From an optimization exercise on the open Yosys and OpenROAD flow, aimed at small area and a short achievable clock period; shortcuts taken in it are not production practice. Function was checked by simulation only, so behaviour that the tests miss may differ from the original. Not every run is shown, and edits may drop behaviour that the tests do not exercise.

### The metal 1 layer, run 1

(1 px per um) Supply wires on this layer in grey.
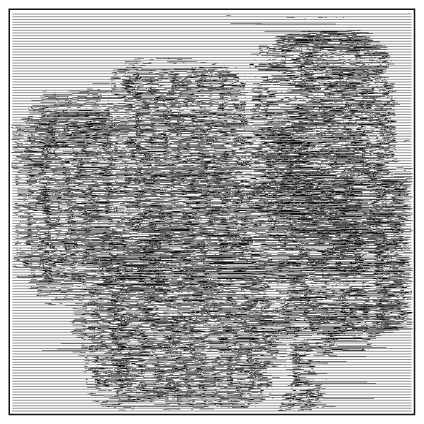
### Met2 routing, run 1

(1.5 px per um)
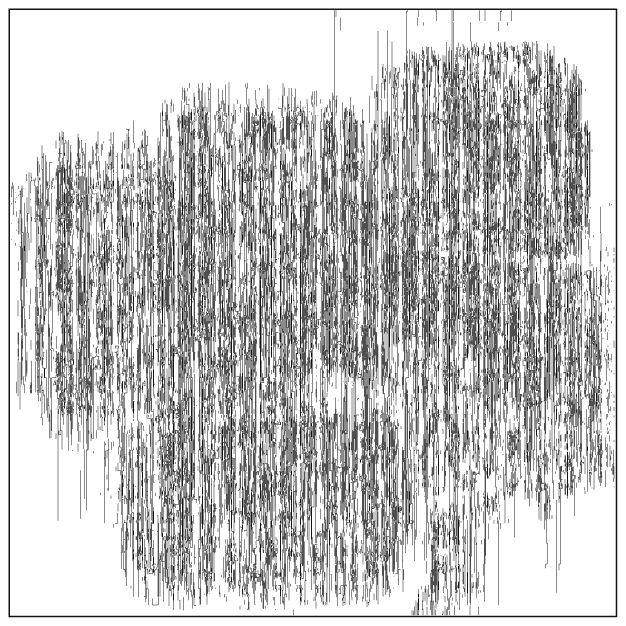
### Met3 routing, run 1

(1 px per um)
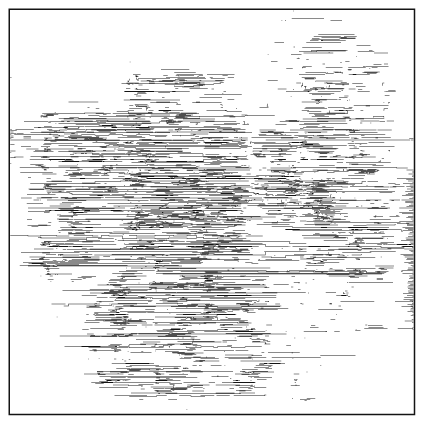
==> design.v <==
module add32sk (input [31:0] a, input [31:0] b, output [31:0] s);
wire [31:0] p, g;
genvar i;
generate for (i = 0; i < 32; i = i + 1) begin : g_pg
    pg_ha u (.a(a[i]), .b(b[i]), .p(p[i]), .g(g[i]));
end endgenerate
wire G1;
pg_g u1 (.g1(g[1]), .p1(p[1]), .g0(g[0]), .g(G1));
wire G2, P2;
pg_gp u2 (.g1(g[3]), .p1(p[3]), .g0(g[2]), .p0(p[2]), .g(G2), .p(P2));
wire G3, P3;
pg_gp u3 (.g1(g[5]), .p1(p[5]), .g0(g[4]), .p0(p[4]), .g(G3), .p(P3));
wire G4, P4;
pg_gp u4 (.g1(g[7]), .p1(p[7]), .g0(g[6]), .p0(p[6]), .g(G4), .p(P4));
wire G5, P5;
pg_gp u5 (.g1(g[9]), .p1(p[9]), .g0(g[8]), .p0(p[8]), .g(G5), .p(P5));
wire G6, P6;
pg_gp u6 (.g1(g[11]), .p1(p[11]), .g0(g[10]), .p0(p[10]), .g(G6), .p(P6));
wire G7, P7;
pg_gp u7 (.g1(g[13]), .p1(p[13]), .g0(g[12]), .p0(p[12]), .g(G7), .p(P7));
wire G8, P8;
pg_gp u8 (.g1(g[15]), .p1(p[15]), .g0(g[14]), .p0(p[14]), .g(G8), .p(P8));
wire G9, P9;
pg_gp u9 (.g1(g[17]), .p1(p[17]), .g0(g[16]), .p0(p[16]), .g(G9), .p(P9));
wire G10, P10;
pg_gp u10 (.g1(g[19]), .p1(p[19]), .g0(g[18]), .p0(p[18]), .g(G10), .p(P10));
wire G11, P11;
pg_gp u11 (.g1(g[21]), .p1(p[21]), .g0(g[20]), .p0(p[20]), .g(G11), .p(P11));
wire G12, P12;
pg_gp u12 (.g1(g[23]), .p1(p[23]), .g0(g[22]), .p0(p[22]), .g(G12), .p(P12));
wire G13, P13;
pg_gp u13 (.g1(g[25]), .p1(p[25]), .g0(g[24]), .p0(p[24]), .g(G13), .p(P13));
wire G14, P14;
pg_gp u14 (.g1(g[27]), .p1(p[27]), .g0(g[26]), .p0(p[26]), .g(G14), .p(P14));
wire G15, P15;
pg_gp u15 (.g1(g[29]), .p1(p[29]), .g0(g[28]), .p0(p[28]), .g(G15), .p(P15));
wire G16, P16;
pg_gp u16 (.g1(g[31]), .p1(p[31]), .g0(g[30]), .p0(p[30]), .g(G16), .p(P16));
wire G17;
pg_g u17 (.g1(g[2]), .p1(p[2]), .g0(G1), .g(G17));
wire G18;
pg_g u18 (.g1(G2), .p1(P2), .g0(G1), .g(G18));
wire G19, P19;
pg_gp u19 (.g1(g[6]), .p1(p[6]), .g0(G3), .p0(P3), .g(G19), .p(P19));
wire G20, P20;
pg_gp u20 (.g1(G4), .p1(P4), .g0(G3), .p0(P3), .g(G20), .p(P20));
wire G21, P21;
pg_gp u21 (.g1(g[10]), .p1(p[10]), .g0(G5), .p0(P5), .g(G21), .p(P21));
wire G22, P22;
pg_gp u22 (.g1(G6), .p1(P6), .g0(G5), .p0(P5), .g(G22), .p(P22));
wire G23, P23;
pg_gp u23 (.g1(g[14]), .p1(p[14]), .g0(G7), .p0(P7), .g(G23), .p(P23));
wire G24, P24;
pg_gp u24 (.g1(G8), .p1(P8), .g0(G7), .p0(P7), .g(G24), .p(P24));
wire G25, P25;
pg_gp u25 (.g1(g[18]), .p1(p[18]), .g0(G9), .p0(P9), .g(G25), .p(P25));
wire G26, P26;
pg_gp u26 (.g1(G10), .p1(P10), .g0(G9), .p0(P9), .g(G26), .p(P26));
wire G27, P27;
pg_gp u27 (.g1(g[22]), .p1(p[22]), .g0(G11), .p0(P11), .g(G27), .p(P27));
wire G28, P28;
pg_gp u28 (.g1(G12), .p1(P12), .g0(G11), .p0(P11), .g(G28), .p(P28));
wire G29, P29;
pg_gp u29 (.g1(g[26]), .p1(p[26]), .g0(G13), .p0(P13), .g(G29), .p(P29));
wire G30, P30;
pg_gp u30 (.g1(G14), .p1(P14), .g0(G13), .p0(P13), .g(G30), .p(P30));
wire G31, P31;
pg_gp u31 (.g1(g[30]), .p1(p[30]), .g0(G15), .p0(P15), .g(G31), .p(P31));
wire G32, P32;
pg_gp u32 (.g1(G16), .p1(P16), .g0(G15), .p0(P15), .g(G32), .p(P32));
wire G33;
pg_g u33 (.g1(g[4]), .p1(p[4]), .g0(G18), .g(G33));
wire G34;
pg_g u34 (.g1(G3), .p1(P3), .g0(G18), .g(G34));
wire G35;
pg_g u35 (.g1(G19), .p1(P19), .g0(G18), .g(G35));
wire G36;
pg_g u36 (.g1(G20), .p1(P20), .g0(G18), .g(G36));
wire G37, P37;
pg_gp u37 (.g1(g[12]), .p1(p[12]), .g0(G22), .p0(P22), .g(G37), .p(P37));
wire G38, P38;
pg_gp u38 (.g1(G7), .p1(P7), .g0(G22), .p0(P22), .g(G38), .p(P38));
wire G39, P39;
pg_gp u39 (.g1(G23), .p1(P23), .g0(G22), .p0(P22), .g(G39), .p(P39));
wire G40, P40;
pg_gp u40 (.g1(G24), .p1(P24), .g0(G22), .p0(P22), .g(G40), .p(P40));
wire G41, P41;
pg_gp u41 (.g1(g[20]), .p1(p[20]), .g0(G26), .p0(P26), .g(G41), .p(P41));
wire G42, P42;
pg_gp u42 (.g1(G11), .p1(P11), .g0(G26), .p0(P26), .g(G42), .p(P42));
wire G43, P43;
pg_gp u43 (.g1(G27), .p1(P27), .g0(G26), .p0(P26), .g(G43), .p(P43));
wire G44, P44;
pg_gp u44 (.g1(G28), .p1(P28), .g0(G26), .p0(P26), .g(G44), .p(P44));
wire G45, P45;
pg_gp u45 (.g1(g[28]), .p1(p[28]), .g0(G30), .p0(P30), .g(G45), .p(P45));
wire G46, P46;
pg_gp u46 (.g1(G15), .p1(P15), .g0(G30), .p0(P30), .g(G46), .p(P46));
wire G47, P47;
pg_gp u47 (.g1(G31), .p1(P31), .g0(G30), .p0(P30), .g(G47), .p(P47));
wire G48, P48;
pg_gp u48 (.g1(G32), .p1(P32), .g0(G30), .p0(P30), .g(G48), .p(P48));
wire G49;
pg_g u49 (.g1(g[8]), .p1(p[8]), .g0(G36), .g(G49));
wire G50;
pg_g u50 (.g1(G5), .p1(P5), .g0(G36), .g(G50));
wire G51;
pg_g u51 (.g1(G21), .p1(P21), .g0(G36), .g(G51));
wire G52;
pg_g u52 (.g1(G22), .p1(P22), .g0(G36), .g(G52));
wire G53;
pg_g u53 (.g1(G37), .p1(P37), .g0(G36), .g(G53));
wire G54;
pg_g u54 (.g1(G38), .p1(P38), .g0(G36), .g(G54));
wire G55;
pg_g u55 (.g1(G39), .p1(P39), .g0(G36), .g(G55));
wire G56;
pg_g u56 (.g1(G40), .p1(P40), .g0(G36), .g(G56));
wire G57, P57;
pg_gp u57 (.g1(g[24]), .p1(p[24]), .g0(G44), .p0(P44), .g(G57), .p(P57));
wire G58, P58;
pg_gp u58 (.g1(G13), .p1(P13), .g0(G44), .p0(P44), .g(G58), .p(P58));
wire G59, P59;
pg_gp u59 (.g1(G29), .p1(P29), .g0(G44), .p0(P44), .g(G59), .p(P59));
wire G60, P60;
pg_gp u60 (.g1(G30), .p1(P30), .g0(G44), .p0(P44), .g(G60), .p(P60));
wire G61, P61;
pg_gp u61 (.g1(G45), .p1(P45), .g0(G44), .p0(P44), .g(G61), .p(P61));
wire G62, P62;
pg_gp u62 (.g1(G46), .p1(P46), .g0(G44), .p0(P44), .g(G62), .p(P62));
wire G63, P63;
pg_gp u63 (.g1(G47), .p1(P47), .g0(G44), .p0(P44), .g(G63), .p(P63));
wire G64, P64;
pg_gp u64 (.g1(G48), .p1(P48), .g0(G44), .p0(P44), .g(G64), .p(P64));
wire G65;
pg_g u65 (.g1(g[16]), .p1(p[16]), .g0(G56), .g(G65));
wire G66;
pg_g u66 (.g1(G9), .p1(P9), .g0(G56), .g(G66));
wire G67;
pg_g u67 (.g1(G25), .p1(P25), .g0(G56), .g(G67));
wire G68;
pg_g u68 (.g1(G26), .p1(P26), .g0(G56), .g(G68));
wire G69;
pg_g u69 (.g1(G41), .p1(P41), .g0(G56), .g(G69));
wire G70;
pg_g u70 (.g1(G42), .p1(P42), .g0(G56), .g(G70));
wire G71;
pg_g u71 (.g1(G43), .p1(P43), .g0(G56), .g(G71));
wire G72;
pg_g u72 (.g1(G44), .p1(P44), .g0(G56), .g(G72));
wire G73;
pg_g u73 (.g1(G57), .p1(P57), .g0(G56), .g(G73));
wire G74;
pg_g u74 (.g1(G58), .p1(P58), .g0(G56), .g(G74));
wire G75;
pg_g u75 (.g1(G59), .p1(P59), .g0(G56), .g(G75));
wire G76;
pg_g u76 (.g1(G60), .p1(P60), .g0(G56), .g(G76));
wire G77;
pg_g u77 (.g1(G61), .p1(P61), .g0(G56), .g(G77));
wire G78;
pg_g u78 (.g1(G62), .p1(P62), .g0(G56), .g(G78));
wire G79;
pg_g u79 (.g1(G63), .p1(P63), .g0(G56), .g(G79));
wire G80;
pg_g u80 (.g1(G64), .p1(P64), .g0(G56), .g(G80));
assign s[0] = p[0];
assign s[1] = p[1] ^ g[0];
assign s[2] = p[2] ^ G1;
assign s[3] = p[3] ^ G17;
assign s[4] = p[4] ^ G18;
assign s[5] = p[5] ^ G33;
assign s[6] = p[6] ^ G34;
assign s[7] = p[7] ^ G35;
assign s[8] = p[8] ^ G36;
assign s[9] = p[9] ^ G49;
assign s[10] = p[10] ^ G50;
assign s[11] = p[11] ^ G51;
assign s[12] = p[12] ^ G52;
assign s[13] = p[13] ^ G53;
assign s[14] = p[14] ^ G54;
assign s[15] = p[15] ^ G55;
assign s[16] = p[16] ^ G56;
assign s[17] = p[17] ^ G65;
assign s[18] = p[18] ^ G66;
assign s[19] = p[19] ^ G67;
assign s[20] = p[20] ^ G68;
assign s[21] = p[21] ^ G69;
assign s[22] = p[22] ^ G70;
assign s[23] = p[23] ^ G71;
assign s[24] = p[24] ^ G72;
assign s[25] = p[25] ^ G73;
assign s[26] = p[26] ^ G74;
assign s[27] = p[27] ^ G75;
assign s[28] = p[28] ^ G76;
assign s[29] = p[29] ^ G77;
assign s[30] = p[30] ^ G78;
assign s[31] = p[31] ^ G79;
endmodule
module add32skc (input [31:0] a, input [31:0] b, input ci, output [31:0] s);
wire [31:0] p, g;
genvar i;
generate for (i = 0; i < 32; i = i + 1) begin : g_pg
    pg_ha u (.a(a[i]), .b(b[i]), .p(p[i]), .g(g[i]));
end endgenerate
wire gc0;
pg_g u0 (.g1(g[0]), .p1(p[0]), .g0(ci), .g(gc0));
wire G1;
pg_g u1 (.g1(g[1]), .p1(p[1]), .g0(gc0), .g(G1));
wire G2, P2;
pg_gp u2 (.g1(g[3]), .p1(p[3]), .g0(g[2]), .p0(p[2]), .g(G2), .p(P2));
wire G3, P3;
pg_gp u3 (.g1(g[5]), .p1(p[5]), .g0(g[4]), .p0(p[4]), .g(G3), .p(P3));
wire G4, P4;
pg_gp u4 (.g1(g[7]), .p1(p[7]), .g0(g[6]), .p0(p[6]), .g(G4), .p(P4));
wire G5, P5;
pg_gp u5 (.g1(g[9]), .p1(p[9]), .g0(g[8]), .p0(p[8]), .g(G5), .p(P5));
wire G6, P6;
pg_gp u6 (.g1(g[11]), .p1(p[11]), .g0(g[10]), .p0(p[10]), .g(G6), .p(P6));
wire G7, P7;
pg_gp u7 (.g1(g[13]), .p1(p[13]), .g0(g[12]), .p0(p[12]), .g(G7), .p(P7));
wire G8, P8;
pg_gp u8 (.g1(g[15]), .p1(p[15]), .g0(g[14]), .p0(p[14]), .g(G8), .p(P8));
wire G9, P9;
pg_gp u9 (.g1(g[17]), .p1(p[17]), .g0(g[16]), .p0(p[16]), .g(G9), .p(P9));
wire G10, P10;
pg_gp u10 (.g1(g[19]), .p1(p[19]), .g0(g[18]), .p0(p[18]), .g(G10), .p(P10));
wire G11, P11;
pg_gp u11 (.g1(g[21]), .p1(p[21]), .g0(g[20]), .p0(p[20]), .g(G11), .p(P11));
wire G12, P12;
pg_gp u12 (.g1(g[23]), .p1(p[23]), .g0(g[22]), .p0(p[22]), .g(G12), .p(P12));
wire G13, P13;
pg_gp u13 (.g1(g[25]), .p1(p[25]), .g0(g[24]), .p0(p[24]), .g(G13), .p(P13));
wire G14, P14;
pg_gp u14 (.g1(g[27]), .p1(p[27]), .g0(g[26]), .p0(p[26]), .g(G14), .p(P14));
wire G15, P15;
pg_gp u15 (.g1(g[29]), .p1(p[29]), .g0(g[28]), .p0(p[28]), .g(G15), .p(P15));
wire G16, P16;
pg_gp u16 (.g1(g[31]), .p1(p[31]), .g0(g[30]), .p0(p[30]), .g(G16), .p(P16));
wire G17;
pg_g u17 (.g1(g[2]), .p1(p[2]), .g0(G1), .g(G17));
wire G18;
pg_g u18 (.g1(G2), .p1(P2), .g0(G1), .g(G18));
wire G19, P19;
pg_gp u19 (.g1(g[6]), .p1(p[6]), .g0(G3), .p0(P3), .g(G19), .p(P19));
wire G20, P20;
pg_gp u20 (.g1(G4), .p1(P4), .g0(G3), .p0(P3), .g(G20), .p(P20));
wire G21, P21;
pg_gp u21 (.g1(g[10]), .p1(p[10]), .g0(G5), .p0(P5), .g(G21), .p(P21));
wire G22, P22;
pg_gp u22 (.g1(G6), .p1(P6), .g0(G5), .p0(P5), .g(G22), .p(P22));
wire G23, P23;
pg_gp u23 (.g1(g[14]), .p1(p[14]), .g0(G7), .p0(P7), .g(G23), .p(P23));
wire G24, P24;
pg_gp u24 (.g1(G8), .p1(P8), .g0(G7), .p0(P7), .g(G24), .p(P24));
wire G25, P25;
pg_gp u25 (.g1(g[18]), .p1(p[18]), .g0(G9), .p0(P9), .g(G25), .p(P25));
wire G26, P26;
pg_gp u26 (.g1(G10), .p1(P10), .g0(G9), .p0(P9), .g(G26), .p(P26));
wire G27, P27;
pg_gp u27 (.g1(g[22]), .p1(p[22]), .g0(G11), .p0(P11), .g(G27), .p(P27));
wire G28, P28;
pg_gp u28 (.g1(G12), .p1(P12), .g0(G11), .p0(P11), .g(G28), .p(P28));
wire G29, P29;
pg_gp u29 (.g1(g[26]), .p1(p[26]), .g0(G13), .p0(P13), .g(G29), .p(P29));
wire G30, P30;
pg_gp u30 (.g1(G14), .p1(P14), .g0(G13), .p0(P13), .g(G30), .p(P30));
wire G31, P31;
pg_gp u31 (.g1(g[30]), .p1(p[30]), .g0(G15), .p0(P15), .g(G31), .p(P31));
wire G32, P32;
pg_gp u32 (.g1(G16), .p1(P16), .g0(G15), .p0(P15), .g(G32), .p(P32));
wire G33;
pg_g u33 (.g1(g[4]), .p1(p[4]), .g0(G18), .g(G33));
wire G34;
pg_g u34 (.g1(G3), .p1(P3), .g0(G18), .g(G34));
wire G35;
pg_g u35 (.g1(G19), .p1(P19), .g0(G18), .g(G35));
wire G36;
pg_g u36 (.g1(G20), .p1(P20), .g0(G18), .g(G36));
wire G37, P37;
pg_gp u37 (.g1(g[12]), .p1(p[12]), .g0(G22), .p0(P22), .g(G37), .p(P37));
wire G38, P38;
pg_gp u38 (.g1(G7), .p1(P7), .g0(G22), .p0(P22), .g(G38), .p(P38));
wire G39, P39;
pg_gp u39 (.g1(G23), .p1(P23), .g0(G22), .p0(P22), .g(G39), .p(P39));
wire G40, P40;
pg_gp u40 (.g1(G24), .p1(P24), .g0(G22), .p0(P22), .g(G40), .p(P40));
wire G41, P41;
pg_gp u41 (.g1(g[20]), .p1(p[20]), .g0(G26), .p0(P26), .g(G41), .p(P41));
wire G42, P42;
pg_gp u42 (.g1(G11), .p1(P11), .g0(G26), .p0(P26), .g(G42), .p(P42));
wire G43, P43;
pg_gp u43 (.g1(G27), .p1(P27), .g0(G26), .p0(P26), .g(G43), .p(P43));
wire G44, P44;
pg_gp u44 (.g1(G28), .p1(P28), .g0(G26), .p0(P26), .g(G44), .p(P44));
wire G45, P45;
pg_gp u45 (.g1(g[28]), .p1(p[28]), .g0(G30), .p0(P30), .g(G45), .p(P45));
wire G46, P46;
pg_gp u46 (.g1(G15), .p1(P15), .g0(G30), .p0(P30), .g(G46), .p(P46));
wire G47, P47;
pg_gp u47 (.g1(G31), .p1(P31), .g0(G30), .p0(P30), .g(G47), .p(P47));
wire G48, P48;
pg_gp u48 (.g1(G32), .p1(P32), .g0(G30), .p0(P30), .g(G48), .p(P48));
wire G49;
pg_g u49 (.g1(g[8]), .p1(p[8]), .g0(G36), .g(G49));
wire G50;
pg_g u50 (.g1(G5), .p1(P5), .g0(G36), .g(G50));
wire G51;
pg_g u51 (.g1(G21), .p1(P21), .g0(G36), .g(G51));
wire G52;
pg_g u52 (.g1(G22), .p1(P22), .g0(G36), .g(G52));
wire G53;
pg_g u53 (.g1(G37), .p1(P37), .g0(G36), .g(G53));
wire G54;
pg_g u54 (.g1(G38), .p1(P38), .g0(G36), .g(G54));
wire G55;
pg_g u55 (.g1(G39), .p1(P39), .g0(G36), .g(G55));
wire G56;
pg_g u56 (.g1(G40), .p1(P40), .g0(G36), .g(G56));
wire G57, P57;
pg_gp u57 (.g1(g[24]), .p1(p[24]), .g0(G44), .p0(P44), .g(G57), .p(P57));
wire G58, P58;
pg_gp u58 (.g1(G13), .p1(P13), .g0(G44), .p0(P44), .g(G58), .p(P58));
wire G59, P59;
pg_gp u59 (.g1(G29), .p1(P29), .g0(G44), .p0(P44), .g(G59), .p(P59));
wire G60, P60;
pg_gp u60 (.g1(G30), .p1(P30), .g0(G44), .p0(P44), .g(G60), .p(P60));
wire G61, P61;
pg_gp u61 (.g1(G45), .p1(P45), .g0(G44), .p0(P44), .g(G61), .p(P61));
wire G62, P62;
pg_gp u62 (.g1(G46), .p1(P46), .g0(G44), .p0(P44), .g(G62), .p(P62));
wire G63, P63;
pg_gp u63 (.g1(G47), .p1(P47), .g0(G44), .p0(P44), .g(G63), .p(P63));
wire G64, P64;
pg_gp u64 (.g1(G48), .p1(P48), .g0(G44), .p0(P44), .g(G64), .p(P64));
wire G65;
pg_g u65 (.g1(g[16]), .p1(p[16]), .g0(G56), .g(G65));
wire G66;
pg_g u66 (.g1(G9), .p1(P9), .g0(G56), .g(G66));
wire G67;
pg_g u67 (.g1(G25), .p1(P25), .g0(G56), .g(G67));
wire G68;
pg_g u68 (.g1(G26), .p1(P26), .g0(G56), .g(G68));
wire G69;
pg_g u69 (.g1(G41), .p1(P41), .g0(G56), .g(G69));
wire G70;
pg_g u70 (.g1(G42), .p1(P42), .g0(G56), .g(G70));
wire G71;
pg_g u71 (.g1(G43), .p1(P43), .g0(G56), .g(G71));
wire G72;
pg_g u72 (.g1(G44), .p1(P44), .g0(G56), .g(G72));
wire G73;
pg_g u73 (.g1(G57), .p1(P57), .g0(G56), .g(G73));
wire G74;
pg_g u74 (.g1(G58), .p1(P58), .g0(G56), .g(G74));
wire G75;
pg_g u75 (.g1(G59), .p1(P59), .g0(G56), .g(G75));
wire G76;
pg_g u76 (.g1(G60), .p1(P60), .g0(G56), .g(G76));
wire G77;
pg_g u77 (.g1(G61), .p1(P61), .g0(G56), .g(G77));
wire G78;
pg_g u78 (.g1(G62), .p1(P62), .g0(G56), .g(G78));
wire G79;
pg_g u79 (.g1(G63), .p1(P63), .g0(G56), .g(G79));
wire G80;
pg_g u80 (.g1(G64), .p1(P64), .g0(G56), .g(G80));
assign s[0] = p[0] ^ ci;
assign s[1] = p[1] ^ gc0;
assign s[2] = p[2] ^ G1;
assign s[3] = p[3] ^ G17;
assign s[4] = p[4] ^ G18;
assign s[5] = p[5] ^ G33;
assign s[6] = p[6] ^ G34;
assign s[7] = p[7] ^ G35;
assign s[8] = p[8] ^ G36;
assign s[9] = p[9] ^ G49;
assign s[10] = p[10] ^ G50;
assign s[11] = p[11] ^ G51;
assign s[12] = p[12] ^ G52;
assign s[13] = p[13] ^ G53;
assign s[14] = p[14] ^ G54;
assign s[15] = p[15] ^ G55;
assign s[16] = p[16] ^ G56;
assign s[17] = p[17] ^ G65;
assign s[18] = p[18] ^ G66;
assign s[19] = p[19] ^ G67;
assign s[20] = p[20] ^ G68;
assign s[21] = p[21] ^ G69;
assign s[22] = p[22] ^ G70;
assign s[23] = p[23] ^ G71;
assign s[24] = p[24] ^ G72;
assign s[25] = p[25] ^ G73;
assign s[26] = p[26] ^ G74;
assign s[27] = p[27] ^ G75;
assign s[28] = p[28] ^ G76;
assign s[29] = p[29] ^ G77;
assign s[30] = p[30] ^ G78;
assign s[31] = p[31] ^ G79;
endmodule
module pg_ha (input a, input b, output p, output g);
assign p = a ^ b;
assign g = a & b;
endmodule
module pg_gp (input g1, input p1, input g0, input p0, output g, output p);
assign g = g1 | (p1 & g0);
assign p = p1 & p0;
endmodule
module pg_g (input g1, input p1, input g0, output g);
assign g = g1 | (p1 & g0);
endmodule
module add32bk (input [31:0] a, input [31:0] b, input ci, output [31:0] s);
wire [31:0] p = a ^ b;
wire [31:0] g0 = a & b;
wire gc0 = g0[0] | (p[0] & ci);
wire G1 = g0[1] | (p[1] & gc0);
wire G2 = g0[3] | (p[3] & g0[2]);
wire P2 = p[3] & p[2];
wire G3 = g0[5] | (p[5] & g0[4]);
wire P3 = p[5] & p[4];
wire G4 = g0[7] | (p[7] & g0[6]);
wire P4 = p[7] & p[6];
wire G5 = g0[9] | (p[9] & g0[8]);
wire P5 = p[9] & p[8];
wire G6 = g0[11] | (p[11] & g0[10]);
wire P6 = p[11] & p[10];
wire G7 = g0[13] | (p[13] & g0[12]);
wire P7 = p[13] & p[12];
wire G8 = g0[15] | (p[15] & g0[14]);
wire P8 = p[15] & p[14];
wire G9 = g0[17] | (p[17] & g0[16]);
wire P9 = p[17] & p[16];
wire G10 = g0[19] | (p[19] & g0[18]);
wire P10 = p[19] & p[18];
wire G11 = g0[21] | (p[21] & g0[20]);
wire P11 = p[21] & p[20];
wire G12 = g0[23] | (p[23] & g0[22]);
wire P12 = p[23] & p[22];
wire G13 = g0[25] | (p[25] & g0[24]);
wire P13 = p[25] & p[24];
wire G14 = g0[27] | (p[27] & g0[26]);
wire P14 = p[27] & p[26];
wire G15 = g0[29] | (p[29] & g0[28]);
wire P15 = p[29] & p[28];
wire G16 = g0[31] | (p[31] & g0[30]);
wire P16 = p[31] & p[30];
wire G17 = G2 | (P2 & G1);
wire G18 = G4 | (P4 & G3);
wire P18 = P4 & P3;
wire G19 = G6 | (P6 & G5);
wire P19 = P6 & P5;
wire G20 = G8 | (P8 & G7);
wire P20 = P8 & P7;
wire G21 = G10 | (P10 & G9);
wire P21 = P10 & P9;
wire G22 = G12 | (P12 & G11);
wire P22 = P12 & P11;
wire G23 = G14 | (P14 & G13);
wire P23 = P14 & P13;
wire G24 = G16 | (P16 & G15);
wire P24 = P16 & P15;
wire G25 = G18 | (P18 & G17);
wire G26 = G20 | (P20 & G19);
wire P26 = P20 & P19;
wire G27 = G22 | (P22 & G21);
wire P27 = P22 & P21;
wire G28 = G24 | (P24 & G23);
wire P28 = P24 & P23;
wire G29 = G26 | (P26 & G25);
wire G30 = G28 | (P28 & G27);
wire P30 = P28 & P27;
wire G31 = G30 | (P30 & G29);
wire G32 = G27 | (P27 & G29);
wire G33 = G19 | (P19 & G25);
wire G34 = G21 | (P21 & G29);
wire G35 = G23 | (P23 & G32);
wire G36 = G3 | (P3 & G17);
wire G37 = G5 | (P5 & G25);
wire G38 = G7 | (P7 & G33);
wire G39 = G9 | (P9 & G29);
wire G40 = G11 | (P11 & G34);
wire G41 = G13 | (P13 & G32);
wire G42 = G15 | (P15 & G35);
wire G43 = g0[2] | (p[2] & G1);
wire G44 = g0[4] | (p[4] & G17);
wire G45 = g0[6] | (p[6] & G36);
wire G46 = g0[8] | (p[8] & G25);
wire G47 = g0[10] | (p[10] & G37);
wire G48 = g0[12] | (p[12] & G33);
wire G49 = g0[14] | (p[14] & G38);
wire G50 = g0[16] | (p[16] & G29);
wire G51 = g0[18] | (p[18] & G39);
wire G52 = g0[20] | (p[20] & G34);
wire G53 = g0[22] | (p[22] & G40);
wire G54 = g0[24] | (p[24] & G32);
wire G55 = g0[26] | (p[26] & G41);
wire G56 = g0[28] | (p[28] & G35);
wire G57 = g0[30] | (p[30] & G42);
assign s[0] = p[0] ^ ci;
assign s[1] = p[1] ^ gc0;
assign s[2] = p[2] ^ G1;
assign s[3] = p[3] ^ G43;
assign s[4] = p[4] ^ G17;
assign s[5] = p[5] ^ G44;
assign s[6] = p[6] ^ G36;
assign s[7] = p[7] ^ G45;
assign s[8] = p[8] ^ G25;
assign s[9] = p[9] ^ G46;
assign s[10] = p[10] ^ G37;
assign s[11] = p[11] ^ G47;
assign s[12] = p[12] ^ G33;
assign s[13] = p[13] ^ G48;
assign s[14] = p[14] ^ G38;
assign s[15] = p[15] ^ G49;
assign s[16] = p[16] ^ G29;
assign s[17] = p[17] ^ G50;
assign s[18] = p[18] ^ G39;
assign s[19] = p[19] ^ G51;
assign s[20] = p[20] ^ G34;
assign s[21] = p[21] ^ G52;
assign s[22] = p[22] ^ G40;
assign s[23] = p[23] ^ G53;
assign s[24] = p[24] ^ G32;
assign s[25] = p[25] ^ G54;
assign s[26] = p[26] ^ G41;
assign s[27] = p[27] ^ G55;
assign s[28] = p[28] ^ G35;
assign s[29] = p[29] ^ G56;
assign s[30] = p[30] ^ G42;
assign s[31] = p[31] ^ G57;
endmodule
module rf_read (input [1023:0] q, input [4:0] a, input [31:0] w, input hit, input [31:0] npend,
                output [31:0] d);
wire [31:0] dec = 32'b1 << a;
wire [32:0] sel = {hit, dec & npend};
genvar j, g;
generate for (j = 0; j < 32; j = j + 1) begin : g_bit
    wire [32:0] v = {w[j], q[j+992], q[j+960], q[j+928], q[j+896], q[j+864], q[j+832], q[j+800],
                     q[j+768], q[j+736], q[j+704], q[j+672], q[j+640], q[j+608], q[j+576], q[j+544],
                     q[j+512], q[j+480], q[j+448], q[j+416], q[j+384], q[j+352], q[j+320], q[j+288],
                     q[j+256], q[j+224], q[j+192], q[j+160], q[j+128], q[j+96], q[j+64], q[j+32], q[j]};
    wire [10:0] n;
    for (g = 0; g < 11; g = g + 1) begin : g_grp
        aoi222 u (.a1(v[3*g]), .b1(sel[3*g]), .a2(v[3*g+1]), .b2(sel[3*g+1]),
                  .a3(v[3*g+2]), .b3(sel[3*g+2]), .y(n[g]));
    end
    assign d[j] = ~&n;
end endgenerate
endmodule
module aoi222 (input a1, input b1, input a2, input b2, input a3, input b3, output y);
assign y = ~((a1 & b1) | (a2 & b2) | (a3 & b3));
endmodule
module mul_tree (input [31:0] a, input [31:0] b, input sh, input [4:0] n, output [31:0] s, output [31:0] c);
wire pp0_0;
wire pp0_1;
wire pp0_2;
wire pp0_3;
wire pp0_4;
wire pp0_5;
wire pp0_6;
wire pp0_7;
wire pp0_8;
wire pp0_9;
wire pp0_10;
wire pp0_11;
wire pp0_12;
wire pp0_13;
wire pp0_14;
wire pp0_15;
wire pp0_16;
wire pp0_17;
wire pp0_18;
wire pp0_19;
wire pp0_20;
wire pp0_21;
wire pp0_22;
wire pp0_23;
wire pp0_24;
wire pp0_25;
wire pp0_26;
wire pp0_27;
wire pp0_28;
wire pp0_29;
wire pp0_30;
wire pp0_31;
wire pp1_0;
wire pp1_1;
wire pp1_2;
wire pp1_3;
wire pp1_4;
wire pp1_5;
wire pp1_6;
wire pp1_7;
wire pp1_8;
wire pp1_9;
wire pp1_10;
wire pp1_11;
wire pp1_12;
wire pp1_13;
wire pp1_14;
wire pp1_15;
wire pp1_16;
wire pp1_17;
wire pp1_18;
wire pp1_19;
wire pp1_20;
wire pp1_21;
wire pp1_22;
wire pp1_23;
wire pp1_24;
wire pp1_25;
wire pp1_26;
wire pp1_27;
wire pp1_28;
wire pp1_29;
wire pp2_0;
wire pp2_1;
wire pp2_2;
wire pp2_3;
wire pp2_4;
wire pp2_5;
wire pp2_6;
wire pp2_7;
wire pp2_8;
wire pp2_9;
wire pp2_10;
wire pp2_11;
wire pp2_12;
wire pp2_13;
wire pp2_14;
wire pp2_15;
wire pp2_16;
wire pp2_17;
wire pp2_18;
wire pp2_19;
wire pp2_20;
wire pp2_21;
wire pp2_22;
wire pp2_23;
wire pp2_24;
wire pp2_25;
wire pp2_26;
wire pp2_27;
wire pp3_0;
wire pp3_1;
wire pp3_2;
wire pp3_3;
wire pp3_4;
wire pp3_5;
wire pp3_6;
wire pp3_7;
wire pp3_8;
wire pp3_9;
wire pp3_10;
wire pp3_11;
wire pp3_12;
wire pp3_13;
wire pp3_14;
wire pp3_15;
wire pp3_16;
wire pp3_17;
wire pp3_18;
wire pp3_19;
wire pp3_20;
wire pp3_21;
wire pp3_22;
wire pp3_23;
wire pp3_24;
wire pp3_25;
wire pp4_0;
wire pp4_1;
wire pp4_2;
wire pp4_3;
wire pp4_4;
wire pp4_5;
wire pp4_6;
wire pp4_7;
wire pp4_8;
wire pp4_9;
wire pp4_10;
wire pp4_11;
wire pp4_12;
wire pp4_13;
wire pp4_14;
wire pp4_15;
wire pp4_16;
wire pp4_17;
wire pp4_18;
wire pp4_19;
wire pp4_20;
wire pp4_21;
wire pp4_22;
wire pp4_23;
wire pp5_0;
wire pp5_1;
wire pp5_2;
wire pp5_3;
wire pp5_4;
wire pp5_5;
wire pp5_6;
wire pp5_7;
wire pp5_8;
wire pp5_9;
wire pp5_10;
wire pp5_11;
wire pp5_12;
wire pp5_13;
wire pp5_14;
wire pp5_15;
wire pp5_16;
wire pp5_17;
wire pp5_18;
wire pp5_19;
wire pp5_20;
wire pp5_21;
wire pp6_0;
wire pp6_1;
wire pp6_2;
wire pp6_3;
wire pp6_4;
wire pp6_5;
wire pp6_6;
wire pp6_7;
wire pp6_8;
wire pp6_9;
wire pp6_10;
wire pp6_11;
wire pp6_12;
wire pp6_13;
wire pp6_14;
wire pp6_15;
wire pp6_16;
wire pp6_17;
wire pp6_18;
wire pp6_19;
wire pp7_0;
wire pp7_1;
wire pp7_2;
wire pp7_3;
wire pp7_4;
wire pp7_5;
wire pp7_6;
wire pp7_7;
wire pp7_8;
wire pp7_9;
wire pp7_10;
wire pp7_11;
wire pp7_12;
wire pp7_13;
wire pp7_14;
wire pp7_15;
wire pp7_16;
wire pp7_17;
wire pp8_0;
wire pp8_1;
wire pp8_2;
wire pp8_3;
wire pp8_4;
wire pp8_5;
wire pp8_6;
wire pp8_7;
wire pp8_8;
wire pp8_9;
wire pp8_10;
wire pp8_11;
wire pp8_12;
wire pp8_13;
wire pp8_14;
wire pp8_15;
wire pp9_0;
wire pp9_1;
wire pp9_2;
wire pp9_3;
wire pp9_4;
wire pp9_5;
wire pp9_6;
wire pp9_7;
wire pp9_8;
wire pp9_9;
wire pp9_10;
wire pp9_11;
wire pp9_12;
wire pp9_13;
wire pp10_0;
wire pp10_1;
wire pp10_2;
wire pp10_3;
wire pp10_4;
wire pp10_5;
wire pp10_6;
wire pp10_7;
wire pp10_8;
wire pp10_9;
wire pp10_10;
wire pp10_11;
wire pp11_0;
wire pp11_1;
wire pp11_2;
wire pp11_3;
wire pp11_4;
wire pp11_5;
wire pp11_6;
wire pp11_7;
wire pp11_8;
wire pp11_9;
wire pp12_0;
wire pp12_1;
wire pp12_2;
wire pp12_3;
wire pp12_4;
wire pp12_5;
wire pp12_6;
wire pp12_7;
wire pp13_0;
wire pp13_1;
wire pp13_2;
wire pp13_3;
wire pp13_4;
wire pp13_5;
wire pp14_0;
wire pp14_1;
wire pp14_2;
wire pp14_3;
wire pp15_0;
wire pp15_1;
wire s1;
wire c2;
wire s3;
wire c4;
wire s5;
wire c6;
wire s7;
wire c8;
wire s9;
wire c10;
wire s11;
wire c12;
wire s13;
wire c14;
wire s15;
wire c16;
wire s17;
wire c18;
wire s19;
wire c20;
wire s21;
wire c22;
wire s23;
wire c24;
wire s25;
wire c26;
wire s27;
wire c28;
wire s29;
wire c30;
wire s31;
wire c32;
wire s33;
wire s34;
wire s35;
wire s36;
wire s37;
wire c38;
wire s39;
wire c40;
wire s41;
wire c42;
wire s43;
wire c44;
wire s45;
wire c46;
wire s47;
wire c48;
wire s49;
wire c50;
wire s51;
wire c52;
wire s53;
wire c54;
wire s55;
wire c56;
wire s57;
wire c58;
wire s59;
wire c60;
wire s61;
wire c62;
wire s63;
wire c64;
wire s65;
wire c66;
wire s67;
wire c68;
wire s69;
wire c70;
wire s71;
wire c72;
wire s73;
wire c74;
wire s75;
wire c76;
wire s77;
wire c78;
wire s79;
wire c80;
wire s81;
wire c82;
wire s83;
wire c84;
wire s85;
wire c86;
wire s87;
wire c88;
wire s89;
wire c90;
wire s91;
wire c92;
wire s93;
wire c94;
wire s95;
wire c96;
wire s97;
wire c98;
wire s99;
wire c100;
wire s101;
wire c102;
wire s103;
wire c104;
wire s105;
wire c106;
wire s107;
wire c108;
wire s109;
wire c110;
wire s111;
wire c112;
wire s113;
wire c114;
wire s115;
wire c116;
wire s117;
wire c118;
wire s119;
wire c120;
wire s121;
wire c122;
wire s123;
wire c124;
wire s125;
wire c126;
wire s127;
wire c128;
wire s129;
wire c130;
wire s131;
wire c132;
wire s133;
wire s134;
wire s135;
wire s136;
wire s137;
wire c138;
wire s139;
wire c140;
wire s141;
wire c142;
wire s143;
wire c144;
wire s145;
wire c146;
wire s147;
wire c148;
wire s149;
wire c150;
wire s151;
wire c152;
wire s153;
wire c154;
wire s155;
wire c156;
wire s157;
wire c158;
wire s159;
wire c160;
wire s161;
wire c162;
wire s163;
wire c164;
wire s165;
wire c166;
wire s167;
wire c168;
wire s169;
wire c170;
wire s171;
wire c172;
wire s173;
wire c174;
wire s175;
wire c176;
wire s177;
wire c178;
wire s179;
wire c180;
wire s181;
wire c182;
wire s183;
wire c184;
wire s185;
wire c186;
wire s187;
wire c188;
wire s189;
wire c190;
wire s191;
wire c192;
wire s193;
wire c194;
wire s195;
wire c196;
wire s197;
wire c198;
wire s199;
wire c200;
wire s201;
wire c202;
wire s203;
wire c204;
wire s205;
wire c206;
wire s207;
wire c208;
wire s209;
wire c210;
wire s211;
wire c212;
wire s213;
wire c214;
wire s215;
wire c216;
wire s217;
wire c218;
wire s219;
wire c220;
wire s221;
wire c222;
wire s223;
wire c224;
wire s225;
wire c226;
wire s227;
wire c228;
wire s229;
wire c230;
wire s231;
wire c232;
wire s233;
wire c234;
wire s235;
wire c236;
wire s237;
wire c238;
wire s239;
wire c240;
wire s241;
wire c242;
wire s243;
wire c244;
wire s245;
wire c246;
wire s247;
wire c248;
wire s249;
wire c250;
wire s251;
wire s252;
wire s253;
wire s254;
wire c255;
wire s256;
wire c257;
wire s258;
wire c259;
wire s260;
wire c261;
wire s262;
wire c263;
wire s264;
wire c265;
wire s266;
wire c267;
wire s268;
wire c269;
wire s270;
wire c271;
wire s272;
wire c273;
wire s274;
wire c275;
wire s276;
wire c277;
wire s278;
wire c279;
wire s280;
wire c281;
wire s282;
wire c283;
wire s284;
wire c285;
wire s286;
wire c287;
wire s288;
wire c289;
wire s290;
wire c291;
wire s292;
wire c293;
wire s294;
wire c295;
wire s296;
wire c297;
wire s298;
wire c299;
wire s300;
wire c301;
wire s302;
wire c303;
wire s304;
wire c305;
wire s306;
wire c307;
wire s308;
wire c309;
wire s310;
wire c311;
wire s312;
wire c313;
wire s314;
wire c315;
wire s316;
wire c317;
wire s318;
wire c319;
wire s320;
wire c321;
wire s322;
wire c323;
wire s324;
wire c325;
wire s326;
wire c327;
wire s328;
wire c329;
wire s330;
wire c331;
wire s332;
wire c333;
wire s334;
wire c335;
wire s336;
wire c337;
wire s338;
wire c339;
wire s340;
wire c341;
wire s342;
wire c343;
wire s344;
wire c345;
wire s346;
wire c347;
wire s348;
wire c349;
wire s350;
wire s351;
wire s352;
wire c353;
wire s354;
wire c355;
wire s356;
wire c357;
wire s358;
wire c359;
wire s360;
wire c361;
wire s362;
wire c363;
wire s364;
wire c365;
wire s366;
wire c367;
wire s368;
wire c369;
wire s370;
wire c371;
wire s372;
wire c373;
wire s374;
wire c375;
wire s376;
wire c377;
wire s378;
wire c379;
wire s380;
wire c381;
wire s382;
wire c383;
wire s384;
wire c385;
wire s386;
wire c387;
wire s388;
wire c389;
wire s390;
wire c391;
wire s392;
wire c393;
wire s394;
wire c395;
wire s396;
wire c397;
wire s398;
wire c399;
wire s400;
wire c401;
wire s402;
wire c403;
wire s404;
wire c405;
wire s406;
wire s407;
wire c408;
wire s409;
wire c410;
wire s411;
wire c412;
wire s413;
wire c414;
wire s415;
wire c416;
wire s417;
wire c418;
wire s419;
wire c420;
wire s421;
wire c422;
wire s423;
wire c424;
wire s425;
wire c426;
wire s427;
wire c428;
wire s429;
wire c430;
wire s431;
wire c432;
wire s433;
wire c434;
wire s435;
wire c436;
wire s437;
wire c438;
wire s439;
wire c440;
wire s441;
wire c442;
wire s443;
wire c444;
wire s445;
wire c446;
wire s447;
wire c448;
wire s449;
wire c450;
wire s451;
wire c452;
wire s453;
wire c454;
wire s455;
wire c456;
wire s457;
wire c458;
wire s459;
wire c460;
wire s461;
wire c462;
wire s463;
wire c464;
wire s465;
wire hn0 = (n[4:1] == 4'd0);
wire one0 = sh ? (hn0 & ~n[0]) : (b[0] ^ 1'b0);
wire two0 = sh ? (hn0 & n[0]) : ((b[1] & ~b[0] & ~1'b0) | (~b[1] & b[0] & 1'b0));
wire neg0 = ~sh & b[1];
assign pp0_0 = ((one0 & a[0]) | (two0 & 1'b0)) ^ neg0;
assign pp0_1 = ((one0 & a[1]) | (two0 & a[0])) ^ neg0;
assign pp0_2 = ((one0 & a[2]) | (two0 & a[1])) ^ neg0;
assign pp0_3 = ((one0 & a[3]) | (two0 & a[2])) ^ neg0;
assign pp0_4 = ((one0 & a[4]) | (two0 & a[3])) ^ neg0;
assign pp0_5 = ((one0 & a[5]) | (two0 & a[4])) ^ neg0;
assign pp0_6 = ((one0 & a[6]) | (two0 & a[5])) ^ neg0;
assign pp0_7 = ((one0 & a[7]) | (two0 & a[6])) ^ neg0;
assign pp0_8 = ((one0 & a[8]) | (two0 & a[7])) ^ neg0;
assign pp0_9 = ((one0 & a[9]) | (two0 & a[8])) ^ neg0;
assign pp0_10 = ((one0 & a[10]) | (two0 & a[9])) ^ neg0;
assign pp0_11 = ((one0 & a[11]) | (two0 & a[10])) ^ neg0;
assign pp0_12 = ((one0 & a[12]) | (two0 & a[11])) ^ neg0;
assign pp0_13 = ((one0 & a[13]) | (two0 & a[12])) ^ neg0;
assign pp0_14 = ((one0 & a[14]) | (two0 & a[13])) ^ neg0;
assign pp0_15 = ((one0 & a[15]) | (two0 & a[14])) ^ neg0;
assign pp0_16 = ((one0 & a[16]) | (two0 & a[15])) ^ neg0;
assign pp0_17 = ((one0 & a[17]) | (two0 & a[16])) ^ neg0;
assign pp0_18 = ((one0 & a[18]) | (two0 & a[17])) ^ neg0;
assign pp0_19 = ((one0 & a[19]) | (two0 & a[18])) ^ neg0;
assign pp0_20 = ((one0 & a[20]) | (two0 & a[19])) ^ neg0;
assign pp0_21 = ((one0 & a[21]) | (two0 & a[20])) ^ neg0;
assign pp0_22 = ((one0 & a[22]) | (two0 & a[21])) ^ neg0;
assign pp0_23 = ((one0 & a[23]) | (two0 & a[22])) ^ neg0;
assign pp0_24 = ((one0 & a[24]) | (two0 & a[23])) ^ neg0;
assign pp0_25 = ((one0 & a[25]) | (two0 & a[24])) ^ neg0;
assign pp0_26 = ((one0 & a[26]) | (two0 & a[25])) ^ neg0;
assign pp0_27 = ((one0 & a[27]) | (two0 & a[26])) ^ neg0;
assign pp0_28 = ((one0 & a[28]) | (two0 & a[27])) ^ neg0;
assign pp0_29 = ((one0 & a[29]) | (two0 & a[28])) ^ neg0;
assign pp0_30 = ((one0 & a[30]) | (two0 & a[29])) ^ neg0;
assign pp0_31 = ((one0 & a[31]) | (two0 & a[30])) ^ neg0;
wire hn1 = (n[4:1] == 4'd1);
wire one1 = sh ? (hn1 & ~n[0]) : (b[2] ^ b[1]);
wire two1 = sh ? (hn1 & n[0]) : ((b[3] & ~b[2] & ~b[1]) | (~b[3] & b[2] & b[1]));
wire neg1 = ~sh & b[3];
assign pp1_0 = ((one1 & a[0]) | (two1 & 1'b0)) ^ neg1;
assign pp1_1 = ((one1 & a[1]) | (two1 & a[0])) ^ neg1;
assign pp1_2 = ((one1 & a[2]) | (two1 & a[1])) ^ neg1;
assign pp1_3 = ((one1 & a[3]) | (two1 & a[2])) ^ neg1;
assign pp1_4 = ((one1 & a[4]) | (two1 & a[3])) ^ neg1;
assign pp1_5 = ((one1 & a[5]) | (two1 & a[4])) ^ neg1;
assign pp1_6 = ((one1 & a[6]) | (two1 & a[5])) ^ neg1;
assign pp1_7 = ((one1 & a[7]) | (two1 & a[6])) ^ neg1;
assign pp1_8 = ((one1 & a[8]) | (two1 & a[7])) ^ neg1;
assign pp1_9 = ((one1 & a[9]) | (two1 & a[8])) ^ neg1;
assign pp1_10 = ((one1 & a[10]) | (two1 & a[9])) ^ neg1;
assign pp1_11 = ((one1 & a[11]) | (two1 & a[10])) ^ neg1;
assign pp1_12 = ((one1 & a[12]) | (two1 & a[11])) ^ neg1;
assign pp1_13 = ((one1 & a[13]) | (two1 & a[12])) ^ neg1;
assign pp1_14 = ((one1 & a[14]) | (two1 & a[13])) ^ neg1;
assign pp1_15 = ((one1 & a[15]) | (two1 & a[14])) ^ neg1;
assign pp1_16 = ((one1 & a[16]) | (two1 & a[15])) ^ neg1;
assign pp1_17 = ((one1 & a[17]) | (two1 & a[16])) ^ neg1;
assign pp1_18 = ((one1 & a[18]) | (two1 & a[17])) ^ neg1;
assign pp1_19 = ((one1 & a[19]) | (two1 & a[18])) ^ neg1;
assign pp1_20 = ((one1 & a[20]) | (two1 & a[19])) ^ neg1;
assign pp1_21 = ((one1 & a[21]) | (two1 & a[20])) ^ neg1;
assign pp1_22 = ((one1 & a[22]) | (two1 & a[21])) ^ neg1;
assign pp1_23 = ((one1 & a[23]) | (two1 & a[22])) ^ neg1;
assign pp1_24 = ((one1 & a[24]) | (two1 & a[23])) ^ neg1;
assign pp1_25 = ((one1 & a[25]) | (two1 & a[24])) ^ neg1;
assign pp1_26 = ((one1 & a[26]) | (two1 & a[25])) ^ neg1;
assign pp1_27 = ((one1 & a[27]) | (two1 & a[26])) ^ neg1;
assign pp1_28 = ((one1 & a[28]) | (two1 & a[27])) ^ neg1;
assign pp1_29 = ((one1 & a[29]) | (two1 & a[28])) ^ neg1;
wire hn2 = (n[4:1] == 4'd2);
wire one2 = sh ? (hn2 & ~n[0]) : (b[4] ^ b[3]);
wire two2 = sh ? (hn2 & n[0]) : ((b[5] & ~b[4] & ~b[3]) | (~b[5] & b[4] & b[3]));
wire neg2 = ~sh & b[5];
assign pp2_0 = ((one2 & a[0]) | (two2 & 1'b0)) ^ neg2;
assign pp2_1 = ((one2 & a[1]) | (two2 & a[0])) ^ neg2;
assign pp2_2 = ((one2 & a[2]) | (two2 & a[1])) ^ neg2;
assign pp2_3 = ((one2 & a[3]) | (two2 & a[2])) ^ neg2;
assign pp2_4 = ((one2 & a[4]) | (two2 & a[3])) ^ neg2;
assign pp2_5 = ((one2 & a[5]) | (two2 & a[4])) ^ neg2;
assign pp2_6 = ((one2 & a[6]) | (two2 & a[5])) ^ neg2;
assign pp2_7 = ((one2 & a[7]) | (two2 & a[6])) ^ neg2;
assign pp2_8 = ((one2 & a[8]) | (two2 & a[7])) ^ neg2;
assign pp2_9 = ((one2 & a[9]) | (two2 & a[8])) ^ neg2;
assign pp2_10 = ((one2 & a[10]) | (two2 & a[9])) ^ neg2;
assign pp2_11 = ((one2 & a[11]) | (two2 & a[10])) ^ neg2;
assign pp2_12 = ((one2 & a[12]) | (two2 & a[11])) ^ neg2;
assign pp2_13 = ((one2 & a[13]) | (two2 & a[12])) ^ neg2;
assign pp2_14 = ((one2 & a[14]) | (two2 & a[13])) ^ neg2;
assign pp2_15 = ((one2 & a[15]) | (two2 & a[14])) ^ neg2;
assign pp2_16 = ((one2 & a[16]) | (two2 & a[15])) ^ neg2;
assign pp2_17 = ((one2 & a[17]) | (two2 & a[16])) ^ neg2;
assign pp2_18 = ((one2 & a[18]) | (two2 & a[17])) ^ neg2;
assign pp2_19 = ((one2 & a[19]) | (two2 & a[18])) ^ neg2;
assign pp2_20 = ((one2 & a[20]) | (two2 & a[19])) ^ neg2;
assign pp2_21 = ((one2 & a[21]) | (two2 & a[20])) ^ neg2;
assign pp2_22 = ((one2 & a[22]) | (two2 & a[21])) ^ neg2;
assign pp2_23 = ((one2 & a[23]) | (two2 & a[22])) ^ neg2;
assign pp2_24 = ((one2 & a[24]) | (two2 & a[23])) ^ neg2;
assign pp2_25 = ((one2 & a[25]) | (two2 & a[24])) ^ neg2;
assign pp2_26 = ((one2 & a[26]) | (two2 & a[25])) ^ neg2;
assign pp2_27 = ((one2 & a[27]) | (two2 & a[26])) ^ neg2;
wire hn3 = (n[4:1] == 4'd3);
wire one3 = sh ? (hn3 & ~n[0]) : (b[6] ^ b[5]);
wire two3 = sh ? (hn3 & n[0]) : ((b[7] & ~b[6] & ~b[5]) | (~b[7] & b[6] & b[5]));
wire neg3 = ~sh & b[7];
assign pp3_0 = ((one3 & a[0]) | (two3 & 1'b0)) ^ neg3;
assign pp3_1 = ((one3 & a[1]) | (two3 & a[0])) ^ neg3;
assign pp3_2 = ((one3 & a[2]) | (two3 & a[1])) ^ neg3;
assign pp3_3 = ((one3 & a[3]) | (two3 & a[2])) ^ neg3;
assign pp3_4 = ((one3 & a[4]) | (two3 & a[3])) ^ neg3;
assign pp3_5 = ((one3 & a[5]) | (two3 & a[4])) ^ neg3;
assign pp3_6 = ((one3 & a[6]) | (two3 & a[5])) ^ neg3;
assign pp3_7 = ((one3 & a[7]) | (two3 & a[6])) ^ neg3;
assign pp3_8 = ((one3 & a[8]) | (two3 & a[7])) ^ neg3;
assign pp3_9 = ((one3 & a[9]) | (two3 & a[8])) ^ neg3;
assign pp3_10 = ((one3 & a[10]) | (two3 & a[9])) ^ neg3;
assign pp3_11 = ((one3 & a[11]) | (two3 & a[10])) ^ neg3;
assign pp3_12 = ((one3 & a[12]) | (two3 & a[11])) ^ neg3;
assign pp3_13 = ((one3 & a[13]) | (two3 & a[12])) ^ neg3;
assign pp3_14 = ((one3 & a[14]) | (two3 & a[13])) ^ neg3;
assign pp3_15 = ((one3 & a[15]) | (two3 & a[14])) ^ neg3;
assign pp3_16 = ((one3 & a[16]) | (two3 & a[15])) ^ neg3;
assign pp3_17 = ((one3 & a[17]) | (two3 & a[16])) ^ neg3;
assign pp3_18 = ((one3 & a[18]) | (two3 & a[17])) ^ neg3;
assign pp3_19 = ((one3 & a[19]) | (two3 & a[18])) ^ neg3;
assign pp3_20 = ((one3 & a[20]) | (two3 & a[19])) ^ neg3;
assign pp3_21 = ((one3 & a[21]) | (two3 & a[20])) ^ neg3;
assign pp3_22 = ((one3 & a[22]) | (two3 & a[21])) ^ neg3;
assign pp3_23 = ((one3 & a[23]) | (two3 & a[22])) ^ neg3;
assign pp3_24 = ((one3 & a[24]) | (two3 & a[23])) ^ neg3;
assign pp3_25 = ((one3 & a[25]) | (two3 & a[24])) ^ neg3;
wire hn4 = (n[4:1] == 4'd4);
wire one4 = sh ? (hn4 & ~n[0]) : (b[8] ^ b[7]);
wire two4 = sh ? (hn4 & n[0]) : ((b[9] & ~b[8] & ~b[7]) | (~b[9] & b[8] & b[7]));
wire neg4 = ~sh & b[9];
assign pp4_0 = ((one4 & a[0]) | (two4 & 1'b0)) ^ neg4;
assign pp4_1 = ((one4 & a[1]) | (two4 & a[0])) ^ neg4;
assign pp4_2 = ((one4 & a[2]) | (two4 & a[1])) ^ neg4;
assign pp4_3 = ((one4 & a[3]) | (two4 & a[2])) ^ neg4;
assign pp4_4 = ((one4 & a[4]) | (two4 & a[3])) ^ neg4;
assign pp4_5 = ((one4 & a[5]) | (two4 & a[4])) ^ neg4;
assign pp4_6 = ((one4 & a[6]) | (two4 & a[5])) ^ neg4;
assign pp4_7 = ((one4 & a[7]) | (two4 & a[6])) ^ neg4;
assign pp4_8 = ((one4 & a[8]) | (two4 & a[7])) ^ neg4;
assign pp4_9 = ((one4 & a[9]) | (two4 & a[8])) ^ neg4;
assign pp4_10 = ((one4 & a[10]) | (two4 & a[9])) ^ neg4;
assign pp4_11 = ((one4 & a[11]) | (two4 & a[10])) ^ neg4;
assign pp4_12 = ((one4 & a[12]) | (two4 & a[11])) ^ neg4;
assign pp4_13 = ((one4 & a[13]) | (two4 & a[12])) ^ neg4;
assign pp4_14 = ((one4 & a[14]) | (two4 & a[13])) ^ neg4;
assign pp4_15 = ((one4 & a[15]) | (two4 & a[14])) ^ neg4;
assign pp4_16 = ((one4 & a[16]) | (two4 & a[15])) ^ neg4;
assign pp4_17 = ((one4 & a[17]) | (two4 & a[16])) ^ neg4;
assign pp4_18 = ((one4 & a[18]) | (two4 & a[17])) ^ neg4;
assign pp4_19 = ((one4 & a[19]) | (two4 & a[18])) ^ neg4;
assign pp4_20 = ((one4 & a[20]) | (two4 & a[19])) ^ neg4;
assign pp4_21 = ((one4 & a[21]) | (two4 & a[20])) ^ neg4;
assign pp4_22 = ((one4 & a[22]) | (two4 & a[21])) ^ neg4;
assign pp4_23 = ((one4 & a[23]) | (two4 & a[22])) ^ neg4;
wire hn5 = (n[4:1] == 4'd5);
wire one5 = sh ? (hn5 & ~n[0]) : (b[10] ^ b[9]);
wire two5 = sh ? (hn5 & n[0]) : ((b[11] & ~b[10] & ~b[9]) | (~b[11] & b[10] & b[9]));
wire neg5 = ~sh & b[11];
assign pp5_0 = ((one5 & a[0]) | (two5 & 1'b0)) ^ neg5;
assign pp5_1 = ((one5 & a[1]) | (two5 & a[0])) ^ neg5;
assign pp5_2 = ((one5 & a[2]) | (two5 & a[1])) ^ neg5;
assign pp5_3 = ((one5 & a[3]) | (two5 & a[2])) ^ neg5;
assign pp5_4 = ((one5 & a[4]) | (two5 & a[3])) ^ neg5;
assign pp5_5 = ((one5 & a[5]) | (two5 & a[4])) ^ neg5;
assign pp5_6 = ((one5 & a[6]) | (two5 & a[5])) ^ neg5;
assign pp5_7 = ((one5 & a[7]) | (two5 & a[6])) ^ neg5;
assign pp5_8 = ((one5 & a[8]) | (two5 & a[7])) ^ neg5;
assign pp5_9 = ((one5 & a[9]) | (two5 & a[8])) ^ neg5;
assign pp5_10 = ((one5 & a[10]) | (two5 & a[9])) ^ neg5;
assign pp5_11 = ((one5 & a[11]) | (two5 & a[10])) ^ neg5;
assign pp5_12 = ((one5 & a[12]) | (two5 & a[11])) ^ neg5;
assign pp5_13 = ((one5 & a[13]) | (two5 & a[12])) ^ neg5;
assign pp5_14 = ((one5 & a[14]) | (two5 & a[13])) ^ neg5;
assign pp5_15 = ((one5 & a[15]) | (two5 & a[14])) ^ neg5;
assign pp5_16 = ((one5 & a[16]) | (two5 & a[15])) ^ neg5;
assign pp5_17 = ((one5 & a[17]) | (two5 & a[16])) ^ neg5;
assign pp5_18 = ((one5 & a[18]) | (two5 & a[17])) ^ neg5;
assign pp5_19 = ((one5 & a[19]) | (two5 & a[18])) ^ neg5;
assign pp5_20 = ((one5 & a[20]) | (two5 & a[19])) ^ neg5;
assign pp5_21 = ((one5 & a[21]) | (two5 & a[20])) ^ neg5;
wire hn6 = (n[4:1] == 4'd6);
wire one6 = sh ? (hn6 & ~n[0]) : (b[12] ^ b[11]);
wire two6 = sh ? (hn6 & n[0]) : ((b[13] & ~b[12] & ~b[11]) | (~b[13] & b[12] & b[11]));
wire neg6 = ~sh & b[13];
assign pp6_0 = ((one6 & a[0]) | (two6 & 1'b0)) ^ neg6;
assign pp6_1 = ((one6 & a[1]) | (two6 & a[0])) ^ neg6;
assign pp6_2 = ((one6 & a[2]) | (two6 & a[1])) ^ neg6;
assign pp6_3 = ((one6 & a[3]) | (two6 & a[2])) ^ neg6;
assign pp6_4 = ((one6 & a[4]) | (two6 & a[3])) ^ neg6;
assign pp6_5 = ((one6 & a[5]) | (two6 & a[4])) ^ neg6;
assign pp6_6 = ((one6 & a[6]) | (two6 & a[5])) ^ neg6;
assign pp6_7 = ((one6 & a[7]) | (two6 & a[6])) ^ neg6;
assign pp6_8 = ((one6 & a[8]) | (two6 & a[7])) ^ neg6;
assign pp6_9 = ((one6 & a[9]) | (two6 & a[8])) ^ neg6;
assign pp6_10 = ((one6 & a[10]) | (two6 & a[9])) ^ neg6;
assign pp6_11 = ((one6 & a[11]) | (two6 & a[10])) ^ neg6;
assign pp6_12 = ((one6 & a[12]) | (two6 & a[11])) ^ neg6;
assign pp6_13 = ((one6 & a[13]) | (two6 & a[12])) ^ neg6;
assign pp6_14 = ((one6 & a[14]) | (two6 & a[13])) ^ neg6;
assign pp6_15 = ((one6 & a[15]) | (two6 & a[14])) ^ neg6;
assign pp6_16 = ((one6 & a[16]) | (two6 & a[15])) ^ neg6;
assign pp6_17 = ((one6 & a[17]) | (two6 & a[16])) ^ neg6;
assign pp6_18 = ((one6 & a[18]) | (two6 & a[17])) ^ neg6;
assign pp6_19 = ((one6 & a[19]) | (two6 & a[18])) ^ neg6;
wire hn7 = (n[4:1] == 4'd7);
wire one7 = sh ? (hn7 & ~n[0]) : (b[14] ^ b[13]);
wire two7 = sh ? (hn7 & n[0]) : ((b[15] & ~b[14] & ~b[13]) | (~b[15] & b[14] & b[13]));
wire neg7 = ~sh & b[15];
assign pp7_0 = ((one7 & a[0]) | (two7 & 1'b0)) ^ neg7;
assign pp7_1 = ((one7 & a[1]) | (two7 & a[0])) ^ neg7;
assign pp7_2 = ((one7 & a[2]) | (two7 & a[1])) ^ neg7;
assign pp7_3 = ((one7 & a[3]) | (two7 & a[2])) ^ neg7;
assign pp7_4 = ((one7 & a[4]) | (two7 & a[3])) ^ neg7;
assign pp7_5 = ((one7 & a[5]) | (two7 & a[4])) ^ neg7;
assign pp7_6 = ((one7 & a[6]) | (two7 & a[5])) ^ neg7;
assign pp7_7 = ((one7 & a[7]) | (two7 & a[6])) ^ neg7;
assign pp7_8 = ((one7 & a[8]) | (two7 & a[7])) ^ neg7;
assign pp7_9 = ((one7 & a[9]) | (two7 & a[8])) ^ neg7;
assign pp7_10 = ((one7 & a[10]) | (two7 & a[9])) ^ neg7;
assign pp7_11 = ((one7 & a[11]) | (two7 & a[10])) ^ neg7;
assign pp7_12 = ((one7 & a[12]) | (two7 & a[11])) ^ neg7;
assign pp7_13 = ((one7 & a[13]) | (two7 & a[12])) ^ neg7;
assign pp7_14 = ((one7 & a[14]) | (two7 & a[13])) ^ neg7;
assign pp7_15 = ((one7 & a[15]) | (two7 & a[14])) ^ neg7;
assign pp7_16 = ((one7 & a[16]) | (two7 & a[15])) ^ neg7;
assign pp7_17 = ((one7 & a[17]) | (two7 & a[16])) ^ neg7;
wire hn8 = (n[4:1] == 4'd8);
wire one8 = sh ? (hn8 & ~n[0]) : (b[16] ^ b[15]);
wire two8 = sh ? (hn8 & n[0]) : ((b[17] & ~b[16] & ~b[15]) | (~b[17] & b[16] & b[15]));
wire neg8 = ~sh & b[17];
assign pp8_0 = ((one8 & a[0]) | (two8 & 1'b0)) ^ neg8;
assign pp8_1 = ((one8 & a[1]) | (two8 & a[0])) ^ neg8;
assign pp8_2 = ((one8 & a[2]) | (two8 & a[1])) ^ neg8;
assign pp8_3 = ((one8 & a[3]) | (two8 & a[2])) ^ neg8;
assign pp8_4 = ((one8 & a[4]) | (two8 & a[3])) ^ neg8;
assign pp8_5 = ((one8 & a[5]) | (two8 & a[4])) ^ neg8;
assign pp8_6 = ((one8 & a[6]) | (two8 & a[5])) ^ neg8;
assign pp8_7 = ((one8 & a[7]) | (two8 & a[6])) ^ neg8;
assign pp8_8 = ((one8 & a[8]) | (two8 & a[7])) ^ neg8;
assign pp8_9 = ((one8 & a[9]) | (two8 & a[8])) ^ neg8;
assign pp8_10 = ((one8 & a[10]) | (two8 & a[9])) ^ neg8;
assign pp8_11 = ((one8 & a[11]) | (two8 & a[10])) ^ neg8;
assign pp8_12 = ((one8 & a[12]) | (two8 & a[11])) ^ neg8;
assign pp8_13 = ((one8 & a[13]) | (two8 & a[12])) ^ neg8;
assign pp8_14 = ((one8 & a[14]) | (two8 & a[13])) ^ neg8;
assign pp8_15 = ((one8 & a[15]) | (two8 & a[14])) ^ neg8;
wire hn9 = (n[4:1] == 4'd9);
wire one9 = sh ? (hn9 & ~n[0]) : (b[18] ^ b[17]);
wire two9 = sh ? (hn9 & n[0]) : ((b[19] & ~b[18] & ~b[17]) | (~b[19] & b[18] & b[17]));
wire neg9 = ~sh & b[19];
assign pp9_0 = ((one9 & a[0]) | (two9 & 1'b0)) ^ neg9;
assign pp9_1 = ((one9 & a[1]) | (two9 & a[0])) ^ neg9;
assign pp9_2 = ((one9 & a[2]) | (two9 & a[1])) ^ neg9;
assign pp9_3 = ((one9 & a[3]) | (two9 & a[2])) ^ neg9;
assign pp9_4 = ((one9 & a[4]) | (two9 & a[3])) ^ neg9;
assign pp9_5 = ((one9 & a[5]) | (two9 & a[4])) ^ neg9;
assign pp9_6 = ((one9 & a[6]) | (two9 & a[5])) ^ neg9;
assign pp9_7 = ((one9 & a[7]) | (two9 & a[6])) ^ neg9;
assign pp9_8 = ((one9 & a[8]) | (two9 & a[7])) ^ neg9;
assign pp9_9 = ((one9 & a[9]) | (two9 & a[8])) ^ neg9;
assign pp9_10 = ((one9 & a[10]) | (two9 & a[9])) ^ neg9;
assign pp9_11 = ((one9 & a[11]) | (two9 & a[10])) ^ neg9;
assign pp9_12 = ((one9 & a[12]) | (two9 & a[11])) ^ neg9;
assign pp9_13 = ((one9 & a[13]) | (two9 & a[12])) ^ neg9;
wire hn10 = (n[4:1] == 4'd10);
wire one10 = sh ? (hn10 & ~n[0]) : (b[20] ^ b[19]);
wire two10 = sh ? (hn10 & n[0]) : ((b[21] & ~b[20] & ~b[19]) | (~b[21] & b[20] & b[19]));
wire neg10 = ~sh & b[21];
assign pp10_0 = ((one10 & a[0]) | (two10 & 1'b0)) ^ neg10;
assign pp10_1 = ((one10 & a[1]) | (two10 & a[0])) ^ neg10;
assign pp10_2 = ((one10 & a[2]) | (two10 & a[1])) ^ neg10;
assign pp10_3 = ((one10 & a[3]) | (two10 & a[2])) ^ neg10;
assign pp10_4 = ((one10 & a[4]) | (two10 & a[3])) ^ neg10;
assign pp10_5 = ((one10 & a[5]) | (two10 & a[4])) ^ neg10;
assign pp10_6 = ((one10 & a[6]) | (two10 & a[5])) ^ neg10;
assign pp10_7 = ((one10 & a[7]) | (two10 & a[6])) ^ neg10;
assign pp10_8 = ((one10 & a[8]) | (two10 & a[7])) ^ neg10;
assign pp10_9 = ((one10 & a[9]) | (two10 & a[8])) ^ neg10;
assign pp10_10 = ((one10 & a[10]) | (two10 & a[9])) ^ neg10;
assign pp10_11 = ((one10 & a[11]) | (two10 & a[10])) ^ neg10;
wire hn11 = (n[4:1] == 4'd11);
wire one11 = sh ? (hn11 & ~n[0]) : (b[22] ^ b[21]);
wire two11 = sh ? (hn11 & n[0]) : ((b[23] & ~b[22] & ~b[21]) | (~b[23] & b[22] & b[21]));
wire neg11 = ~sh & b[23];
assign pp11_0 = ((one11 & a[0]) | (two11 & 1'b0)) ^ neg11;
assign pp11_1 = ((one11 & a[1]) | (two11 & a[0])) ^ neg11;
assign pp11_2 = ((one11 & a[2]) | (two11 & a[1])) ^ neg11;
assign pp11_3 = ((one11 & a[3]) | (two11 & a[2])) ^ neg11;
assign pp11_4 = ((one11 & a[4]) | (two11 & a[3])) ^ neg11;
assign pp11_5 = ((one11 & a[5]) | (two11 & a[4])) ^ neg11;
assign pp11_6 = ((one11 & a[6]) | (two11 & a[5])) ^ neg11;
assign pp11_7 = ((one11 & a[7]) | (two11 & a[6])) ^ neg11;
assign pp11_8 = ((one11 & a[8]) | (two11 & a[7])) ^ neg11;
assign pp11_9 = ((one11 & a[9]) | (two11 & a[8])) ^ neg11;
wire hn12 = (n[4:1] == 4'd12);
wire one12 = sh ? (hn12 & ~n[0]) : (b[24] ^ b[23]);
wire two12 = sh ? (hn12 & n[0]) : ((b[25] & ~b[24] & ~b[23]) | (~b[25] & b[24] & b[23]));
wire neg12 = ~sh & b[25];
assign pp12_0 = ((one12 & a[0]) | (two12 & 1'b0)) ^ neg12;
assign pp12_1 = ((one12 & a[1]) | (two12 & a[0])) ^ neg12;
assign pp12_2 = ((one12 & a[2]) | (two12 & a[1])) ^ neg12;
assign pp12_3 = ((one12 & a[3]) | (two12 & a[2])) ^ neg12;
assign pp12_4 = ((one12 & a[4]) | (two12 & a[3])) ^ neg12;
assign pp12_5 = ((one12 & a[5]) | (two12 & a[4])) ^ neg12;
assign pp12_6 = ((one12 & a[6]) | (two12 & a[5])) ^ neg12;
assign pp12_7 = ((one12 & a[7]) | (two12 & a[6])) ^ neg12;
wire hn13 = (n[4:1] == 4'd13);
wire one13 = sh ? (hn13 & ~n[0]) : (b[26] ^ b[25]);
wire two13 = sh ? (hn13 & n[0]) : ((b[27] & ~b[26] & ~b[25]) | (~b[27] & b[26] & b[25]));
wire neg13 = ~sh & b[27];
assign pp13_0 = ((one13 & a[0]) | (two13 & 1'b0)) ^ neg13;
assign pp13_1 = ((one13 & a[1]) | (two13 & a[0])) ^ neg13;
assign pp13_2 = ((one13 & a[2]) | (two13 & a[1])) ^ neg13;
assign pp13_3 = ((one13 & a[3]) | (two13 & a[2])) ^ neg13;
assign pp13_4 = ((one13 & a[4]) | (two13 & a[3])) ^ neg13;
assign pp13_5 = ((one13 & a[5]) | (two13 & a[4])) ^ neg13;
wire hn14 = (n[4:1] == 4'd14);
wire one14 = sh ? (hn14 & ~n[0]) : (b[28] ^ b[27]);
wire two14 = sh ? (hn14 & n[0]) : ((b[29] & ~b[28] & ~b[27]) | (~b[29] & b[28] & b[27]));
wire neg14 = ~sh & b[29];
assign pp14_0 = ((one14 & a[0]) | (two14 & 1'b0)) ^ neg14;
assign pp14_1 = ((one14 & a[1]) | (two14 & a[0])) ^ neg14;
assign pp14_2 = ((one14 & a[2]) | (two14 & a[1])) ^ neg14;
assign pp14_3 = ((one14 & a[3]) | (two14 & a[2])) ^ neg14;
wire hn15 = (n[4:1] == 4'd15);
wire one15 = sh ? (hn15 & ~n[0]) : (b[30] ^ b[29]);
wire two15 = sh ? (hn15 & n[0]) : ((b[31] & ~b[30] & ~b[29]) | (~b[31] & b[30] & b[29]));
wire neg15 = ~sh & b[31];
assign pp15_0 = ((one15 & a[0]) | (two15 & 1'b0)) ^ neg15;
assign pp15_1 = ((one15 & a[1]) | (two15 & a[0])) ^ neg15;
mha h2 (.a(pp0_24), .b(pp1_22), .s(s1), .co(c2));
mha h4 (.a(pp0_25), .b(pp1_23), .s(s3), .co(c4));
mfa f6 (.a(pp0_26), .b(pp1_24), .c(pp2_22), .s(s5), .co(c6));
mha h8 (.a(pp3_20), .b(pp4_18), .s(s7), .co(c8));
mfa f10 (.a(pp0_27), .b(pp1_25), .c(pp2_23), .s(s9), .co(c10));
mha h12 (.a(pp3_21), .b(pp4_19), .s(s11), .co(c12));
mfa f14 (.a(pp0_28), .b(pp1_26), .c(pp2_24), .s(s13), .co(c14));
mfa f16 (.a(pp3_22), .b(pp4_20), .c(pp5_18), .s(s15), .co(c16));
mha h18 (.a(pp6_16), .b(pp7_14), .s(s17), .co(c18));
mfa f20 (.a(pp0_29), .b(pp1_27), .c(pp2_25), .s(s19), .co(c20));
mfa f22 (.a(pp3_23), .b(pp4_21), .c(pp5_19), .s(s21), .co(c22));
mha h24 (.a(pp6_17), .b(pp7_15), .s(s23), .co(c24));
mfa f26 (.a(pp0_30), .b(pp1_28), .c(pp2_26), .s(s25), .co(c26));
mfa f28 (.a(pp3_24), .b(pp4_22), .c(pp5_20), .s(s27), .co(c28));
mfa f30 (.a(pp6_18), .b(pp7_16), .c(pp8_14), .s(s29), .co(c30));
mha h32 (.a(pp9_12), .b(pp10_10), .s(s31), .co(c32));
mfa f33 (.a(pp0_31), .b(pp1_29), .c(pp2_27), .s(s33), .co());
mfa f34 (.a(pp3_25), .b(pp4_23), .c(pp5_21), .s(s34), .co());
mfa f35 (.a(pp6_19), .b(pp7_17), .c(pp8_15), .s(s35), .co());
assign s36 = pp9_13 ^ pp10_11;
mha h38 (.a(pp0_16), .b(pp1_14), .s(s37), .co(c38));
mha h40 (.a(pp0_17), .b(pp1_15), .s(s39), .co(c40));
mfa f42 (.a(pp0_18), .b(pp1_16), .c(pp2_14), .s(s41), .co(c42));
mha h44 (.a(pp3_12), .b(pp4_10), .s(s43), .co(c44));
mfa f46 (.a(pp0_19), .b(pp1_17), .c(pp2_15), .s(s45), .co(c46));
mha h48 (.a(pp3_13), .b(pp4_11), .s(s47), .co(c48));
mfa f50 (.a(pp0_20), .b(pp1_18), .c(pp2_16), .s(s49), .co(c50));
mfa f52 (.a(pp3_14), .b(pp4_12), .c(pp5_10), .s(s51), .co(c52));
mha h54 (.a(pp6_8), .b(pp7_6), .s(s53), .co(c54));
mfa f56 (.a(pp0_21), .b(pp1_19), .c(pp2_17), .s(s55), .co(c56));
mfa f58 (.a(pp3_15), .b(pp4_13), .c(pp5_11), .s(s57), .co(c58));
mha h60 (.a(pp6_9), .b(pp7_7), .s(s59), .co(c60));
mfa f62 (.a(pp0_22), .b(pp1_20), .c(pp2_18), .s(s61), .co(c62));
mfa f64 (.a(pp3_16), .b(pp4_14), .c(pp5_12), .s(s63), .co(c64));
mfa f66 (.a(pp6_10), .b(pp7_8), .c(pp8_6), .s(s65), .co(c66));
mha h68 (.a(pp9_4), .b(pp10_2), .s(s67), .co(c68));
mfa f70 (.a(pp0_23), .b(pp1_21), .c(pp2_19), .s(s69), .co(c70));
mfa f72 (.a(pp3_17), .b(pp4_15), .c(pp5_13), .s(s71), .co(c72));
mfa f74 (.a(pp6_11), .b(pp7_9), .c(pp8_7), .s(s73), .co(c74));
mha h76 (.a(pp9_5), .b(pp10_3), .s(s75), .co(c76));
mfa f78 (.a(pp2_20), .b(pp3_18), .c(pp4_16), .s(s77), .co(c78));
mfa f80 (.a(pp5_14), .b(pp6_12), .c(pp7_10), .s(s79), .co(c80));
mfa f82 (.a(pp8_8), .b(pp9_6), .c(pp10_4), .s(s81), .co(c82));
mfa f84 (.a(pp11_2), .b(pp12_0), .c(neg12), .s(s83), .co(c84));
mfa f86 (.a(pp2_21), .b(pp3_19), .c(pp4_17), .s(s85), .co(c86));
mfa f88 (.a(pp5_15), .b(pp6_13), .c(pp7_11), .s(s87), .co(c88));
mfa f90 (.a(pp8_9), .b(pp9_7), .c(pp10_5), .s(s89), .co(c90));
mfa f92 (.a(pp11_3), .b(pp12_1), .c(s3), .s(s91), .co(c92));
mfa f94 (.a(pp5_16), .b(pp6_14), .c(pp7_12), .s(s93), .co(c94));
mfa f96 (.a(pp8_10), .b(pp9_8), .c(pp10_6), .s(s95), .co(c96));
mfa f98 (.a(pp11_4), .b(pp12_2), .c(pp13_0), .s(s97), .co(c98));
mfa f100 (.a(neg13), .b(s5), .c(s7), .s(s99), .co(c100));
mfa f102 (.a(pp5_17), .b(pp6_15), .c(pp7_13), .s(s101), .co(c102));
mfa f104 (.a(pp8_11), .b(pp9_9), .c(pp10_7), .s(s103), .co(c104));
mfa f106 (.a(pp11_5), .b(pp12_3), .c(pp13_1), .s(s105), .co(c106));
mfa f108 (.a(s9), .b(s11), .c(c6), .s(s107), .co(c108));
mfa f110 (.a(pp8_12), .b(pp9_10), .c(pp10_8), .s(s109), .co(c110));
mfa f112 (.a(pp11_6), .b(pp12_4), .c(pp13_2), .s(s111), .co(c112));
mfa f114 (.a(pp14_0), .b(neg14), .c(s13), .s(s113), .co(c114));
mfa f116 (.a(s15), .b(s17), .c(c10), .s(s115), .co(c116));
mfa f118 (.a(pp8_13), .b(pp9_11), .c(pp10_9), .s(s117), .co(c118));
mfa f120 (.a(pp11_7), .b(pp12_5), .c(pp13_3), .s(s119), .co(c120));
mfa f122 (.a(pp14_1), .b(s19), .c(s21), .s(s121), .co(c122));
mfa f124 (.a(s23), .b(c14), .c(c16), .s(s123), .co(c124));
mfa f126 (.a(pp11_8), .b(pp12_6), .c(pp13_4), .s(s125), .co(c126));
mfa f128 (.a(pp14_2), .b(pp15_0), .c(neg15), .s(s127), .co(c128));
mfa f130 (.a(s25), .b(s27), .c(s29), .s(s129), .co(c130));
mfa f132 (.a(s31), .b(c20), .c(c22), .s(s131), .co(c132));
mfa f133 (.a(pp11_9), .b(pp12_7), .c(pp13_5), .s(s133), .co());
mfa f134 (.a(pp14_3), .b(pp15_1), .c(s33), .s(s134), .co());
mfa f135 (.a(s34), .b(s35), .c(s36), .s(s135), .co());
mfa f136 (.a(c26), .b(c28), .c(c30), .s(s136), .co());
mha h138 (.a(pp0_10), .b(pp1_8), .s(s137), .co(c138));
mha h140 (.a(pp0_11), .b(pp1_9), .s(s139), .co(c140));
mfa f142 (.a(pp0_12), .b(pp1_10), .c(pp2_8), .s(s141), .co(c142));
mha h144 (.a(pp3_6), .b(pp4_4), .s(s143), .co(c144));
mfa f146 (.a(pp0_13), .b(pp1_11), .c(pp2_9), .s(s145), .co(c146));
mha h148 (.a(pp3_7), .b(pp4_5), .s(s147), .co(c148));
mfa f150 (.a(pp0_14), .b(pp1_12), .c(pp2_10), .s(s149), .co(c150));
mfa f152 (.a(pp3_8), .b(pp4_6), .c(pp5_4), .s(s151), .co(c152));
mha h154 (.a(pp6_2), .b(pp7_0), .s(s153), .co(c154));
mfa f156 (.a(pp0_15), .b(pp1_13), .c(pp2_11), .s(s155), .co(c156));
mfa f158 (.a(pp3_9), .b(pp4_7), .c(pp5_5), .s(s157), .co(c158));
mha h160 (.a(pp6_3), .b(pp7_1), .s(s159), .co(c160));
mfa f162 (.a(pp2_12), .b(pp3_10), .c(pp4_8), .s(s161), .co(c162));
mfa f164 (.a(pp5_6), .b(pp6_4), .c(pp7_2), .s(s163), .co(c164));
mfa f166 (.a(pp8_0), .b(neg8), .c(s37), .s(s165), .co(c166));
mfa f168 (.a(pp2_13), .b(pp3_11), .c(pp4_9), .s(s167), .co(c168));
mfa f170 (.a(pp5_7), .b(pp6_5), .c(pp7_3), .s(s169), .co(c170));
mfa f172 (.a(pp8_1), .b(s39), .c(c38), .s(s171), .co(c172));
mfa f174 (.a(pp5_8), .b(pp6_6), .c(pp7_4), .s(s173), .co(c174));
mfa f176 (.a(pp8_2), .b(pp9_0), .c(neg9), .s(s175), .co(c176));
mfa f178 (.a(s41), .b(s43), .c(c40), .s(s177), .co(c178));
mfa f180 (.a(pp5_9), .b(pp6_7), .c(pp7_5), .s(s179), .co(c180));
mfa f182 (.a(pp8_3), .b(pp9_1), .c(s45), .s(s181), .co(c182));
mfa f184 (.a(s47), .b(c42), .c(c44), .s(s183), .co(c184));
mfa f186 (.a(pp8_4), .b(pp9_2), .c(pp10_0), .s(s185), .co(c186));
mfa f188 (.a(neg10), .b(s49), .c(s51), .s(s187), .co(c188));
mfa f190 (.a(s53), .b(c46), .c(c48), .s(s189), .co(c190));
mfa f192 (.a(pp8_5), .b(pp9_3), .c(pp10_1), .s(s191), .co(c192));
mfa f194 (.a(s55), .b(s57), .c(s59), .s(s193), .co(c194));
mfa f196 (.a(c50), .b(c52), .c(c54), .s(s195), .co(c196));
mfa f198 (.a(pp11_0), .b(neg11), .c(s61), .s(s197), .co(c198));
mfa f200 (.a(s63), .b(s65), .c(s67), .s(s199), .co(c200));
mfa f202 (.a(c56), .b(c58), .c(c60), .s(s201), .co(c202));
mfa f204 (.a(pp11_1), .b(s69), .c(s71), .s(s203), .co(c204));
mfa f206 (.a(s73), .b(s75), .c(c62), .s(s205), .co(c206));
mfa f208 (.a(c64), .b(c66), .c(c68), .s(s207), .co(c208));
mfa f210 (.a(s1), .b(s77), .c(s79), .s(s209), .co(c210));
mfa f212 (.a(s81), .b(s83), .c(c70), .s(s211), .co(c212));
mfa f214 (.a(c72), .b(c74), .c(c76), .s(s213), .co(c214));
mfa f216 (.a(c2), .b(s85), .c(s87), .s(s215), .co(c216));
mfa f218 (.a(s89), .b(s91), .c(c78), .s(s217), .co(c218));
mfa f220 (.a(c80), .b(c82), .c(c84), .s(s219), .co(c220));
mfa f222 (.a(c4), .b(s93), .c(s95), .s(s221), .co(c222));
mfa f224 (.a(s97), .b(s99), .c(c86), .s(s223), .co(c224));
mfa f226 (.a(c88), .b(c90), .c(c92), .s(s225), .co(c226));
mfa f228 (.a(c8), .b(s101), .c(s103), .s(s227), .co(c228));
mfa f230 (.a(s105), .b(s107), .c(c94), .s(s229), .co(c230));
mfa f232 (.a(c96), .b(c98), .c(c100), .s(s231), .co(c232));
mfa f234 (.a(c12), .b(s109), .c(s111), .s(s233), .co(c234));
mfa f236 (.a(s113), .b(s115), .c(c102), .s(s235), .co(c236));
mfa f238 (.a(c104), .b(c106), .c(c108), .s(s237), .co(c238));
mfa f240 (.a(c18), .b(s117), .c(s119), .s(s239), .co(c240));
mfa f242 (.a(s121), .b(s123), .c(c110), .s(s241), .co(c242));
mfa f244 (.a(c112), .b(c114), .c(c116), .s(s243), .co(c244));
mfa f246 (.a(c24), .b(s125), .c(s127), .s(s245), .co(c246));
mfa f248 (.a(s129), .b(s131), .c(c118), .s(s247), .co(c248));
mfa f250 (.a(c120), .b(c122), .c(c124), .s(s249), .co(c250));
mfa f251 (.a(c32), .b(s133), .c(s134), .s(s251), .co());
mfa f252 (.a(s135), .b(s136), .c(c126), .s(s252), .co());
mfa f253 (.a(c128), .b(c130), .c(c132), .s(s253), .co());
mha h255 (.a(pp0_6), .b(pp1_4), .s(s254), .co(c255));
mha h257 (.a(pp0_7), .b(pp1_5), .s(s256), .co(c257));
mfa f259 (.a(pp0_8), .b(pp1_6), .c(pp2_4), .s(s258), .co(c259));
mha h261 (.a(pp3_2), .b(pp4_0), .s(s260), .co(c261));
mfa f263 (.a(pp0_9), .b(pp1_7), .c(pp2_5), .s(s262), .co(c263));
mha h265 (.a(pp3_3), .b(pp4_1), .s(s264), .co(c265));
mfa f267 (.a(pp2_6), .b(pp3_4), .c(pp4_2), .s(s266), .co(c267));
mfa f269 (.a(pp5_0), .b(neg5), .c(s137), .s(s268), .co(c269));
mfa f271 (.a(pp2_7), .b(pp3_5), .c(pp4_3), .s(s270), .co(c271));
mfa f273 (.a(pp5_1), .b(s139), .c(c138), .s(s272), .co(c273));
mfa f275 (.a(pp5_2), .b(pp6_0), .c(neg6), .s(s274), .co(c275));
mfa f277 (.a(s141), .b(s143), .c(c140), .s(s276), .co(c277));
mfa f279 (.a(pp5_3), .b(pp6_1), .c(s145), .s(s278), .co(c279));
mfa f281 (.a(s147), .b(c142), .c(c144), .s(s280), .co(c281));
mfa f283 (.a(neg7), .b(s149), .c(s151), .s(s282), .co(c283));
mfa f285 (.a(s153), .b(c146), .c(c148), .s(s284), .co(c285));
mfa f287 (.a(s155), .b(s157), .c(s159), .s(s286), .co(c287));
mfa f289 (.a(c150), .b(c152), .c(c154), .s(s288), .co(c289));
mfa f291 (.a(s161), .b(s163), .c(s165), .s(s290), .co(c291));
mfa f293 (.a(c156), .b(c158), .c(c160), .s(s292), .co(c293));
mfa f295 (.a(s167), .b(s169), .c(s171), .s(s294), .co(c295));
mfa f297 (.a(c162), .b(c164), .c(c166), .s(s296), .co(c297));
mfa f299 (.a(s173), .b(s175), .c(s177), .s(s298), .co(c299));
mfa f301 (.a(c168), .b(c170), .c(c172), .s(s300), .co(c301));
mfa f303 (.a(s179), .b(s181), .c(s183), .s(s302), .co(c303));
mfa f305 (.a(c174), .b(c176), .c(c178), .s(s304), .co(c305));
mfa f307 (.a(s185), .b(s187), .c(s189), .s(s306), .co(c307));
mfa f309 (.a(c180), .b(c182), .c(c184), .s(s308), .co(c309));
mfa f311 (.a(s191), .b(s193), .c(s195), .s(s310), .co(c311));
mfa f313 (.a(c186), .b(c188), .c(c190), .s(s312), .co(c313));
mfa f315 (.a(s197), .b(s199), .c(s201), .s(s314), .co(c315));
mfa f317 (.a(c192), .b(c194), .c(c196), .s(s316), .co(c317));
mfa f319 (.a(s203), .b(s205), .c(s207), .s(s318), .co(c319));
mfa f321 (.a(c198), .b(c200), .c(c202), .s(s320), .co(c321));
mfa f323 (.a(s209), .b(s211), .c(s213), .s(s322), .co(c323));
mfa f325 (.a(c204), .b(c206), .c(c208), .s(s324), .co(c325));
mfa f327 (.a(s215), .b(s217), .c(s219), .s(s326), .co(c327));
mfa f329 (.a(c210), .b(c212), .c(c214), .s(s328), .co(c329));
mfa f331 (.a(s221), .b(s223), .c(s225), .s(s330), .co(c331));
mfa f333 (.a(c216), .b(c218), .c(c220), .s(s332), .co(c333));
mfa f335 (.a(s227), .b(s229), .c(s231), .s(s334), .co(c335));
mfa f337 (.a(c222), .b(c224), .c(c226), .s(s336), .co(c337));
mfa f339 (.a(s233), .b(s235), .c(s237), .s(s338), .co(c339));
mfa f341 (.a(c228), .b(c230), .c(c232), .s(s340), .co(c341));
mfa f343 (.a(s239), .b(s241), .c(s243), .s(s342), .co(c343));
mfa f345 (.a(c234), .b(c236), .c(c238), .s(s344), .co(c345));
mfa f347 (.a(s245), .b(s247), .c(s249), .s(s346), .co(c347));
mfa f349 (.a(c240), .b(c242), .c(c244), .s(s348), .co(c349));
mfa f350 (.a(s251), .b(s252), .c(s253), .s(s350), .co());
mfa f351 (.a(c246), .b(c248), .c(c250), .s(s351), .co());
mha h353 (.a(pp0_4), .b(pp1_2), .s(s352), .co(c353));
mha h355 (.a(pp0_5), .b(pp1_3), .s(s354), .co(c355));
mfa f357 (.a(pp2_2), .b(pp3_0), .c(neg3), .s(s356), .co(c357));
mfa f359 (.a(pp2_3), .b(pp3_1), .c(s256), .s(s358), .co(c359));
mfa f361 (.a(neg4), .b(s258), .c(s260), .s(s360), .co(c361));
mfa f363 (.a(s262), .b(s264), .c(c259), .s(s362), .co(c363));
mfa f365 (.a(s266), .b(s268), .c(c263), .s(s364), .co(c365));
mfa f367 (.a(s270), .b(s272), .c(c267), .s(s366), .co(c367));
mfa f369 (.a(s274), .b(s276), .c(c271), .s(s368), .co(c369));
mfa f371 (.a(s278), .b(s280), .c(c275), .s(s370), .co(c371));
mfa f373 (.a(s282), .b(s284), .c(c279), .s(s372), .co(c373));
mfa f375 (.a(s286), .b(s288), .c(c283), .s(s374), .co(c375));
mfa f377 (.a(s290), .b(s292), .c(c287), .s(s376), .co(c377));
mfa f379 (.a(s294), .b(s296), .c(c291), .s(s378), .co(c379));
mfa f381 (.a(s298), .b(s300), .c(c295), .s(s380), .co(c381));
mfa f383 (.a(s302), .b(s304), .c(c299), .s(s382), .co(c383));
mfa f385 (.a(s306), .b(s308), .c(c303), .s(s384), .co(c385));
mfa f387 (.a(s310), .b(s312), .c(c307), .s(s386), .co(c387));
mfa f389 (.a(s314), .b(s316), .c(c311), .s(s388), .co(c389));
mfa f391 (.a(s318), .b(s320), .c(c315), .s(s390), .co(c391));
mfa f393 (.a(s322), .b(s324), .c(c319), .s(s392), .co(c393));
mfa f395 (.a(s326), .b(s328), .c(c323), .s(s394), .co(c395));
mfa f397 (.a(s330), .b(s332), .c(c327), .s(s396), .co(c397));
mfa f399 (.a(s334), .b(s336), .c(c331), .s(s398), .co(c399));
mfa f401 (.a(s338), .b(s340), .c(c335), .s(s400), .co(c401));
mfa f403 (.a(s342), .b(s344), .c(c339), .s(s402), .co(c403));
mfa f405 (.a(s346), .b(s348), .c(c343), .s(s404), .co(c405));
mfa f406 (.a(s350), .b(s351), .c(c347), .s(s406), .co());
mha h408 (.a(pp0_2), .b(pp1_0), .s(s407), .co(c408));
mha h410 (.a(pp0_3), .b(pp1_1), .s(s409), .co(c410));
mfa f412 (.a(pp2_0), .b(neg2), .c(s352), .s(s411), .co(c412));
mfa f414 (.a(pp2_1), .b(s354), .c(c353), .s(s413), .co(c414));
mfa f416 (.a(s254), .b(s356), .c(c355), .s(s415), .co(c416));
mfa f418 (.a(c255), .b(s358), .c(c357), .s(s417), .co(c418));
mfa f420 (.a(c257), .b(s360), .c(c359), .s(s419), .co(c420));
mfa f422 (.a(c261), .b(s362), .c(c361), .s(s421), .co(c422));
mfa f424 (.a(c265), .b(s364), .c(c363), .s(s423), .co(c424));
mfa f426 (.a(c269), .b(s366), .c(c365), .s(s425), .co(c426));
mfa f428 (.a(c273), .b(s368), .c(c367), .s(s427), .co(c428));
mfa f430 (.a(c277), .b(s370), .c(c369), .s(s429), .co(c430));
mfa f432 (.a(c281), .b(s372), .c(c371), .s(s431), .co(c432));
mfa f434 (.a(c285), .b(s374), .c(c373), .s(s433), .co(c434));
mfa f436 (.a(c289), .b(s376), .c(c375), .s(s435), .co(c436));
mfa f438 (.a(c293), .b(s378), .c(c377), .s(s437), .co(c438));
mfa f440 (.a(c297), .b(s380), .c(c379), .s(s439), .co(c440));
mfa f442 (.a(c301), .b(s382), .c(c381), .s(s441), .co(c442));
mfa f444 (.a(c305), .b(s384), .c(c383), .s(s443), .co(c444));
mfa f446 (.a(c309), .b(s386), .c(c385), .s(s445), .co(c446));
mfa f448 (.a(c313), .b(s388), .c(c387), .s(s447), .co(c448));
mfa f450 (.a(c317), .b(s390), .c(c389), .s(s449), .co(c450));
mfa f452 (.a(c321), .b(s392), .c(c391), .s(s451), .co(c452));
mfa f454 (.a(c325), .b(s394), .c(c393), .s(s453), .co(c454));
mfa f456 (.a(c329), .b(s396), .c(c395), .s(s455), .co(c456));
mfa f458 (.a(c333), .b(s398), .c(c397), .s(s457), .co(c458));
mfa f460 (.a(c337), .b(s400), .c(c399), .s(s459), .co(c460));
mfa f462 (.a(c341), .b(s402), .c(c401), .s(s461), .co(c462));
mfa f464 (.a(c345), .b(s404), .c(c403), .s(s463), .co(c464));
mfa f465 (.a(c349), .b(s406), .c(c405), .s(s465), .co());
assign s[0] = pp0_0;
assign c[0] = neg0;
assign s[1] = pp0_1;
assign c[1] = 1'b0;
assign s[2] = neg1;
assign c[2] = s407;
assign s[3] = s409;
assign c[3] = c408;
assign s[4] = s411;
assign c[4] = c410;
assign s[5] = s413;
assign c[5] = c412;
assign s[6] = s415;
assign c[6] = c414;
assign s[7] = s417;
assign c[7] = c416;
assign s[8] = s419;
assign c[8] = c418;
assign s[9] = s421;
assign c[9] = c420;
assign s[10] = s423;
assign c[10] = c422;
assign s[11] = s425;
assign c[11] = c424;
assign s[12] = s427;
assign c[12] = c426;
assign s[13] = s429;
assign c[13] = c428;
assign s[14] = s431;
assign c[14] = c430;
assign s[15] = s433;
assign c[15] = c432;
assign s[16] = s435;
assign c[16] = c434;
assign s[17] = s437;
assign c[17] = c436;
assign s[18] = s439;
assign c[18] = c438;
assign s[19] = s441;
assign c[19] = c440;
assign s[20] = s443;
assign c[20] = c442;
assign s[21] = s445;
assign c[21] = c444;
assign s[22] = s447;
assign c[22] = c446;
assign s[23] = s449;
assign c[23] = c448;
assign s[24] = s451;
assign c[24] = c450;
assign s[25] = s453;
assign c[25] = c452;
assign s[26] = s455;
assign c[26] = c454;
assign s[27] = s457;
assign c[27] = c456;
assign s[28] = s459;
assign c[28] = c458;
assign s[29] = s461;
assign c[29] = c460;
assign s[30] = s463;
assign c[30] = c462;
assign s[31] = s465;
assign c[31] = c464;
endmodule
module mfa (input a, input b, input c, output s, output co);
assign s = a ^ b ^ c;
assign co = (a & b) | (a & c) | (b & c);
endmodule
module mha (input a, input b, output s, output co);
assign s = a ^ b;
assign co = a & b;
endmodule
module RISC_V #(parameter LENGTH = 32)(
    input clock,reset,
    input [LENGTH-1:0] HRDATA_Instr, HRDATA_Data,
    output MemWrite,
    output [LENGTH-1:0] RegisterFile_RD2_w, HADDR,
    output [LENGTH-1:0] programCounter_Output
    );
wire [31:0] ins = HRDATA_Instr;
wire [6:0] op = ins[6:0];
wire [2:0] f3 = ins[14:12];
wire [6:0] f7 = ins[31:25];
wire [4:0] rd  = ins[11:7];
wire [4:0] rs1 = ins[19:15];
wire [4:0] rs2 = ins[24:20];
wire is_r     = (op == 7'b0110011);
wire is_i     = (op == 7'b0010011);
wire is_auipc = (op == 7'b0010111);
wire is_ld    = (op == 7'b0000011);
wire is_st    = (op == 7'b0100011);
wire is_br    = (op == 7'b1100011);
wire is_jal   = (op == 7'b1101111);
wire is_jalr  = (op == 7'b1100111);
wire [31:0] immI = {{20{ins[31]}}, ins[31:20]};
wire [31:0] immS = {20'h0, ins[31:25], ins[11:7]};
wire [31:0] immB = {{19{ins[31]}}, ins[31], ins[7], ins[30:25], ins[11:8], 1'b0};
wire [31:0] immJ = {{11{ins[31]}}, ins[31], ins[19:12], ins[20], ins[30:21], 1'b0};
wire [31:0] immU = {ins[31:12], 12'h0};
reg [31:0] pc;
assign programCounter_Output = pc;
reg [31:0] p_s, p_c;      
reg        p_cin;
reg        p_slt;         
reg        p_zero;        
reg        p_rev;         
reg        p_we;
reg [4:0]  p_rd;
wire [31:0] w;
fin32 u_fin (.s(p_s), .c(p_c), .cin(p_cin), .slt(p_slt), .rev(p_rev), .zero(p_zero), .w(w));
reg [31:0] rf [0:31];
wire [1023:0] rfq;
genvar gq;
generate for (gq = 0; gq < 32; gq = gq + 1) begin : g_q
    assign rfq[32*gq +: 32] = rf[gq];
end endgenerate
wire hit1 = p_we & (p_rd == rs1);
wire hit2 = p_we & (p_rd == rs2);
wire [31:0] rs1v, rs2v;
wire [31:0] pend = {31'b0, p_we} << p_rd;
rf_read u_rd1 (.q(rfq), .a(rs1), .w(w), .hit(hit1), .npend(~pend), .d(rs1v));
rf_read u_rd2 (.q(rfq), .a(rs2), .w(w), .hit(hit2), .npend(~pend), .d(rs2v));
assign RegisterFile_RD2_w = rs2v;
wire [31:0] w0 = w & {32{~reset}};
wire [31:0] w2 = (w & ~{32{reset}}) | (32'h7FFFEFFC & {32{reset}});
genvar gi;
generate for (gi = 0; gi < 32; gi = gi + 1) begin : g_rf
    always @(posedge clock)
        if (reset | pend[gi])
            rf[gi] <= (gi == 2) ? w2 : w0;
end endgenerate
wire [31:0] A = rs1v;
wire [31:0] B = is_r ? rs2v : immI;
wire is_mul = is_r & (f7 == 7'b0000001) & (f3 == 3'b000);
wire is_alu = is_r | is_i;
wire is_sll = (f3 == 3'b001);
wire is_srl = (f3 == 3'b101);
genvar gr;
wire [31:0] rs1r;
generate for (gr = 0; gr < 32; gr = gr + 1) begin : g_rev1
    assign rs1r[gr] = rs1v[31-gr];
end endgenerate
wire big = is_alu & is_srl & (|B[31:5]);
wire [31:0] ma = is_srl ? rs1r : rs1v;
wire [31:0] mul_s, mul_c;
mul_tree u_mul (.a(ma), .b(rs2v), .sh(is_sll | is_srl), .n(B[4:0]), .s(mul_s), .c(mul_c));
reg [31:0] x, y;
reg cin, slt, rev;
always @* begin
    x = 32'b0; y = 32'b0; cin = 1'b0; slt = 1'b0; rev = 1'b0;
    if (is_alu) begin
        case (f3)
        3'b000: begin x = A; y = B; end
        3'b100: begin x = A; y = ~B; cin = 1'b1; end
        3'b111: x = A & B;
        3'b110: x = A | B;
        3'b001: begin x = mul_s; y = mul_c; end
        3'b101: begin x = mul_s; y = mul_c; rev = 1'b1; end
        default: begin x = A; y = ~B; cin = 1'b1; slt = 1'b1; end
        endcase
        if (is_mul) begin x = mul_s; y = mul_c; cin = 1'b0; end
    end else if (is_ld) begin
        x = HRDATA_Data;
    end else if (is_auipc) begin
        x = pc; y = immU;
    end else begin
        x = pc; y = 32'd4;
    end
end
wire we = is_alu | is_ld | is_auipc | is_jal | is_jalr;
always @(posedge clock) begin
    p_s   <= x;
    p_c   <= y;
    p_cin <= cin;
    p_slt <= slt;
    p_zero <= big;
    p_rev <= rev;
    p_rd  <= rd;
    p_we  <= we & ~reset;
end
wire [31:0] pcim;
wire [31:0] agu;
add32sk u_agu (.a(rs1v), .b(is_st ? immS : immI), .s(agu));
wire eq = (rs1v == rs2v);
wire take = is_jal | (is_br & ((f3 == 3'b000) & eq | (f3 == 3'b001) & ~eq));
add32bk u_pcim (.a(pc), .b(is_jal ? immJ : take ? immB : 32'd4), .ci(1'b0), .s(pcim));
wire [31:0] npc = is_jalr ? agu : pcim;
always @(posedge clock, posedge reset)
    if (reset) pc <= 32'h00400000;
    else       pc <= npc;
assign HADDR = (is_ld | is_st) ? agu : pc;
assign MemWrite = is_st & ~reset;
endmodule
module fin32 (input [31:0] s, input [31:0] c, input cin, input slt, input rev, input zero,
              output [31:0] w);
wire [31:0] sum;
add32skc u_add (.a(s), .b(c), .ci(cin), .s(sum));
wire lt = (s[31] == c[31]) ? s[31] : sum[31];
wire [31:0] sum_r;
genvar i;
generate for (i = 0; i < 32; i = i + 1) begin : g_rev
    assign sum_r[i] = sum[31-i];
end endgenerate
assign w = zero ? 32'b0 : slt ? {31'b0, lt} : rev ? sum_r : sum;
endmodule
==> flow/run.sh <==
#!/bin/bash
# Own layout flow: the standard synthesis and layout steps, with the port
# buffers that placement inserts made plain buffers (buf_2) instead of the
# delay cells buffer_ports picks by default, and timing repair aimed at the
# setup margin in flow/margin.txt (the SDC and clock period are unchanged).
# Each step's log is under orfs/logs; the two make runs log to synth.log and
# layout.log here.
set -euo pipefail
MARGIN=$(cat flow/margin.txt)
bash standard.sh synth > synth.log 2>&1
bash standard.sh "BUFFER_PORTS_ARGS=-buffer_cell sky130_fd_sc_hd__buf_2" SETUP_SLACK_MARGIN="$MARGIN" finish > layout.log 2>&1
==> flow/margin.txt <==
6.5
==> standard.sh <==
#!/bin/bash
# synth_recipe.tcl (not shown) runs the flow's synth.tcl, then flattens the netlist and writes it again
# the make line also repeats each setting of config.mk as NAME=value (left out here)
make -C /OpenROAD-flow-scripts/flow DESIGN_CONFIG=/design/flow/config.mk WORK_HOME=/design/flow/orfs CLKGATE_MAP_FILE= SYNTH_SCRIPT=/design/flow/synth_recipe.tcl "${@:-finish}"
==> config.mk <==
export PLATFORM = sky130hd
export DESIGN_NAME = RISC_V
export DESIGN_NICKNAME = RISC_V
export VERILOG_FILES = /design/flow/design.v
export SDC_FILE = /design/flow/constraint.sdc
export NUM_CORES = 4
export LEC_CHECK = 0
export CAP_MARGIN = 20
export CORE_MARGIN = 2
export CORE_UTILIZATION = 40
export CTS_BUF_LIST = sky130_fd_sc_hd__clkbuf_8
export CTS_CLUSTER_DIAMETER = 80
export CTS_CLUSTER_SIZE = 12
export SETUP_SLACK_MARGIN = 5
export SLEW_MARGIN = 20
export SYNTH_HIERARCHICAL = 1
==> constraint.sdc <==
create_clock -name core_clock -period 18.0 [get_ports {clock}]
set_input_delay 3.6000 -clock core_clock [delete_from_list [all_inputs] [get_ports {clock}]]
set_output_delay 3.6000 -clock core_clock [all_outputs]
set_load 0.01 [all_outputs]
==> results.sh, run 1 <==
export IMPL_portBuffers=162
export IMPL_cp_end_kind="primary output"
export IMPL_die_area_um2=163000
export IMPL_mostFrequentLayoutCells="edfxtp_1, a222oi_1, xnor2_1, a22oi_1, fa_1"
export IMPL_synthArstFlopShare=0.0283
export IMPL_largest_reg_flops=1024
export IMPL_htree_levels=3
export IMPL_route_met2_wl_um=120000
export IMPL_cts_clk_slew_worst_paths_ps=100
export IMPL_layout_commonest_cell="edfxtp_1"
export IMPL_nNonClkInverters=52
export IMPL_dr_pass1_iters=15
export IMPL_use_met2=0.492
export IMPL_synth_area_leaders="edfxtp_1, a222oi_1, fa_1"
export IMPL_worstPathRequired_ps=14400
export IMPL_min_path_cells=2
export IMPL_grt_max_degree=43
export IMPL_hpwl_um=178000
export IMPL_antenna_found_initial=29
export IMPL_drv_cap=0
export IMPL_avgSynthCellArea_um2=13.3
export IMPL_postRouteAntennaNets=0
export IMPL_synth_seq_area_share=0.517
export IMPL_cts_tree="built"
export IMPL_synth_main_ff_cell="edfxtp_1"
export IMPL_drive_gt1_frac=0.174
export IMPL_syn_area_um2=63900
export IMPL_met3_wirelength_um=39700
export IMPL_grt_pass1_wl_um=381000
export IMPL_grt_usage=0.329
export IMPL_initial_core_util=0.403
export IMPL_synth_most_common_cell="edfxtp_1"
export IMPL_synth_compound_area_frac=0.196
export IMPL_status="no timing/DRC/antenna violations"
export IMPL_critPathKind="input port to primary output"
export IMPL_synth_cell_types=83
export IMPL_period_minus_slack_ps=11760
export IMPL_drc=0
export IMPL_cts_root_buf="clkbuf_8"
export IMPL_grt_use_met3=0.0987
export IMPL_taps=2072
export IMPL_r2r_start="p_s[0]$_DFF_P_"
export IMPL_synth_xor_area_share=0.0562
export IMPL_skew_ps=104
export IMPL_core_um2=159000
export IMPL_synth_top_family_by_area="compound AO/OA/AOI/OAI gates"
export IMPL_die_x_um=404
export IMPL_multi_input_area_um2=30200
export IMPL_hold_path_startpoint="pc[25]$_DFF_PP0_"
export IMPL_min_to="p_s[25]$_DFF_P_"
export IMPL_area_growth_pct=10.8
export IMPL_place_congestion=1.01
export IMPL_yosysWarnings=8
export IMPL_antenna_cells=9
export IMPL_r2r_end="p_s[31]$_DFF_P_"
export IMPL_avgViaCountPerCell=7.31
export IMPL_place_ws_ps=5320
export IMPL_numCtsBuffers=106
export IMPL_postPlaceCellArea_um2=67500
export IMPL_die_y_um=404
export IMPL_multi_input_area_share=0.426
export IMPL_synth_simple_gate_area_share=0.0794
export IMPL_wirelength_met1_um=98700
export IMPL_rsz0062_at_grt="yes"
export IMPL_highest_layer="met5"
export IMPL_grt_most_used_layer="met2"
export IMPL_reg2reg_slack_ps=7250
export IMPL_wl_um=281000
export IMPL_nets=5422
export IMPL_post_place_cells=6929
export IMPL_synth_top_area_frac=0.481
export IMPL_multi_input_cells=3338
export IMPL_finalInstanceArea_um2=70800
export IMPL_max_flop_register="rf"
export IMPL_cp_max_fo=11
export IMPL_cp_depth=17
export IMPL_hold_class="flip-flop to flip-flop"
export IMPL_cts_max_path_buffers=3
export IMPL_nFillCells=14400
export IMPL_synth_seq_cells=1130
export IMPL_slew_limit_headroom=0.145
export IMPL_io_pins=163
export IMPL_synthMuxAreaShare=0.0291
export IMPL_finalCoreUtilization=0.447
export IMPL_r2r_cells=25
export IMPL_rows=146
export IMPL_clkbuf_count=106
Notes on 'The metal 1 layer' above:
share of all routed wire: 35%
nets with wire on the layer: 5034

Notes on 'Met2 routing' above:
longest straight run: 135 um
nets with wire on the layer: 4788

Notes on 'Met3 routing' above:
nets with wire on the layer: 1175
longest straight run: 228 um
main direction: horizontal
share of all routed wire: 14%
wire length on this layer: 39.7 mm

--- run 2 (diff from run 1) ---
--- a/config.mk
+++ b/config.mk
@@ -11,6 +11,7 @@
 export CTS_BUF_LIST = sky130_fd_sc_hd__clkbuf_8
 export CTS_CLUSTER_DIAMETER = 80
 export CTS_CLUSTER_SIZE = 12
+export PLACE_DENSITY = 0.66
 export SETUP_SLACK_MARGIN = 5
 export SLEW_MARGIN = 20
 export SYNTH_HIERARCHICAL = 1
### Met4 routing, run 2

(1 px per um) Supply wires on this layer in grey.
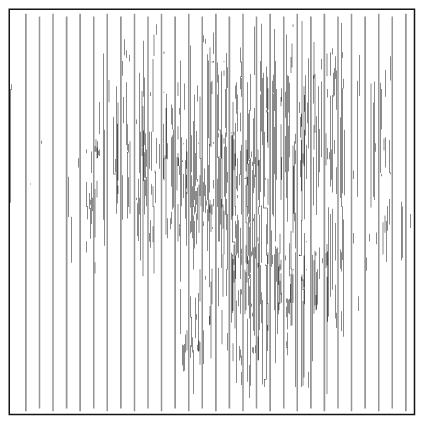
wire length on this layer: 20.1 mm
main direction: vertical

==> results.sh, run 2 <==
export IMPL_multi_input_area_um2=30200
export IMPL_r2r_cells=28
export IMPL_synthMuxAreaShare=0.0291
export IMPL_r2r_end="p_s[31]$_DFF_P_"
export IMPL_setup_ws_ps=6190
export IMPL_rsz0062_at_grt="yes"
export IMPL_numCtsBuffers=106
export IMPL_grt_pass1_wl_um=385000
export IMPL_finalInstanceArea_um2=70900
export IMPL_wl_um=282000
export IMPL_setup_viol=0
export IMPL_dr_pass1_iters=17
export IMPL_synthArstFlopShare=0.0283
export IMPL_yosysWarnings=8
export IMPL_cp_slowest_cell="nand4_1"
export IMPL_design_seq_count=1130
export IMPL_signal_buffers=382
export IMPL_reg2reg_slack_ps=7530
export IMPL_max_stage_delay_ps=700
export IMPL_cts_resized_gates=124
export IMPL_multi_input_cells=3336
export IMPL_syn_inst=4808
export IMPL_cts_clk_slew_worst_paths_ps=90
export IMPL_die_area_um2=163000
export IMPL_syn_area_um2=63900
export IMPL_hold_path_startpoint="pc[8]$_DFF_PP0_"
export IMPL_grt_usage=0.332
export IMPL_hold_buffers=0
export IMPL_cts_root_buf="clkbuf_8"
export IMPL_synth_top_family_by_area="compound AO/OA/AOI/OAI gates"
export IMPL_synth_simple_gate_area_share=0.0794
export IMPL_multi_input_area_share=0.426
export IMPL_max_flop_register="rf"
export IMPL_synth_cell_types=83
export IMPL_max_freq_mhz=84.7
export IMPL_drt_iter0_markers=13900
export IMPL_grt_pass1_vias=49800
export IMPL_mostFrequentLayoutCells="edfxtp_1, a222oi_1, xnor2_1, a22oi_1, fa_1"
export IMPL_postPlaceCellArea_um2=67600
export IMPL_grt_most_used_layer="met2"
export IMPL_synth_common_cells="edfxtp_1, a222oi_1, xnor2_1"
export IMPL_taps=2072
export IMPL_initial_core_util=0.403
export IMPL_cts_sinks=1130
export IMPL_status="no timing/DRC/antenna violations"
export IMPL_grt_util_met1=0.418
export IMPL_nets=5422
export IMPL_post_place_cells=6934
export IMPL_grt_use_met3=0.156
export IMPL_cts_setup_buffers=13
export IMPL_worstPathCellList="buf_8 > and3b_1 > and3_1 > buf_4 > a222oi_1 > nand4_1 > or3_4 > buf_12 > ha_4 > and2_4 > a21o_1 > a21o_1 > a21o_4 > a21o_1 > xor2_2 > mux2_4 > buf_6"
export IMPL_synth_most_common_cell="edfxtp_1"
export IMPL_synth_adder_area_share=0.0948
export IMPL_tightest_slew_ps=1360
export IMPL_worstPathRequired_ps=14400
export IMPL_portBuffers=162
export IMPL_synth_seq_cells=1130
export IMPL_arrival_ps=8210
export IMPL_place_ws_ps=5420
export IMPL_ff_latch_area_um2=33000
export IMPL_clock_latency_ps=910
export IMPL_period_minus_slack_ps=11810
export IMPL_synth_top_area_frac=0.481
export IMPL_min_path_cells=2
export IMPL_overflow=0
export IMPL_use_met2=0.465
export IMPL_synth_top_cell_by_area="edfxtp_1"
export IMPL_layout_commonest_cell="edfxtp_1"
export IMPL_buf_share=0.0437
export IMPL_cp_max_fo=32
export IMPL_postRouteAntennaNets=0
export IMPL_synth_xor_area_share=0.0562
export IMPL_drive_gt1_frac=0.172
export IMPL_area_growth_pct=10.9
export IMPL_nNonClkInverters=52
export IMPL_cts_max_path_buffers=3
export IMPL_antenna_found_initial=46
export IMPL_clkbuf_count=108
export IMPL_core_um2=159000
export IMPL_slew_limit_headroom=0.0949
export IMPL_timing_critical_path_to="HADDR[29]"
export IMPL_synth_seq_area_share=0.517
export IMPL_fin_hold_ws_ps=704
export IMPL_synth_compound_area_frac=0.196
export IMPL_cp_top_family="simple AND/OR/NAND/NOR gates"
export IMPL_place_congestion=1.05
export IMPL_drc=0
export IMPL_wirelength_met1_um=95900
export IMPL_sh_seq_area=0.466
export IMPL_largest_class="registers"
export IMPL_cp_depth=17
export IMPL_path_buf_inv=4
export IMPL_avgSynthCellArea_um2=13.3
export IMPL_critical_path_startpoint="HRDATA_Instr[18]"
export IMPL_wl_per_cell_um=39.6
export IMPL_cp_end_kind="primary output"
export IMPL_htree_levels=3
export IMPL_final_cells=7126
export IMPL_synth_edf_count=1024
export IMPL_critPathKind="input port to primary output"
export IMPL_largest_reg_flops=1024
export IMPL_hold_violations=0
export IMPL_drv_cap=0
export IMPL_met3_wirelength_um=51300
export IMPL_avgViaCountPerCell=7.50
export IMPL_die_x_um=404
export IMPL_final_period_utilization=0.656
export IMPL_io_pins=163
export IMPL_highest_layer="met5"
export IMPL_rows=146
export IMPL_route_met2_wl_um=114000
export IMPL_hold_class="flip-flop to flip-flop"
export IMPL_min_to="p_s[8]$_DFF_P_"
export IMPL_slew_violations=0
export IMPL_grt_max_degree=58
export IMPL_vias=53400
export IMPL_hpwl_um=178000
export IMPL_synth_area_leaders="edfxtp_1, a222oi_1, fa_1"
export IMPL_synth_main_ff_cell="edfxtp_1"
export IMPL_start_kind="input port"
export IMPL_setup_tns_ps=0
export IMPL_cts_tree="built"
export IMPL_clkCellAreaFrac=0.0244
export IMPL_cp_common_cell="a21o_1"
export IMPL_skew_ps=141
export IMPL_die_y_um=404
export IMPL_antenna_cells=17
export IMPL_finalCoreUtilization=0.447
export IMPL_nFillCells=14200
export IMPL_r2r_start="p_s[0]$_DFF_P_"
### Met2 routing, run 2

(1.5 px per um)
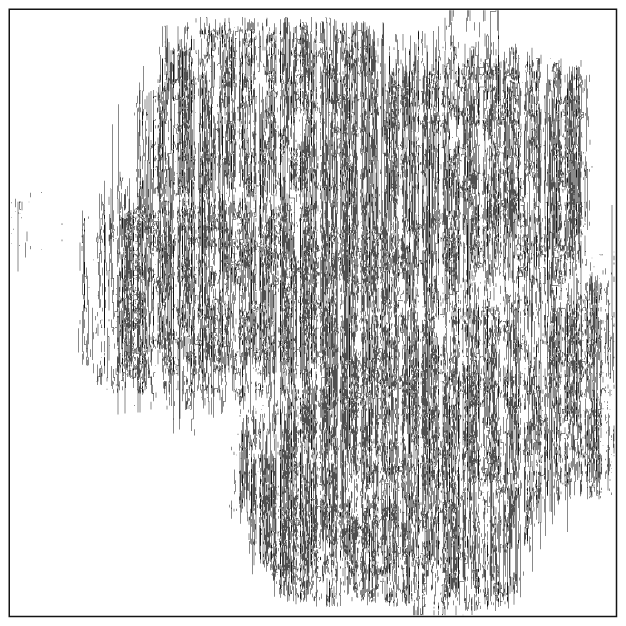
longest straight run: 215 um
wire length on this layer: 114 mm
nets with wire on the layer: 4816
main direction: vertical

--- run 3 (diff from run 2) ---
--- a/config.mk
+++ b/config.mk
@@ -11,7 +11,7 @@
 export CTS_BUF_LIST = sky130_fd_sc_hd__clkbuf_8
 export CTS_CLUSTER_DIAMETER = 80
 export CTS_CLUSTER_SIZE = 12
-export PLACE_DENSITY = 0.66
 export SETUP_SLACK_MARGIN = 5
 export SLEW_MARGIN = 20
 export SYNTH_HIERARCHICAL = 1
+export TNS_END_PERCENT = 5
### Met2 routing, run 3

(1.5 px per um)
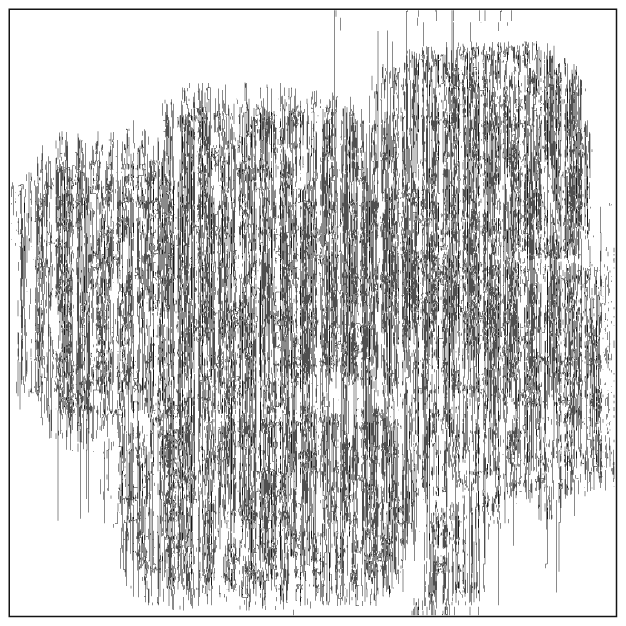
longest straight run: 162 um
main direction: vertical
wire length on this layer: 120 mm

==> results.sh, run 3 <==
export IMPL_status="no timing/DRC/antenna violations"
export IMPL_cp_depth=17
export IMPL_grt_util_met1=0.416
export IMPL_antenna_found_initial=29
export IMPL_hpwl_um=178000
export IMPL_synth_cell_types=83
export IMPL_setup_viol=0
export IMPL_multi_input_area_um2=30000
export IMPL_cp_max_fo=8
export IMPL_worstPathCellList="buf_16 > and3b_2 > and3_4 > buf_12 > buf_6 > a222oi_1 > nand4_1 > or3_4 > ha_4 > and2_1 > and2_4 > a21o_4 > a21o_4 > a21o_1 > xor2_2 > mux2_2 > buf_2"
export IMPL_postPlaceCellArea_um2=67500
export IMPL_wl_per_cell_um=39.6
export IMPL_synth_seq_cells=1130
export IMPL_wl_um=281000
export IMPL_final_cells=7109
export IMPL_hold_buffers=0
export IMPL_skew_ps=106
export IMPL_ff_latch_area_um2=33000
export IMPL_grt_usage=0.329
export IMPL_route_met2_wl_um=120000
export IMPL_antenna_cells=5
export IMPL_synth_edf_count=1024
export IMPL_synth_most_common_cell="edfxtp_1"
export IMPL_wirelength_met1_um=98700
export IMPL_io_pins=163
export IMPL_tightest_slew_ps=1290
export IMPL_core_um2=159000
export IMPL_buf_share=0.0416
export IMPL_grt_most_used_layer="met2"
export IMPL_synth_common_cells="edfxtp_1, a222oi_1, xnor2_1"
export IMPL_synth_simple_gate_area_share=0.0794
export IMPL_max_stage_delay_ps=680
export IMPL_sh_seq_area=0.468
export IMPL_drv_cap=0
export IMPL_slew_limit_headroom=0.138
export IMPL_cp_slowest_cell="or3_4"
export IMPL_cts_resized_gates=109
export IMPL_synthMuxAreaShare=0.0291
export IMPL_cts_max_path_buffers=3
export IMPL_critPathKind="input port to primary output"
export IMPL_synth_area_leaders="edfxtp_1, a222oi_1, fa_1"
export IMPL_post_place_cells=6929
export IMPL_rows=146
export IMPL_synth_main_ff_cell="edfxtp_1"
export IMPL_nNonClkInverters=52
export IMPL_cts_setup_buffers=4
export IMPL_r2r_cells=25
export IMPL_syn_area_um2=63900
export IMPL_synth_top_area_frac=0.481
export IMPL_largest_reg_flops=1024
export IMPL_setup_tns_ps=0
export IMPL_min_to="p_s[25]$_DFF_P_"
export IMPL_synth_seq_area_share=0.517
export IMPL_synth_top_cell_by_area="edfxtp_1"
export IMPL_slew_violations=0
export IMPL_mostFrequentLayoutCells="edfxtp_1, a222oi_1, xnor2_1, a22oi_1, fa_1"
export IMPL_period_minus_slack_ps=11840
export IMPL_area_growth_pct=10.3
export IMPL_critical_path_startpoint="HRDATA_Instr[18]"
### The metal 1 layer, run 3

(1 px per um) Supply wires on this layer in grey.
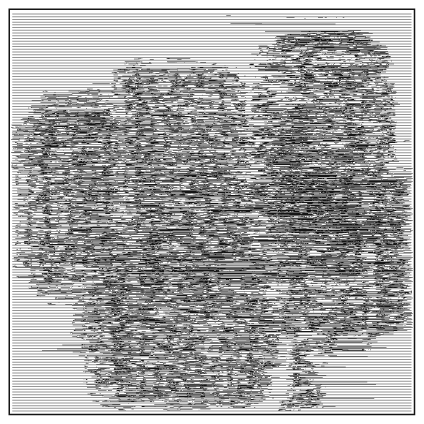
nets with wire on the layer: 5033
wire length on this layer: 98.7 mm
longest straight run: 186 um
share of all routed wire: 35%
main direction: horizontal

--- run 4 (diff from run 3) ---
--- a/design.v
+++ b/design.v
@@ -544,12 +544,29 @@
         aoi222 u (.a1(v[3*g]), .b1(sel[3*g]), .a2(v[3*g+1]), .b2(sel[3*g+1]),
                   .a3(v[3*g+2]), .b3(sel[3*g+2]), .y(n[g]));
     end
-    assign d[j] = ~&n;
+    wire [5:0] t;
+    for (g = 0; g < 5; g = g + 1) begin : g_t
+        nand2m u (.a(n[2*g]), .b(n[2*g+1]), .y(t[g]));
+    end
+    invm u_t5 (.a(n[10]), .y(t[5]));
+    wire u0, u1;
+    nor3m u_u0 (.a(t[0]), .b(t[1]), .c(t[2]), .y(u0));
+    nor3m u_u1 (.a(t[3]), .b(t[4]), .c(t[5]), .y(u1));
+    nand2m u_d (.a(u0), .b(u1), .y(d[j]));
 end endgenerate
 endmodule
 module aoi222 (input a1, input b1, input a2, input b2, input a3, input b3, output y);
 assign y = ~((a1 & b1) | (a2 & b2) | (a3 & b3));
 endmodule
+module nand2m (input a, input b, output y);
+assign y = ~(a & b);
+endmodule
+module nor3m (input a, input b, input c, output y);
+assign y = ~(a | b | c);
+endmodule
+module invm (input a, output y);
+assign y = ~a;
+endmodule
 module mul_tree (input [31:0] a, input [31:0] b, input sh, input [4:0] n, output [31:0] s, output [31:0] c);
 wire pp0_0;
 wire pp0_1;
### Met4 routing, run 4

(1 px per um) Supply wires on this layer in grey.
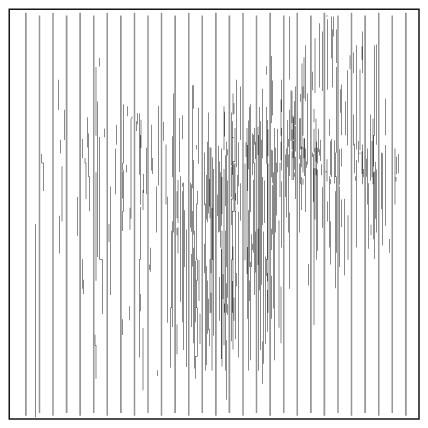
share of all routed wire: 6.7%
nets with wire on the layer: 267
wire length on this layer: 18700 um
main direction: vertical
longest straight run: 235 um

==> results.sh, run 4 <==
export IMPL_status="no timing/DRC/antenna violations"
export IMPL_synth_common_cells="edfxtp_1, a222oi_1, nand2_1"
export IMPL_cp_end_kind="flip-flop"
export IMPL_sh_seq_area=0.460
export IMPL_min_to="p_s[22]$_DFF_P_"
export IMPL_r2r_cells=30
export IMPL_r2r_start="p_s[0]$_DFF_P_"
export IMPL_setup_viol=0
export IMPL_final_period_utilization=0.647
export IMPL_nFillCells=14800
export IMPL_drv_cap=0
export IMPL_r2r_end="p_s[31]$_DFF_P_"
export IMPL_min_path_cells=2
export IMPL_multi_input_area_um2=31300
export IMPL_antenna_cells=6
export IMPL_signal_buffers=356
export IMPL_finalInstanceArea_um2=71800
export IMPL_nNonClkInverters=115
export IMPL_clkbuf_count=107
export IMPL_highest_layer="met5"
export IMPL_multi_input_area_share=0.437
export IMPL_period_minus_slack_ps=11640
export IMPL_grt_pass1_wl_um=385000
export IMPL_die_area_um2=167000
export IMPL_multi_input_cells=3594
export IMPL_grt_max_degree=65
export IMPL_worstPathCellList="buf_2 > nor3_1 > and3_1 > buf_4 > a222oi_1 > nand2_1 > nor3_2 > nand2_1 > xor2_1 > nor4_1 > nand4_1 > nor2_1 > mux2i_2 > o21a_1 > ha_1 > a21oi_1 > o21ai_0 > o31ai_4 > o21bai_1 > fa_1 > xor2_1 > mux2_2"
export IMPL_synthArstFlopShare=0.0283
export IMPL_wl_um=281000
export IMPL_wl_per_cell_um=37.5
export IMPL_slew_limit_headroom=0.190
export IMPL_drive_gt1_frac=0.180
export IMPL_initial_core_util=0.402
export IMPL_synth_xor_area_share=0.0550
export IMPL_setup_ws_ps=6360
export IMPL_rsz0062_at_grt="yes"
export IMPL_path_buf_inv=2
export IMPL_largest_reg_flops=1024
export IMPL_cts_resized_gates=99
export IMPL_slew_violations=0
export IMPL_synth_compound_area_frac=0.191
export IMPL_avgViaCountPerCell=7.09
export IMPL_max_flop_register="rf"
export IMPL_synth_top_cell_by_area="edfxtp_1"
export IMPL_drt_iter0_markers=11900
export IMPL_tightest_slew_ps=1210
export IMPL_yosysWarnings=8
export IMPL_fin_hold_ws_ps=672
export IMPL_post_place_cells=7337
export IMPL_portBuffers=162
export IMPL_cp_depth=22
export IMPL_synth_adder_area_share=0.0927
export IMPL_synth_area_leaders="edfxtp_1, a222oi_1, fa_1"
export IMPL_hpwl_um=182000
export IMPL_mostFrequentLayoutCells="edfxtp_1, a222oi_1, nand2_1, xnor2_1, a22oi_1"
export IMPL_reg2reg_slack_ps=7650
export IMPL_hold_class="flip-flop to flip-flop"
export IMPL_dr_pass1_iters=15
export IMPL_numCtsBuffers=106
export IMPL_die_y_um=408
export IMPL_cts_tree="built"
### Track usage over the die, run 4

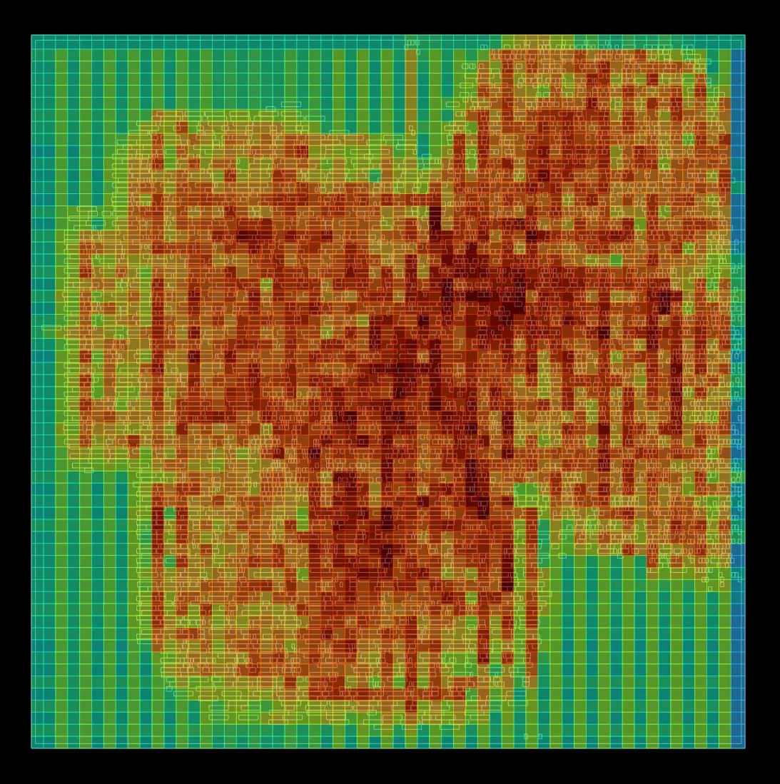
met2 Track Usage GR: 0.473
met3 usage: 0.108


## Gallery

Met3 routing.
(1 px per um)
(a)
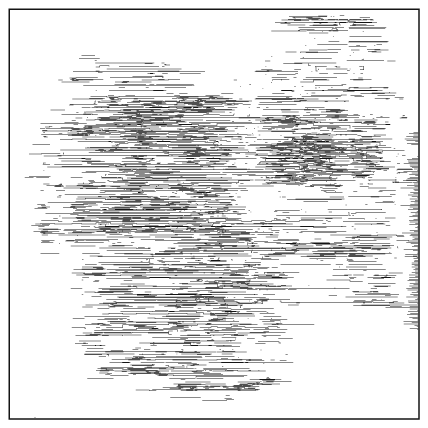
(b)
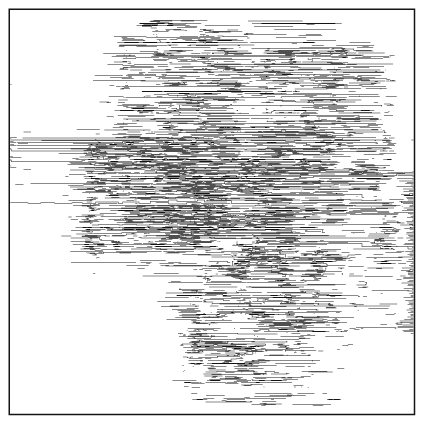
run 2: (b)
run 4: (a)

Key to (b):
main direction: horizontal
share of all routed wire: 18%
wire length on this layer: 51.3 mm
longest straight run: 206 um
nets with wire on the layer: 1240

==> separate check: timing with driven ports <==
How much do the figures lean on ideal ports? The routed layouts below were timed once more, with nothing changed but the port constraints.
Step 1, drivers: a clkbuf_16 drives clock and a buf_2 each remaining input, both assumed.
Step 2 moves the port delays by t, midway between the first and last clock arrival at a register: inputs arrive t later, outputs are due t later. That takes back most of the time a late clock gives input paths.
a / b / c = no drivers / after step 1 / after step 2; a / b = the first two.
| run | t (ns) | slack for setup (ns) | worst hold slack (ns) | worst setup path at the end | worst slew at a driven data input, ns |
|---|---|---|---|---|---|
| run 1 | 0.971 | 6.240 / 5.997 / 5.452 | 0.651 / 0.651 / 0.651 | input to register | 0.26 |
| run 2 | 0.918 | 6.187 / 6.134 / 5.693 | 0.704 / 0.704 / 0.704 | input to register | 0.09 |
| run 3 | 0.971 | 6.164 / 5.917 / 5.342 | 0.622 / 0.622 / 0.622 | input to register | 0.26 |
| run 4 | 0.957 | 6.360 / 6.371 / 5.451 | 0.672 / 0.672 / 0.672 | input to register | 0.07 |
After both steps setup and hold are still met in every run listed. The setup slack of run 4, which loses most, moves by +0.011 ns with the drivers and by -0.909 ns with both steps.
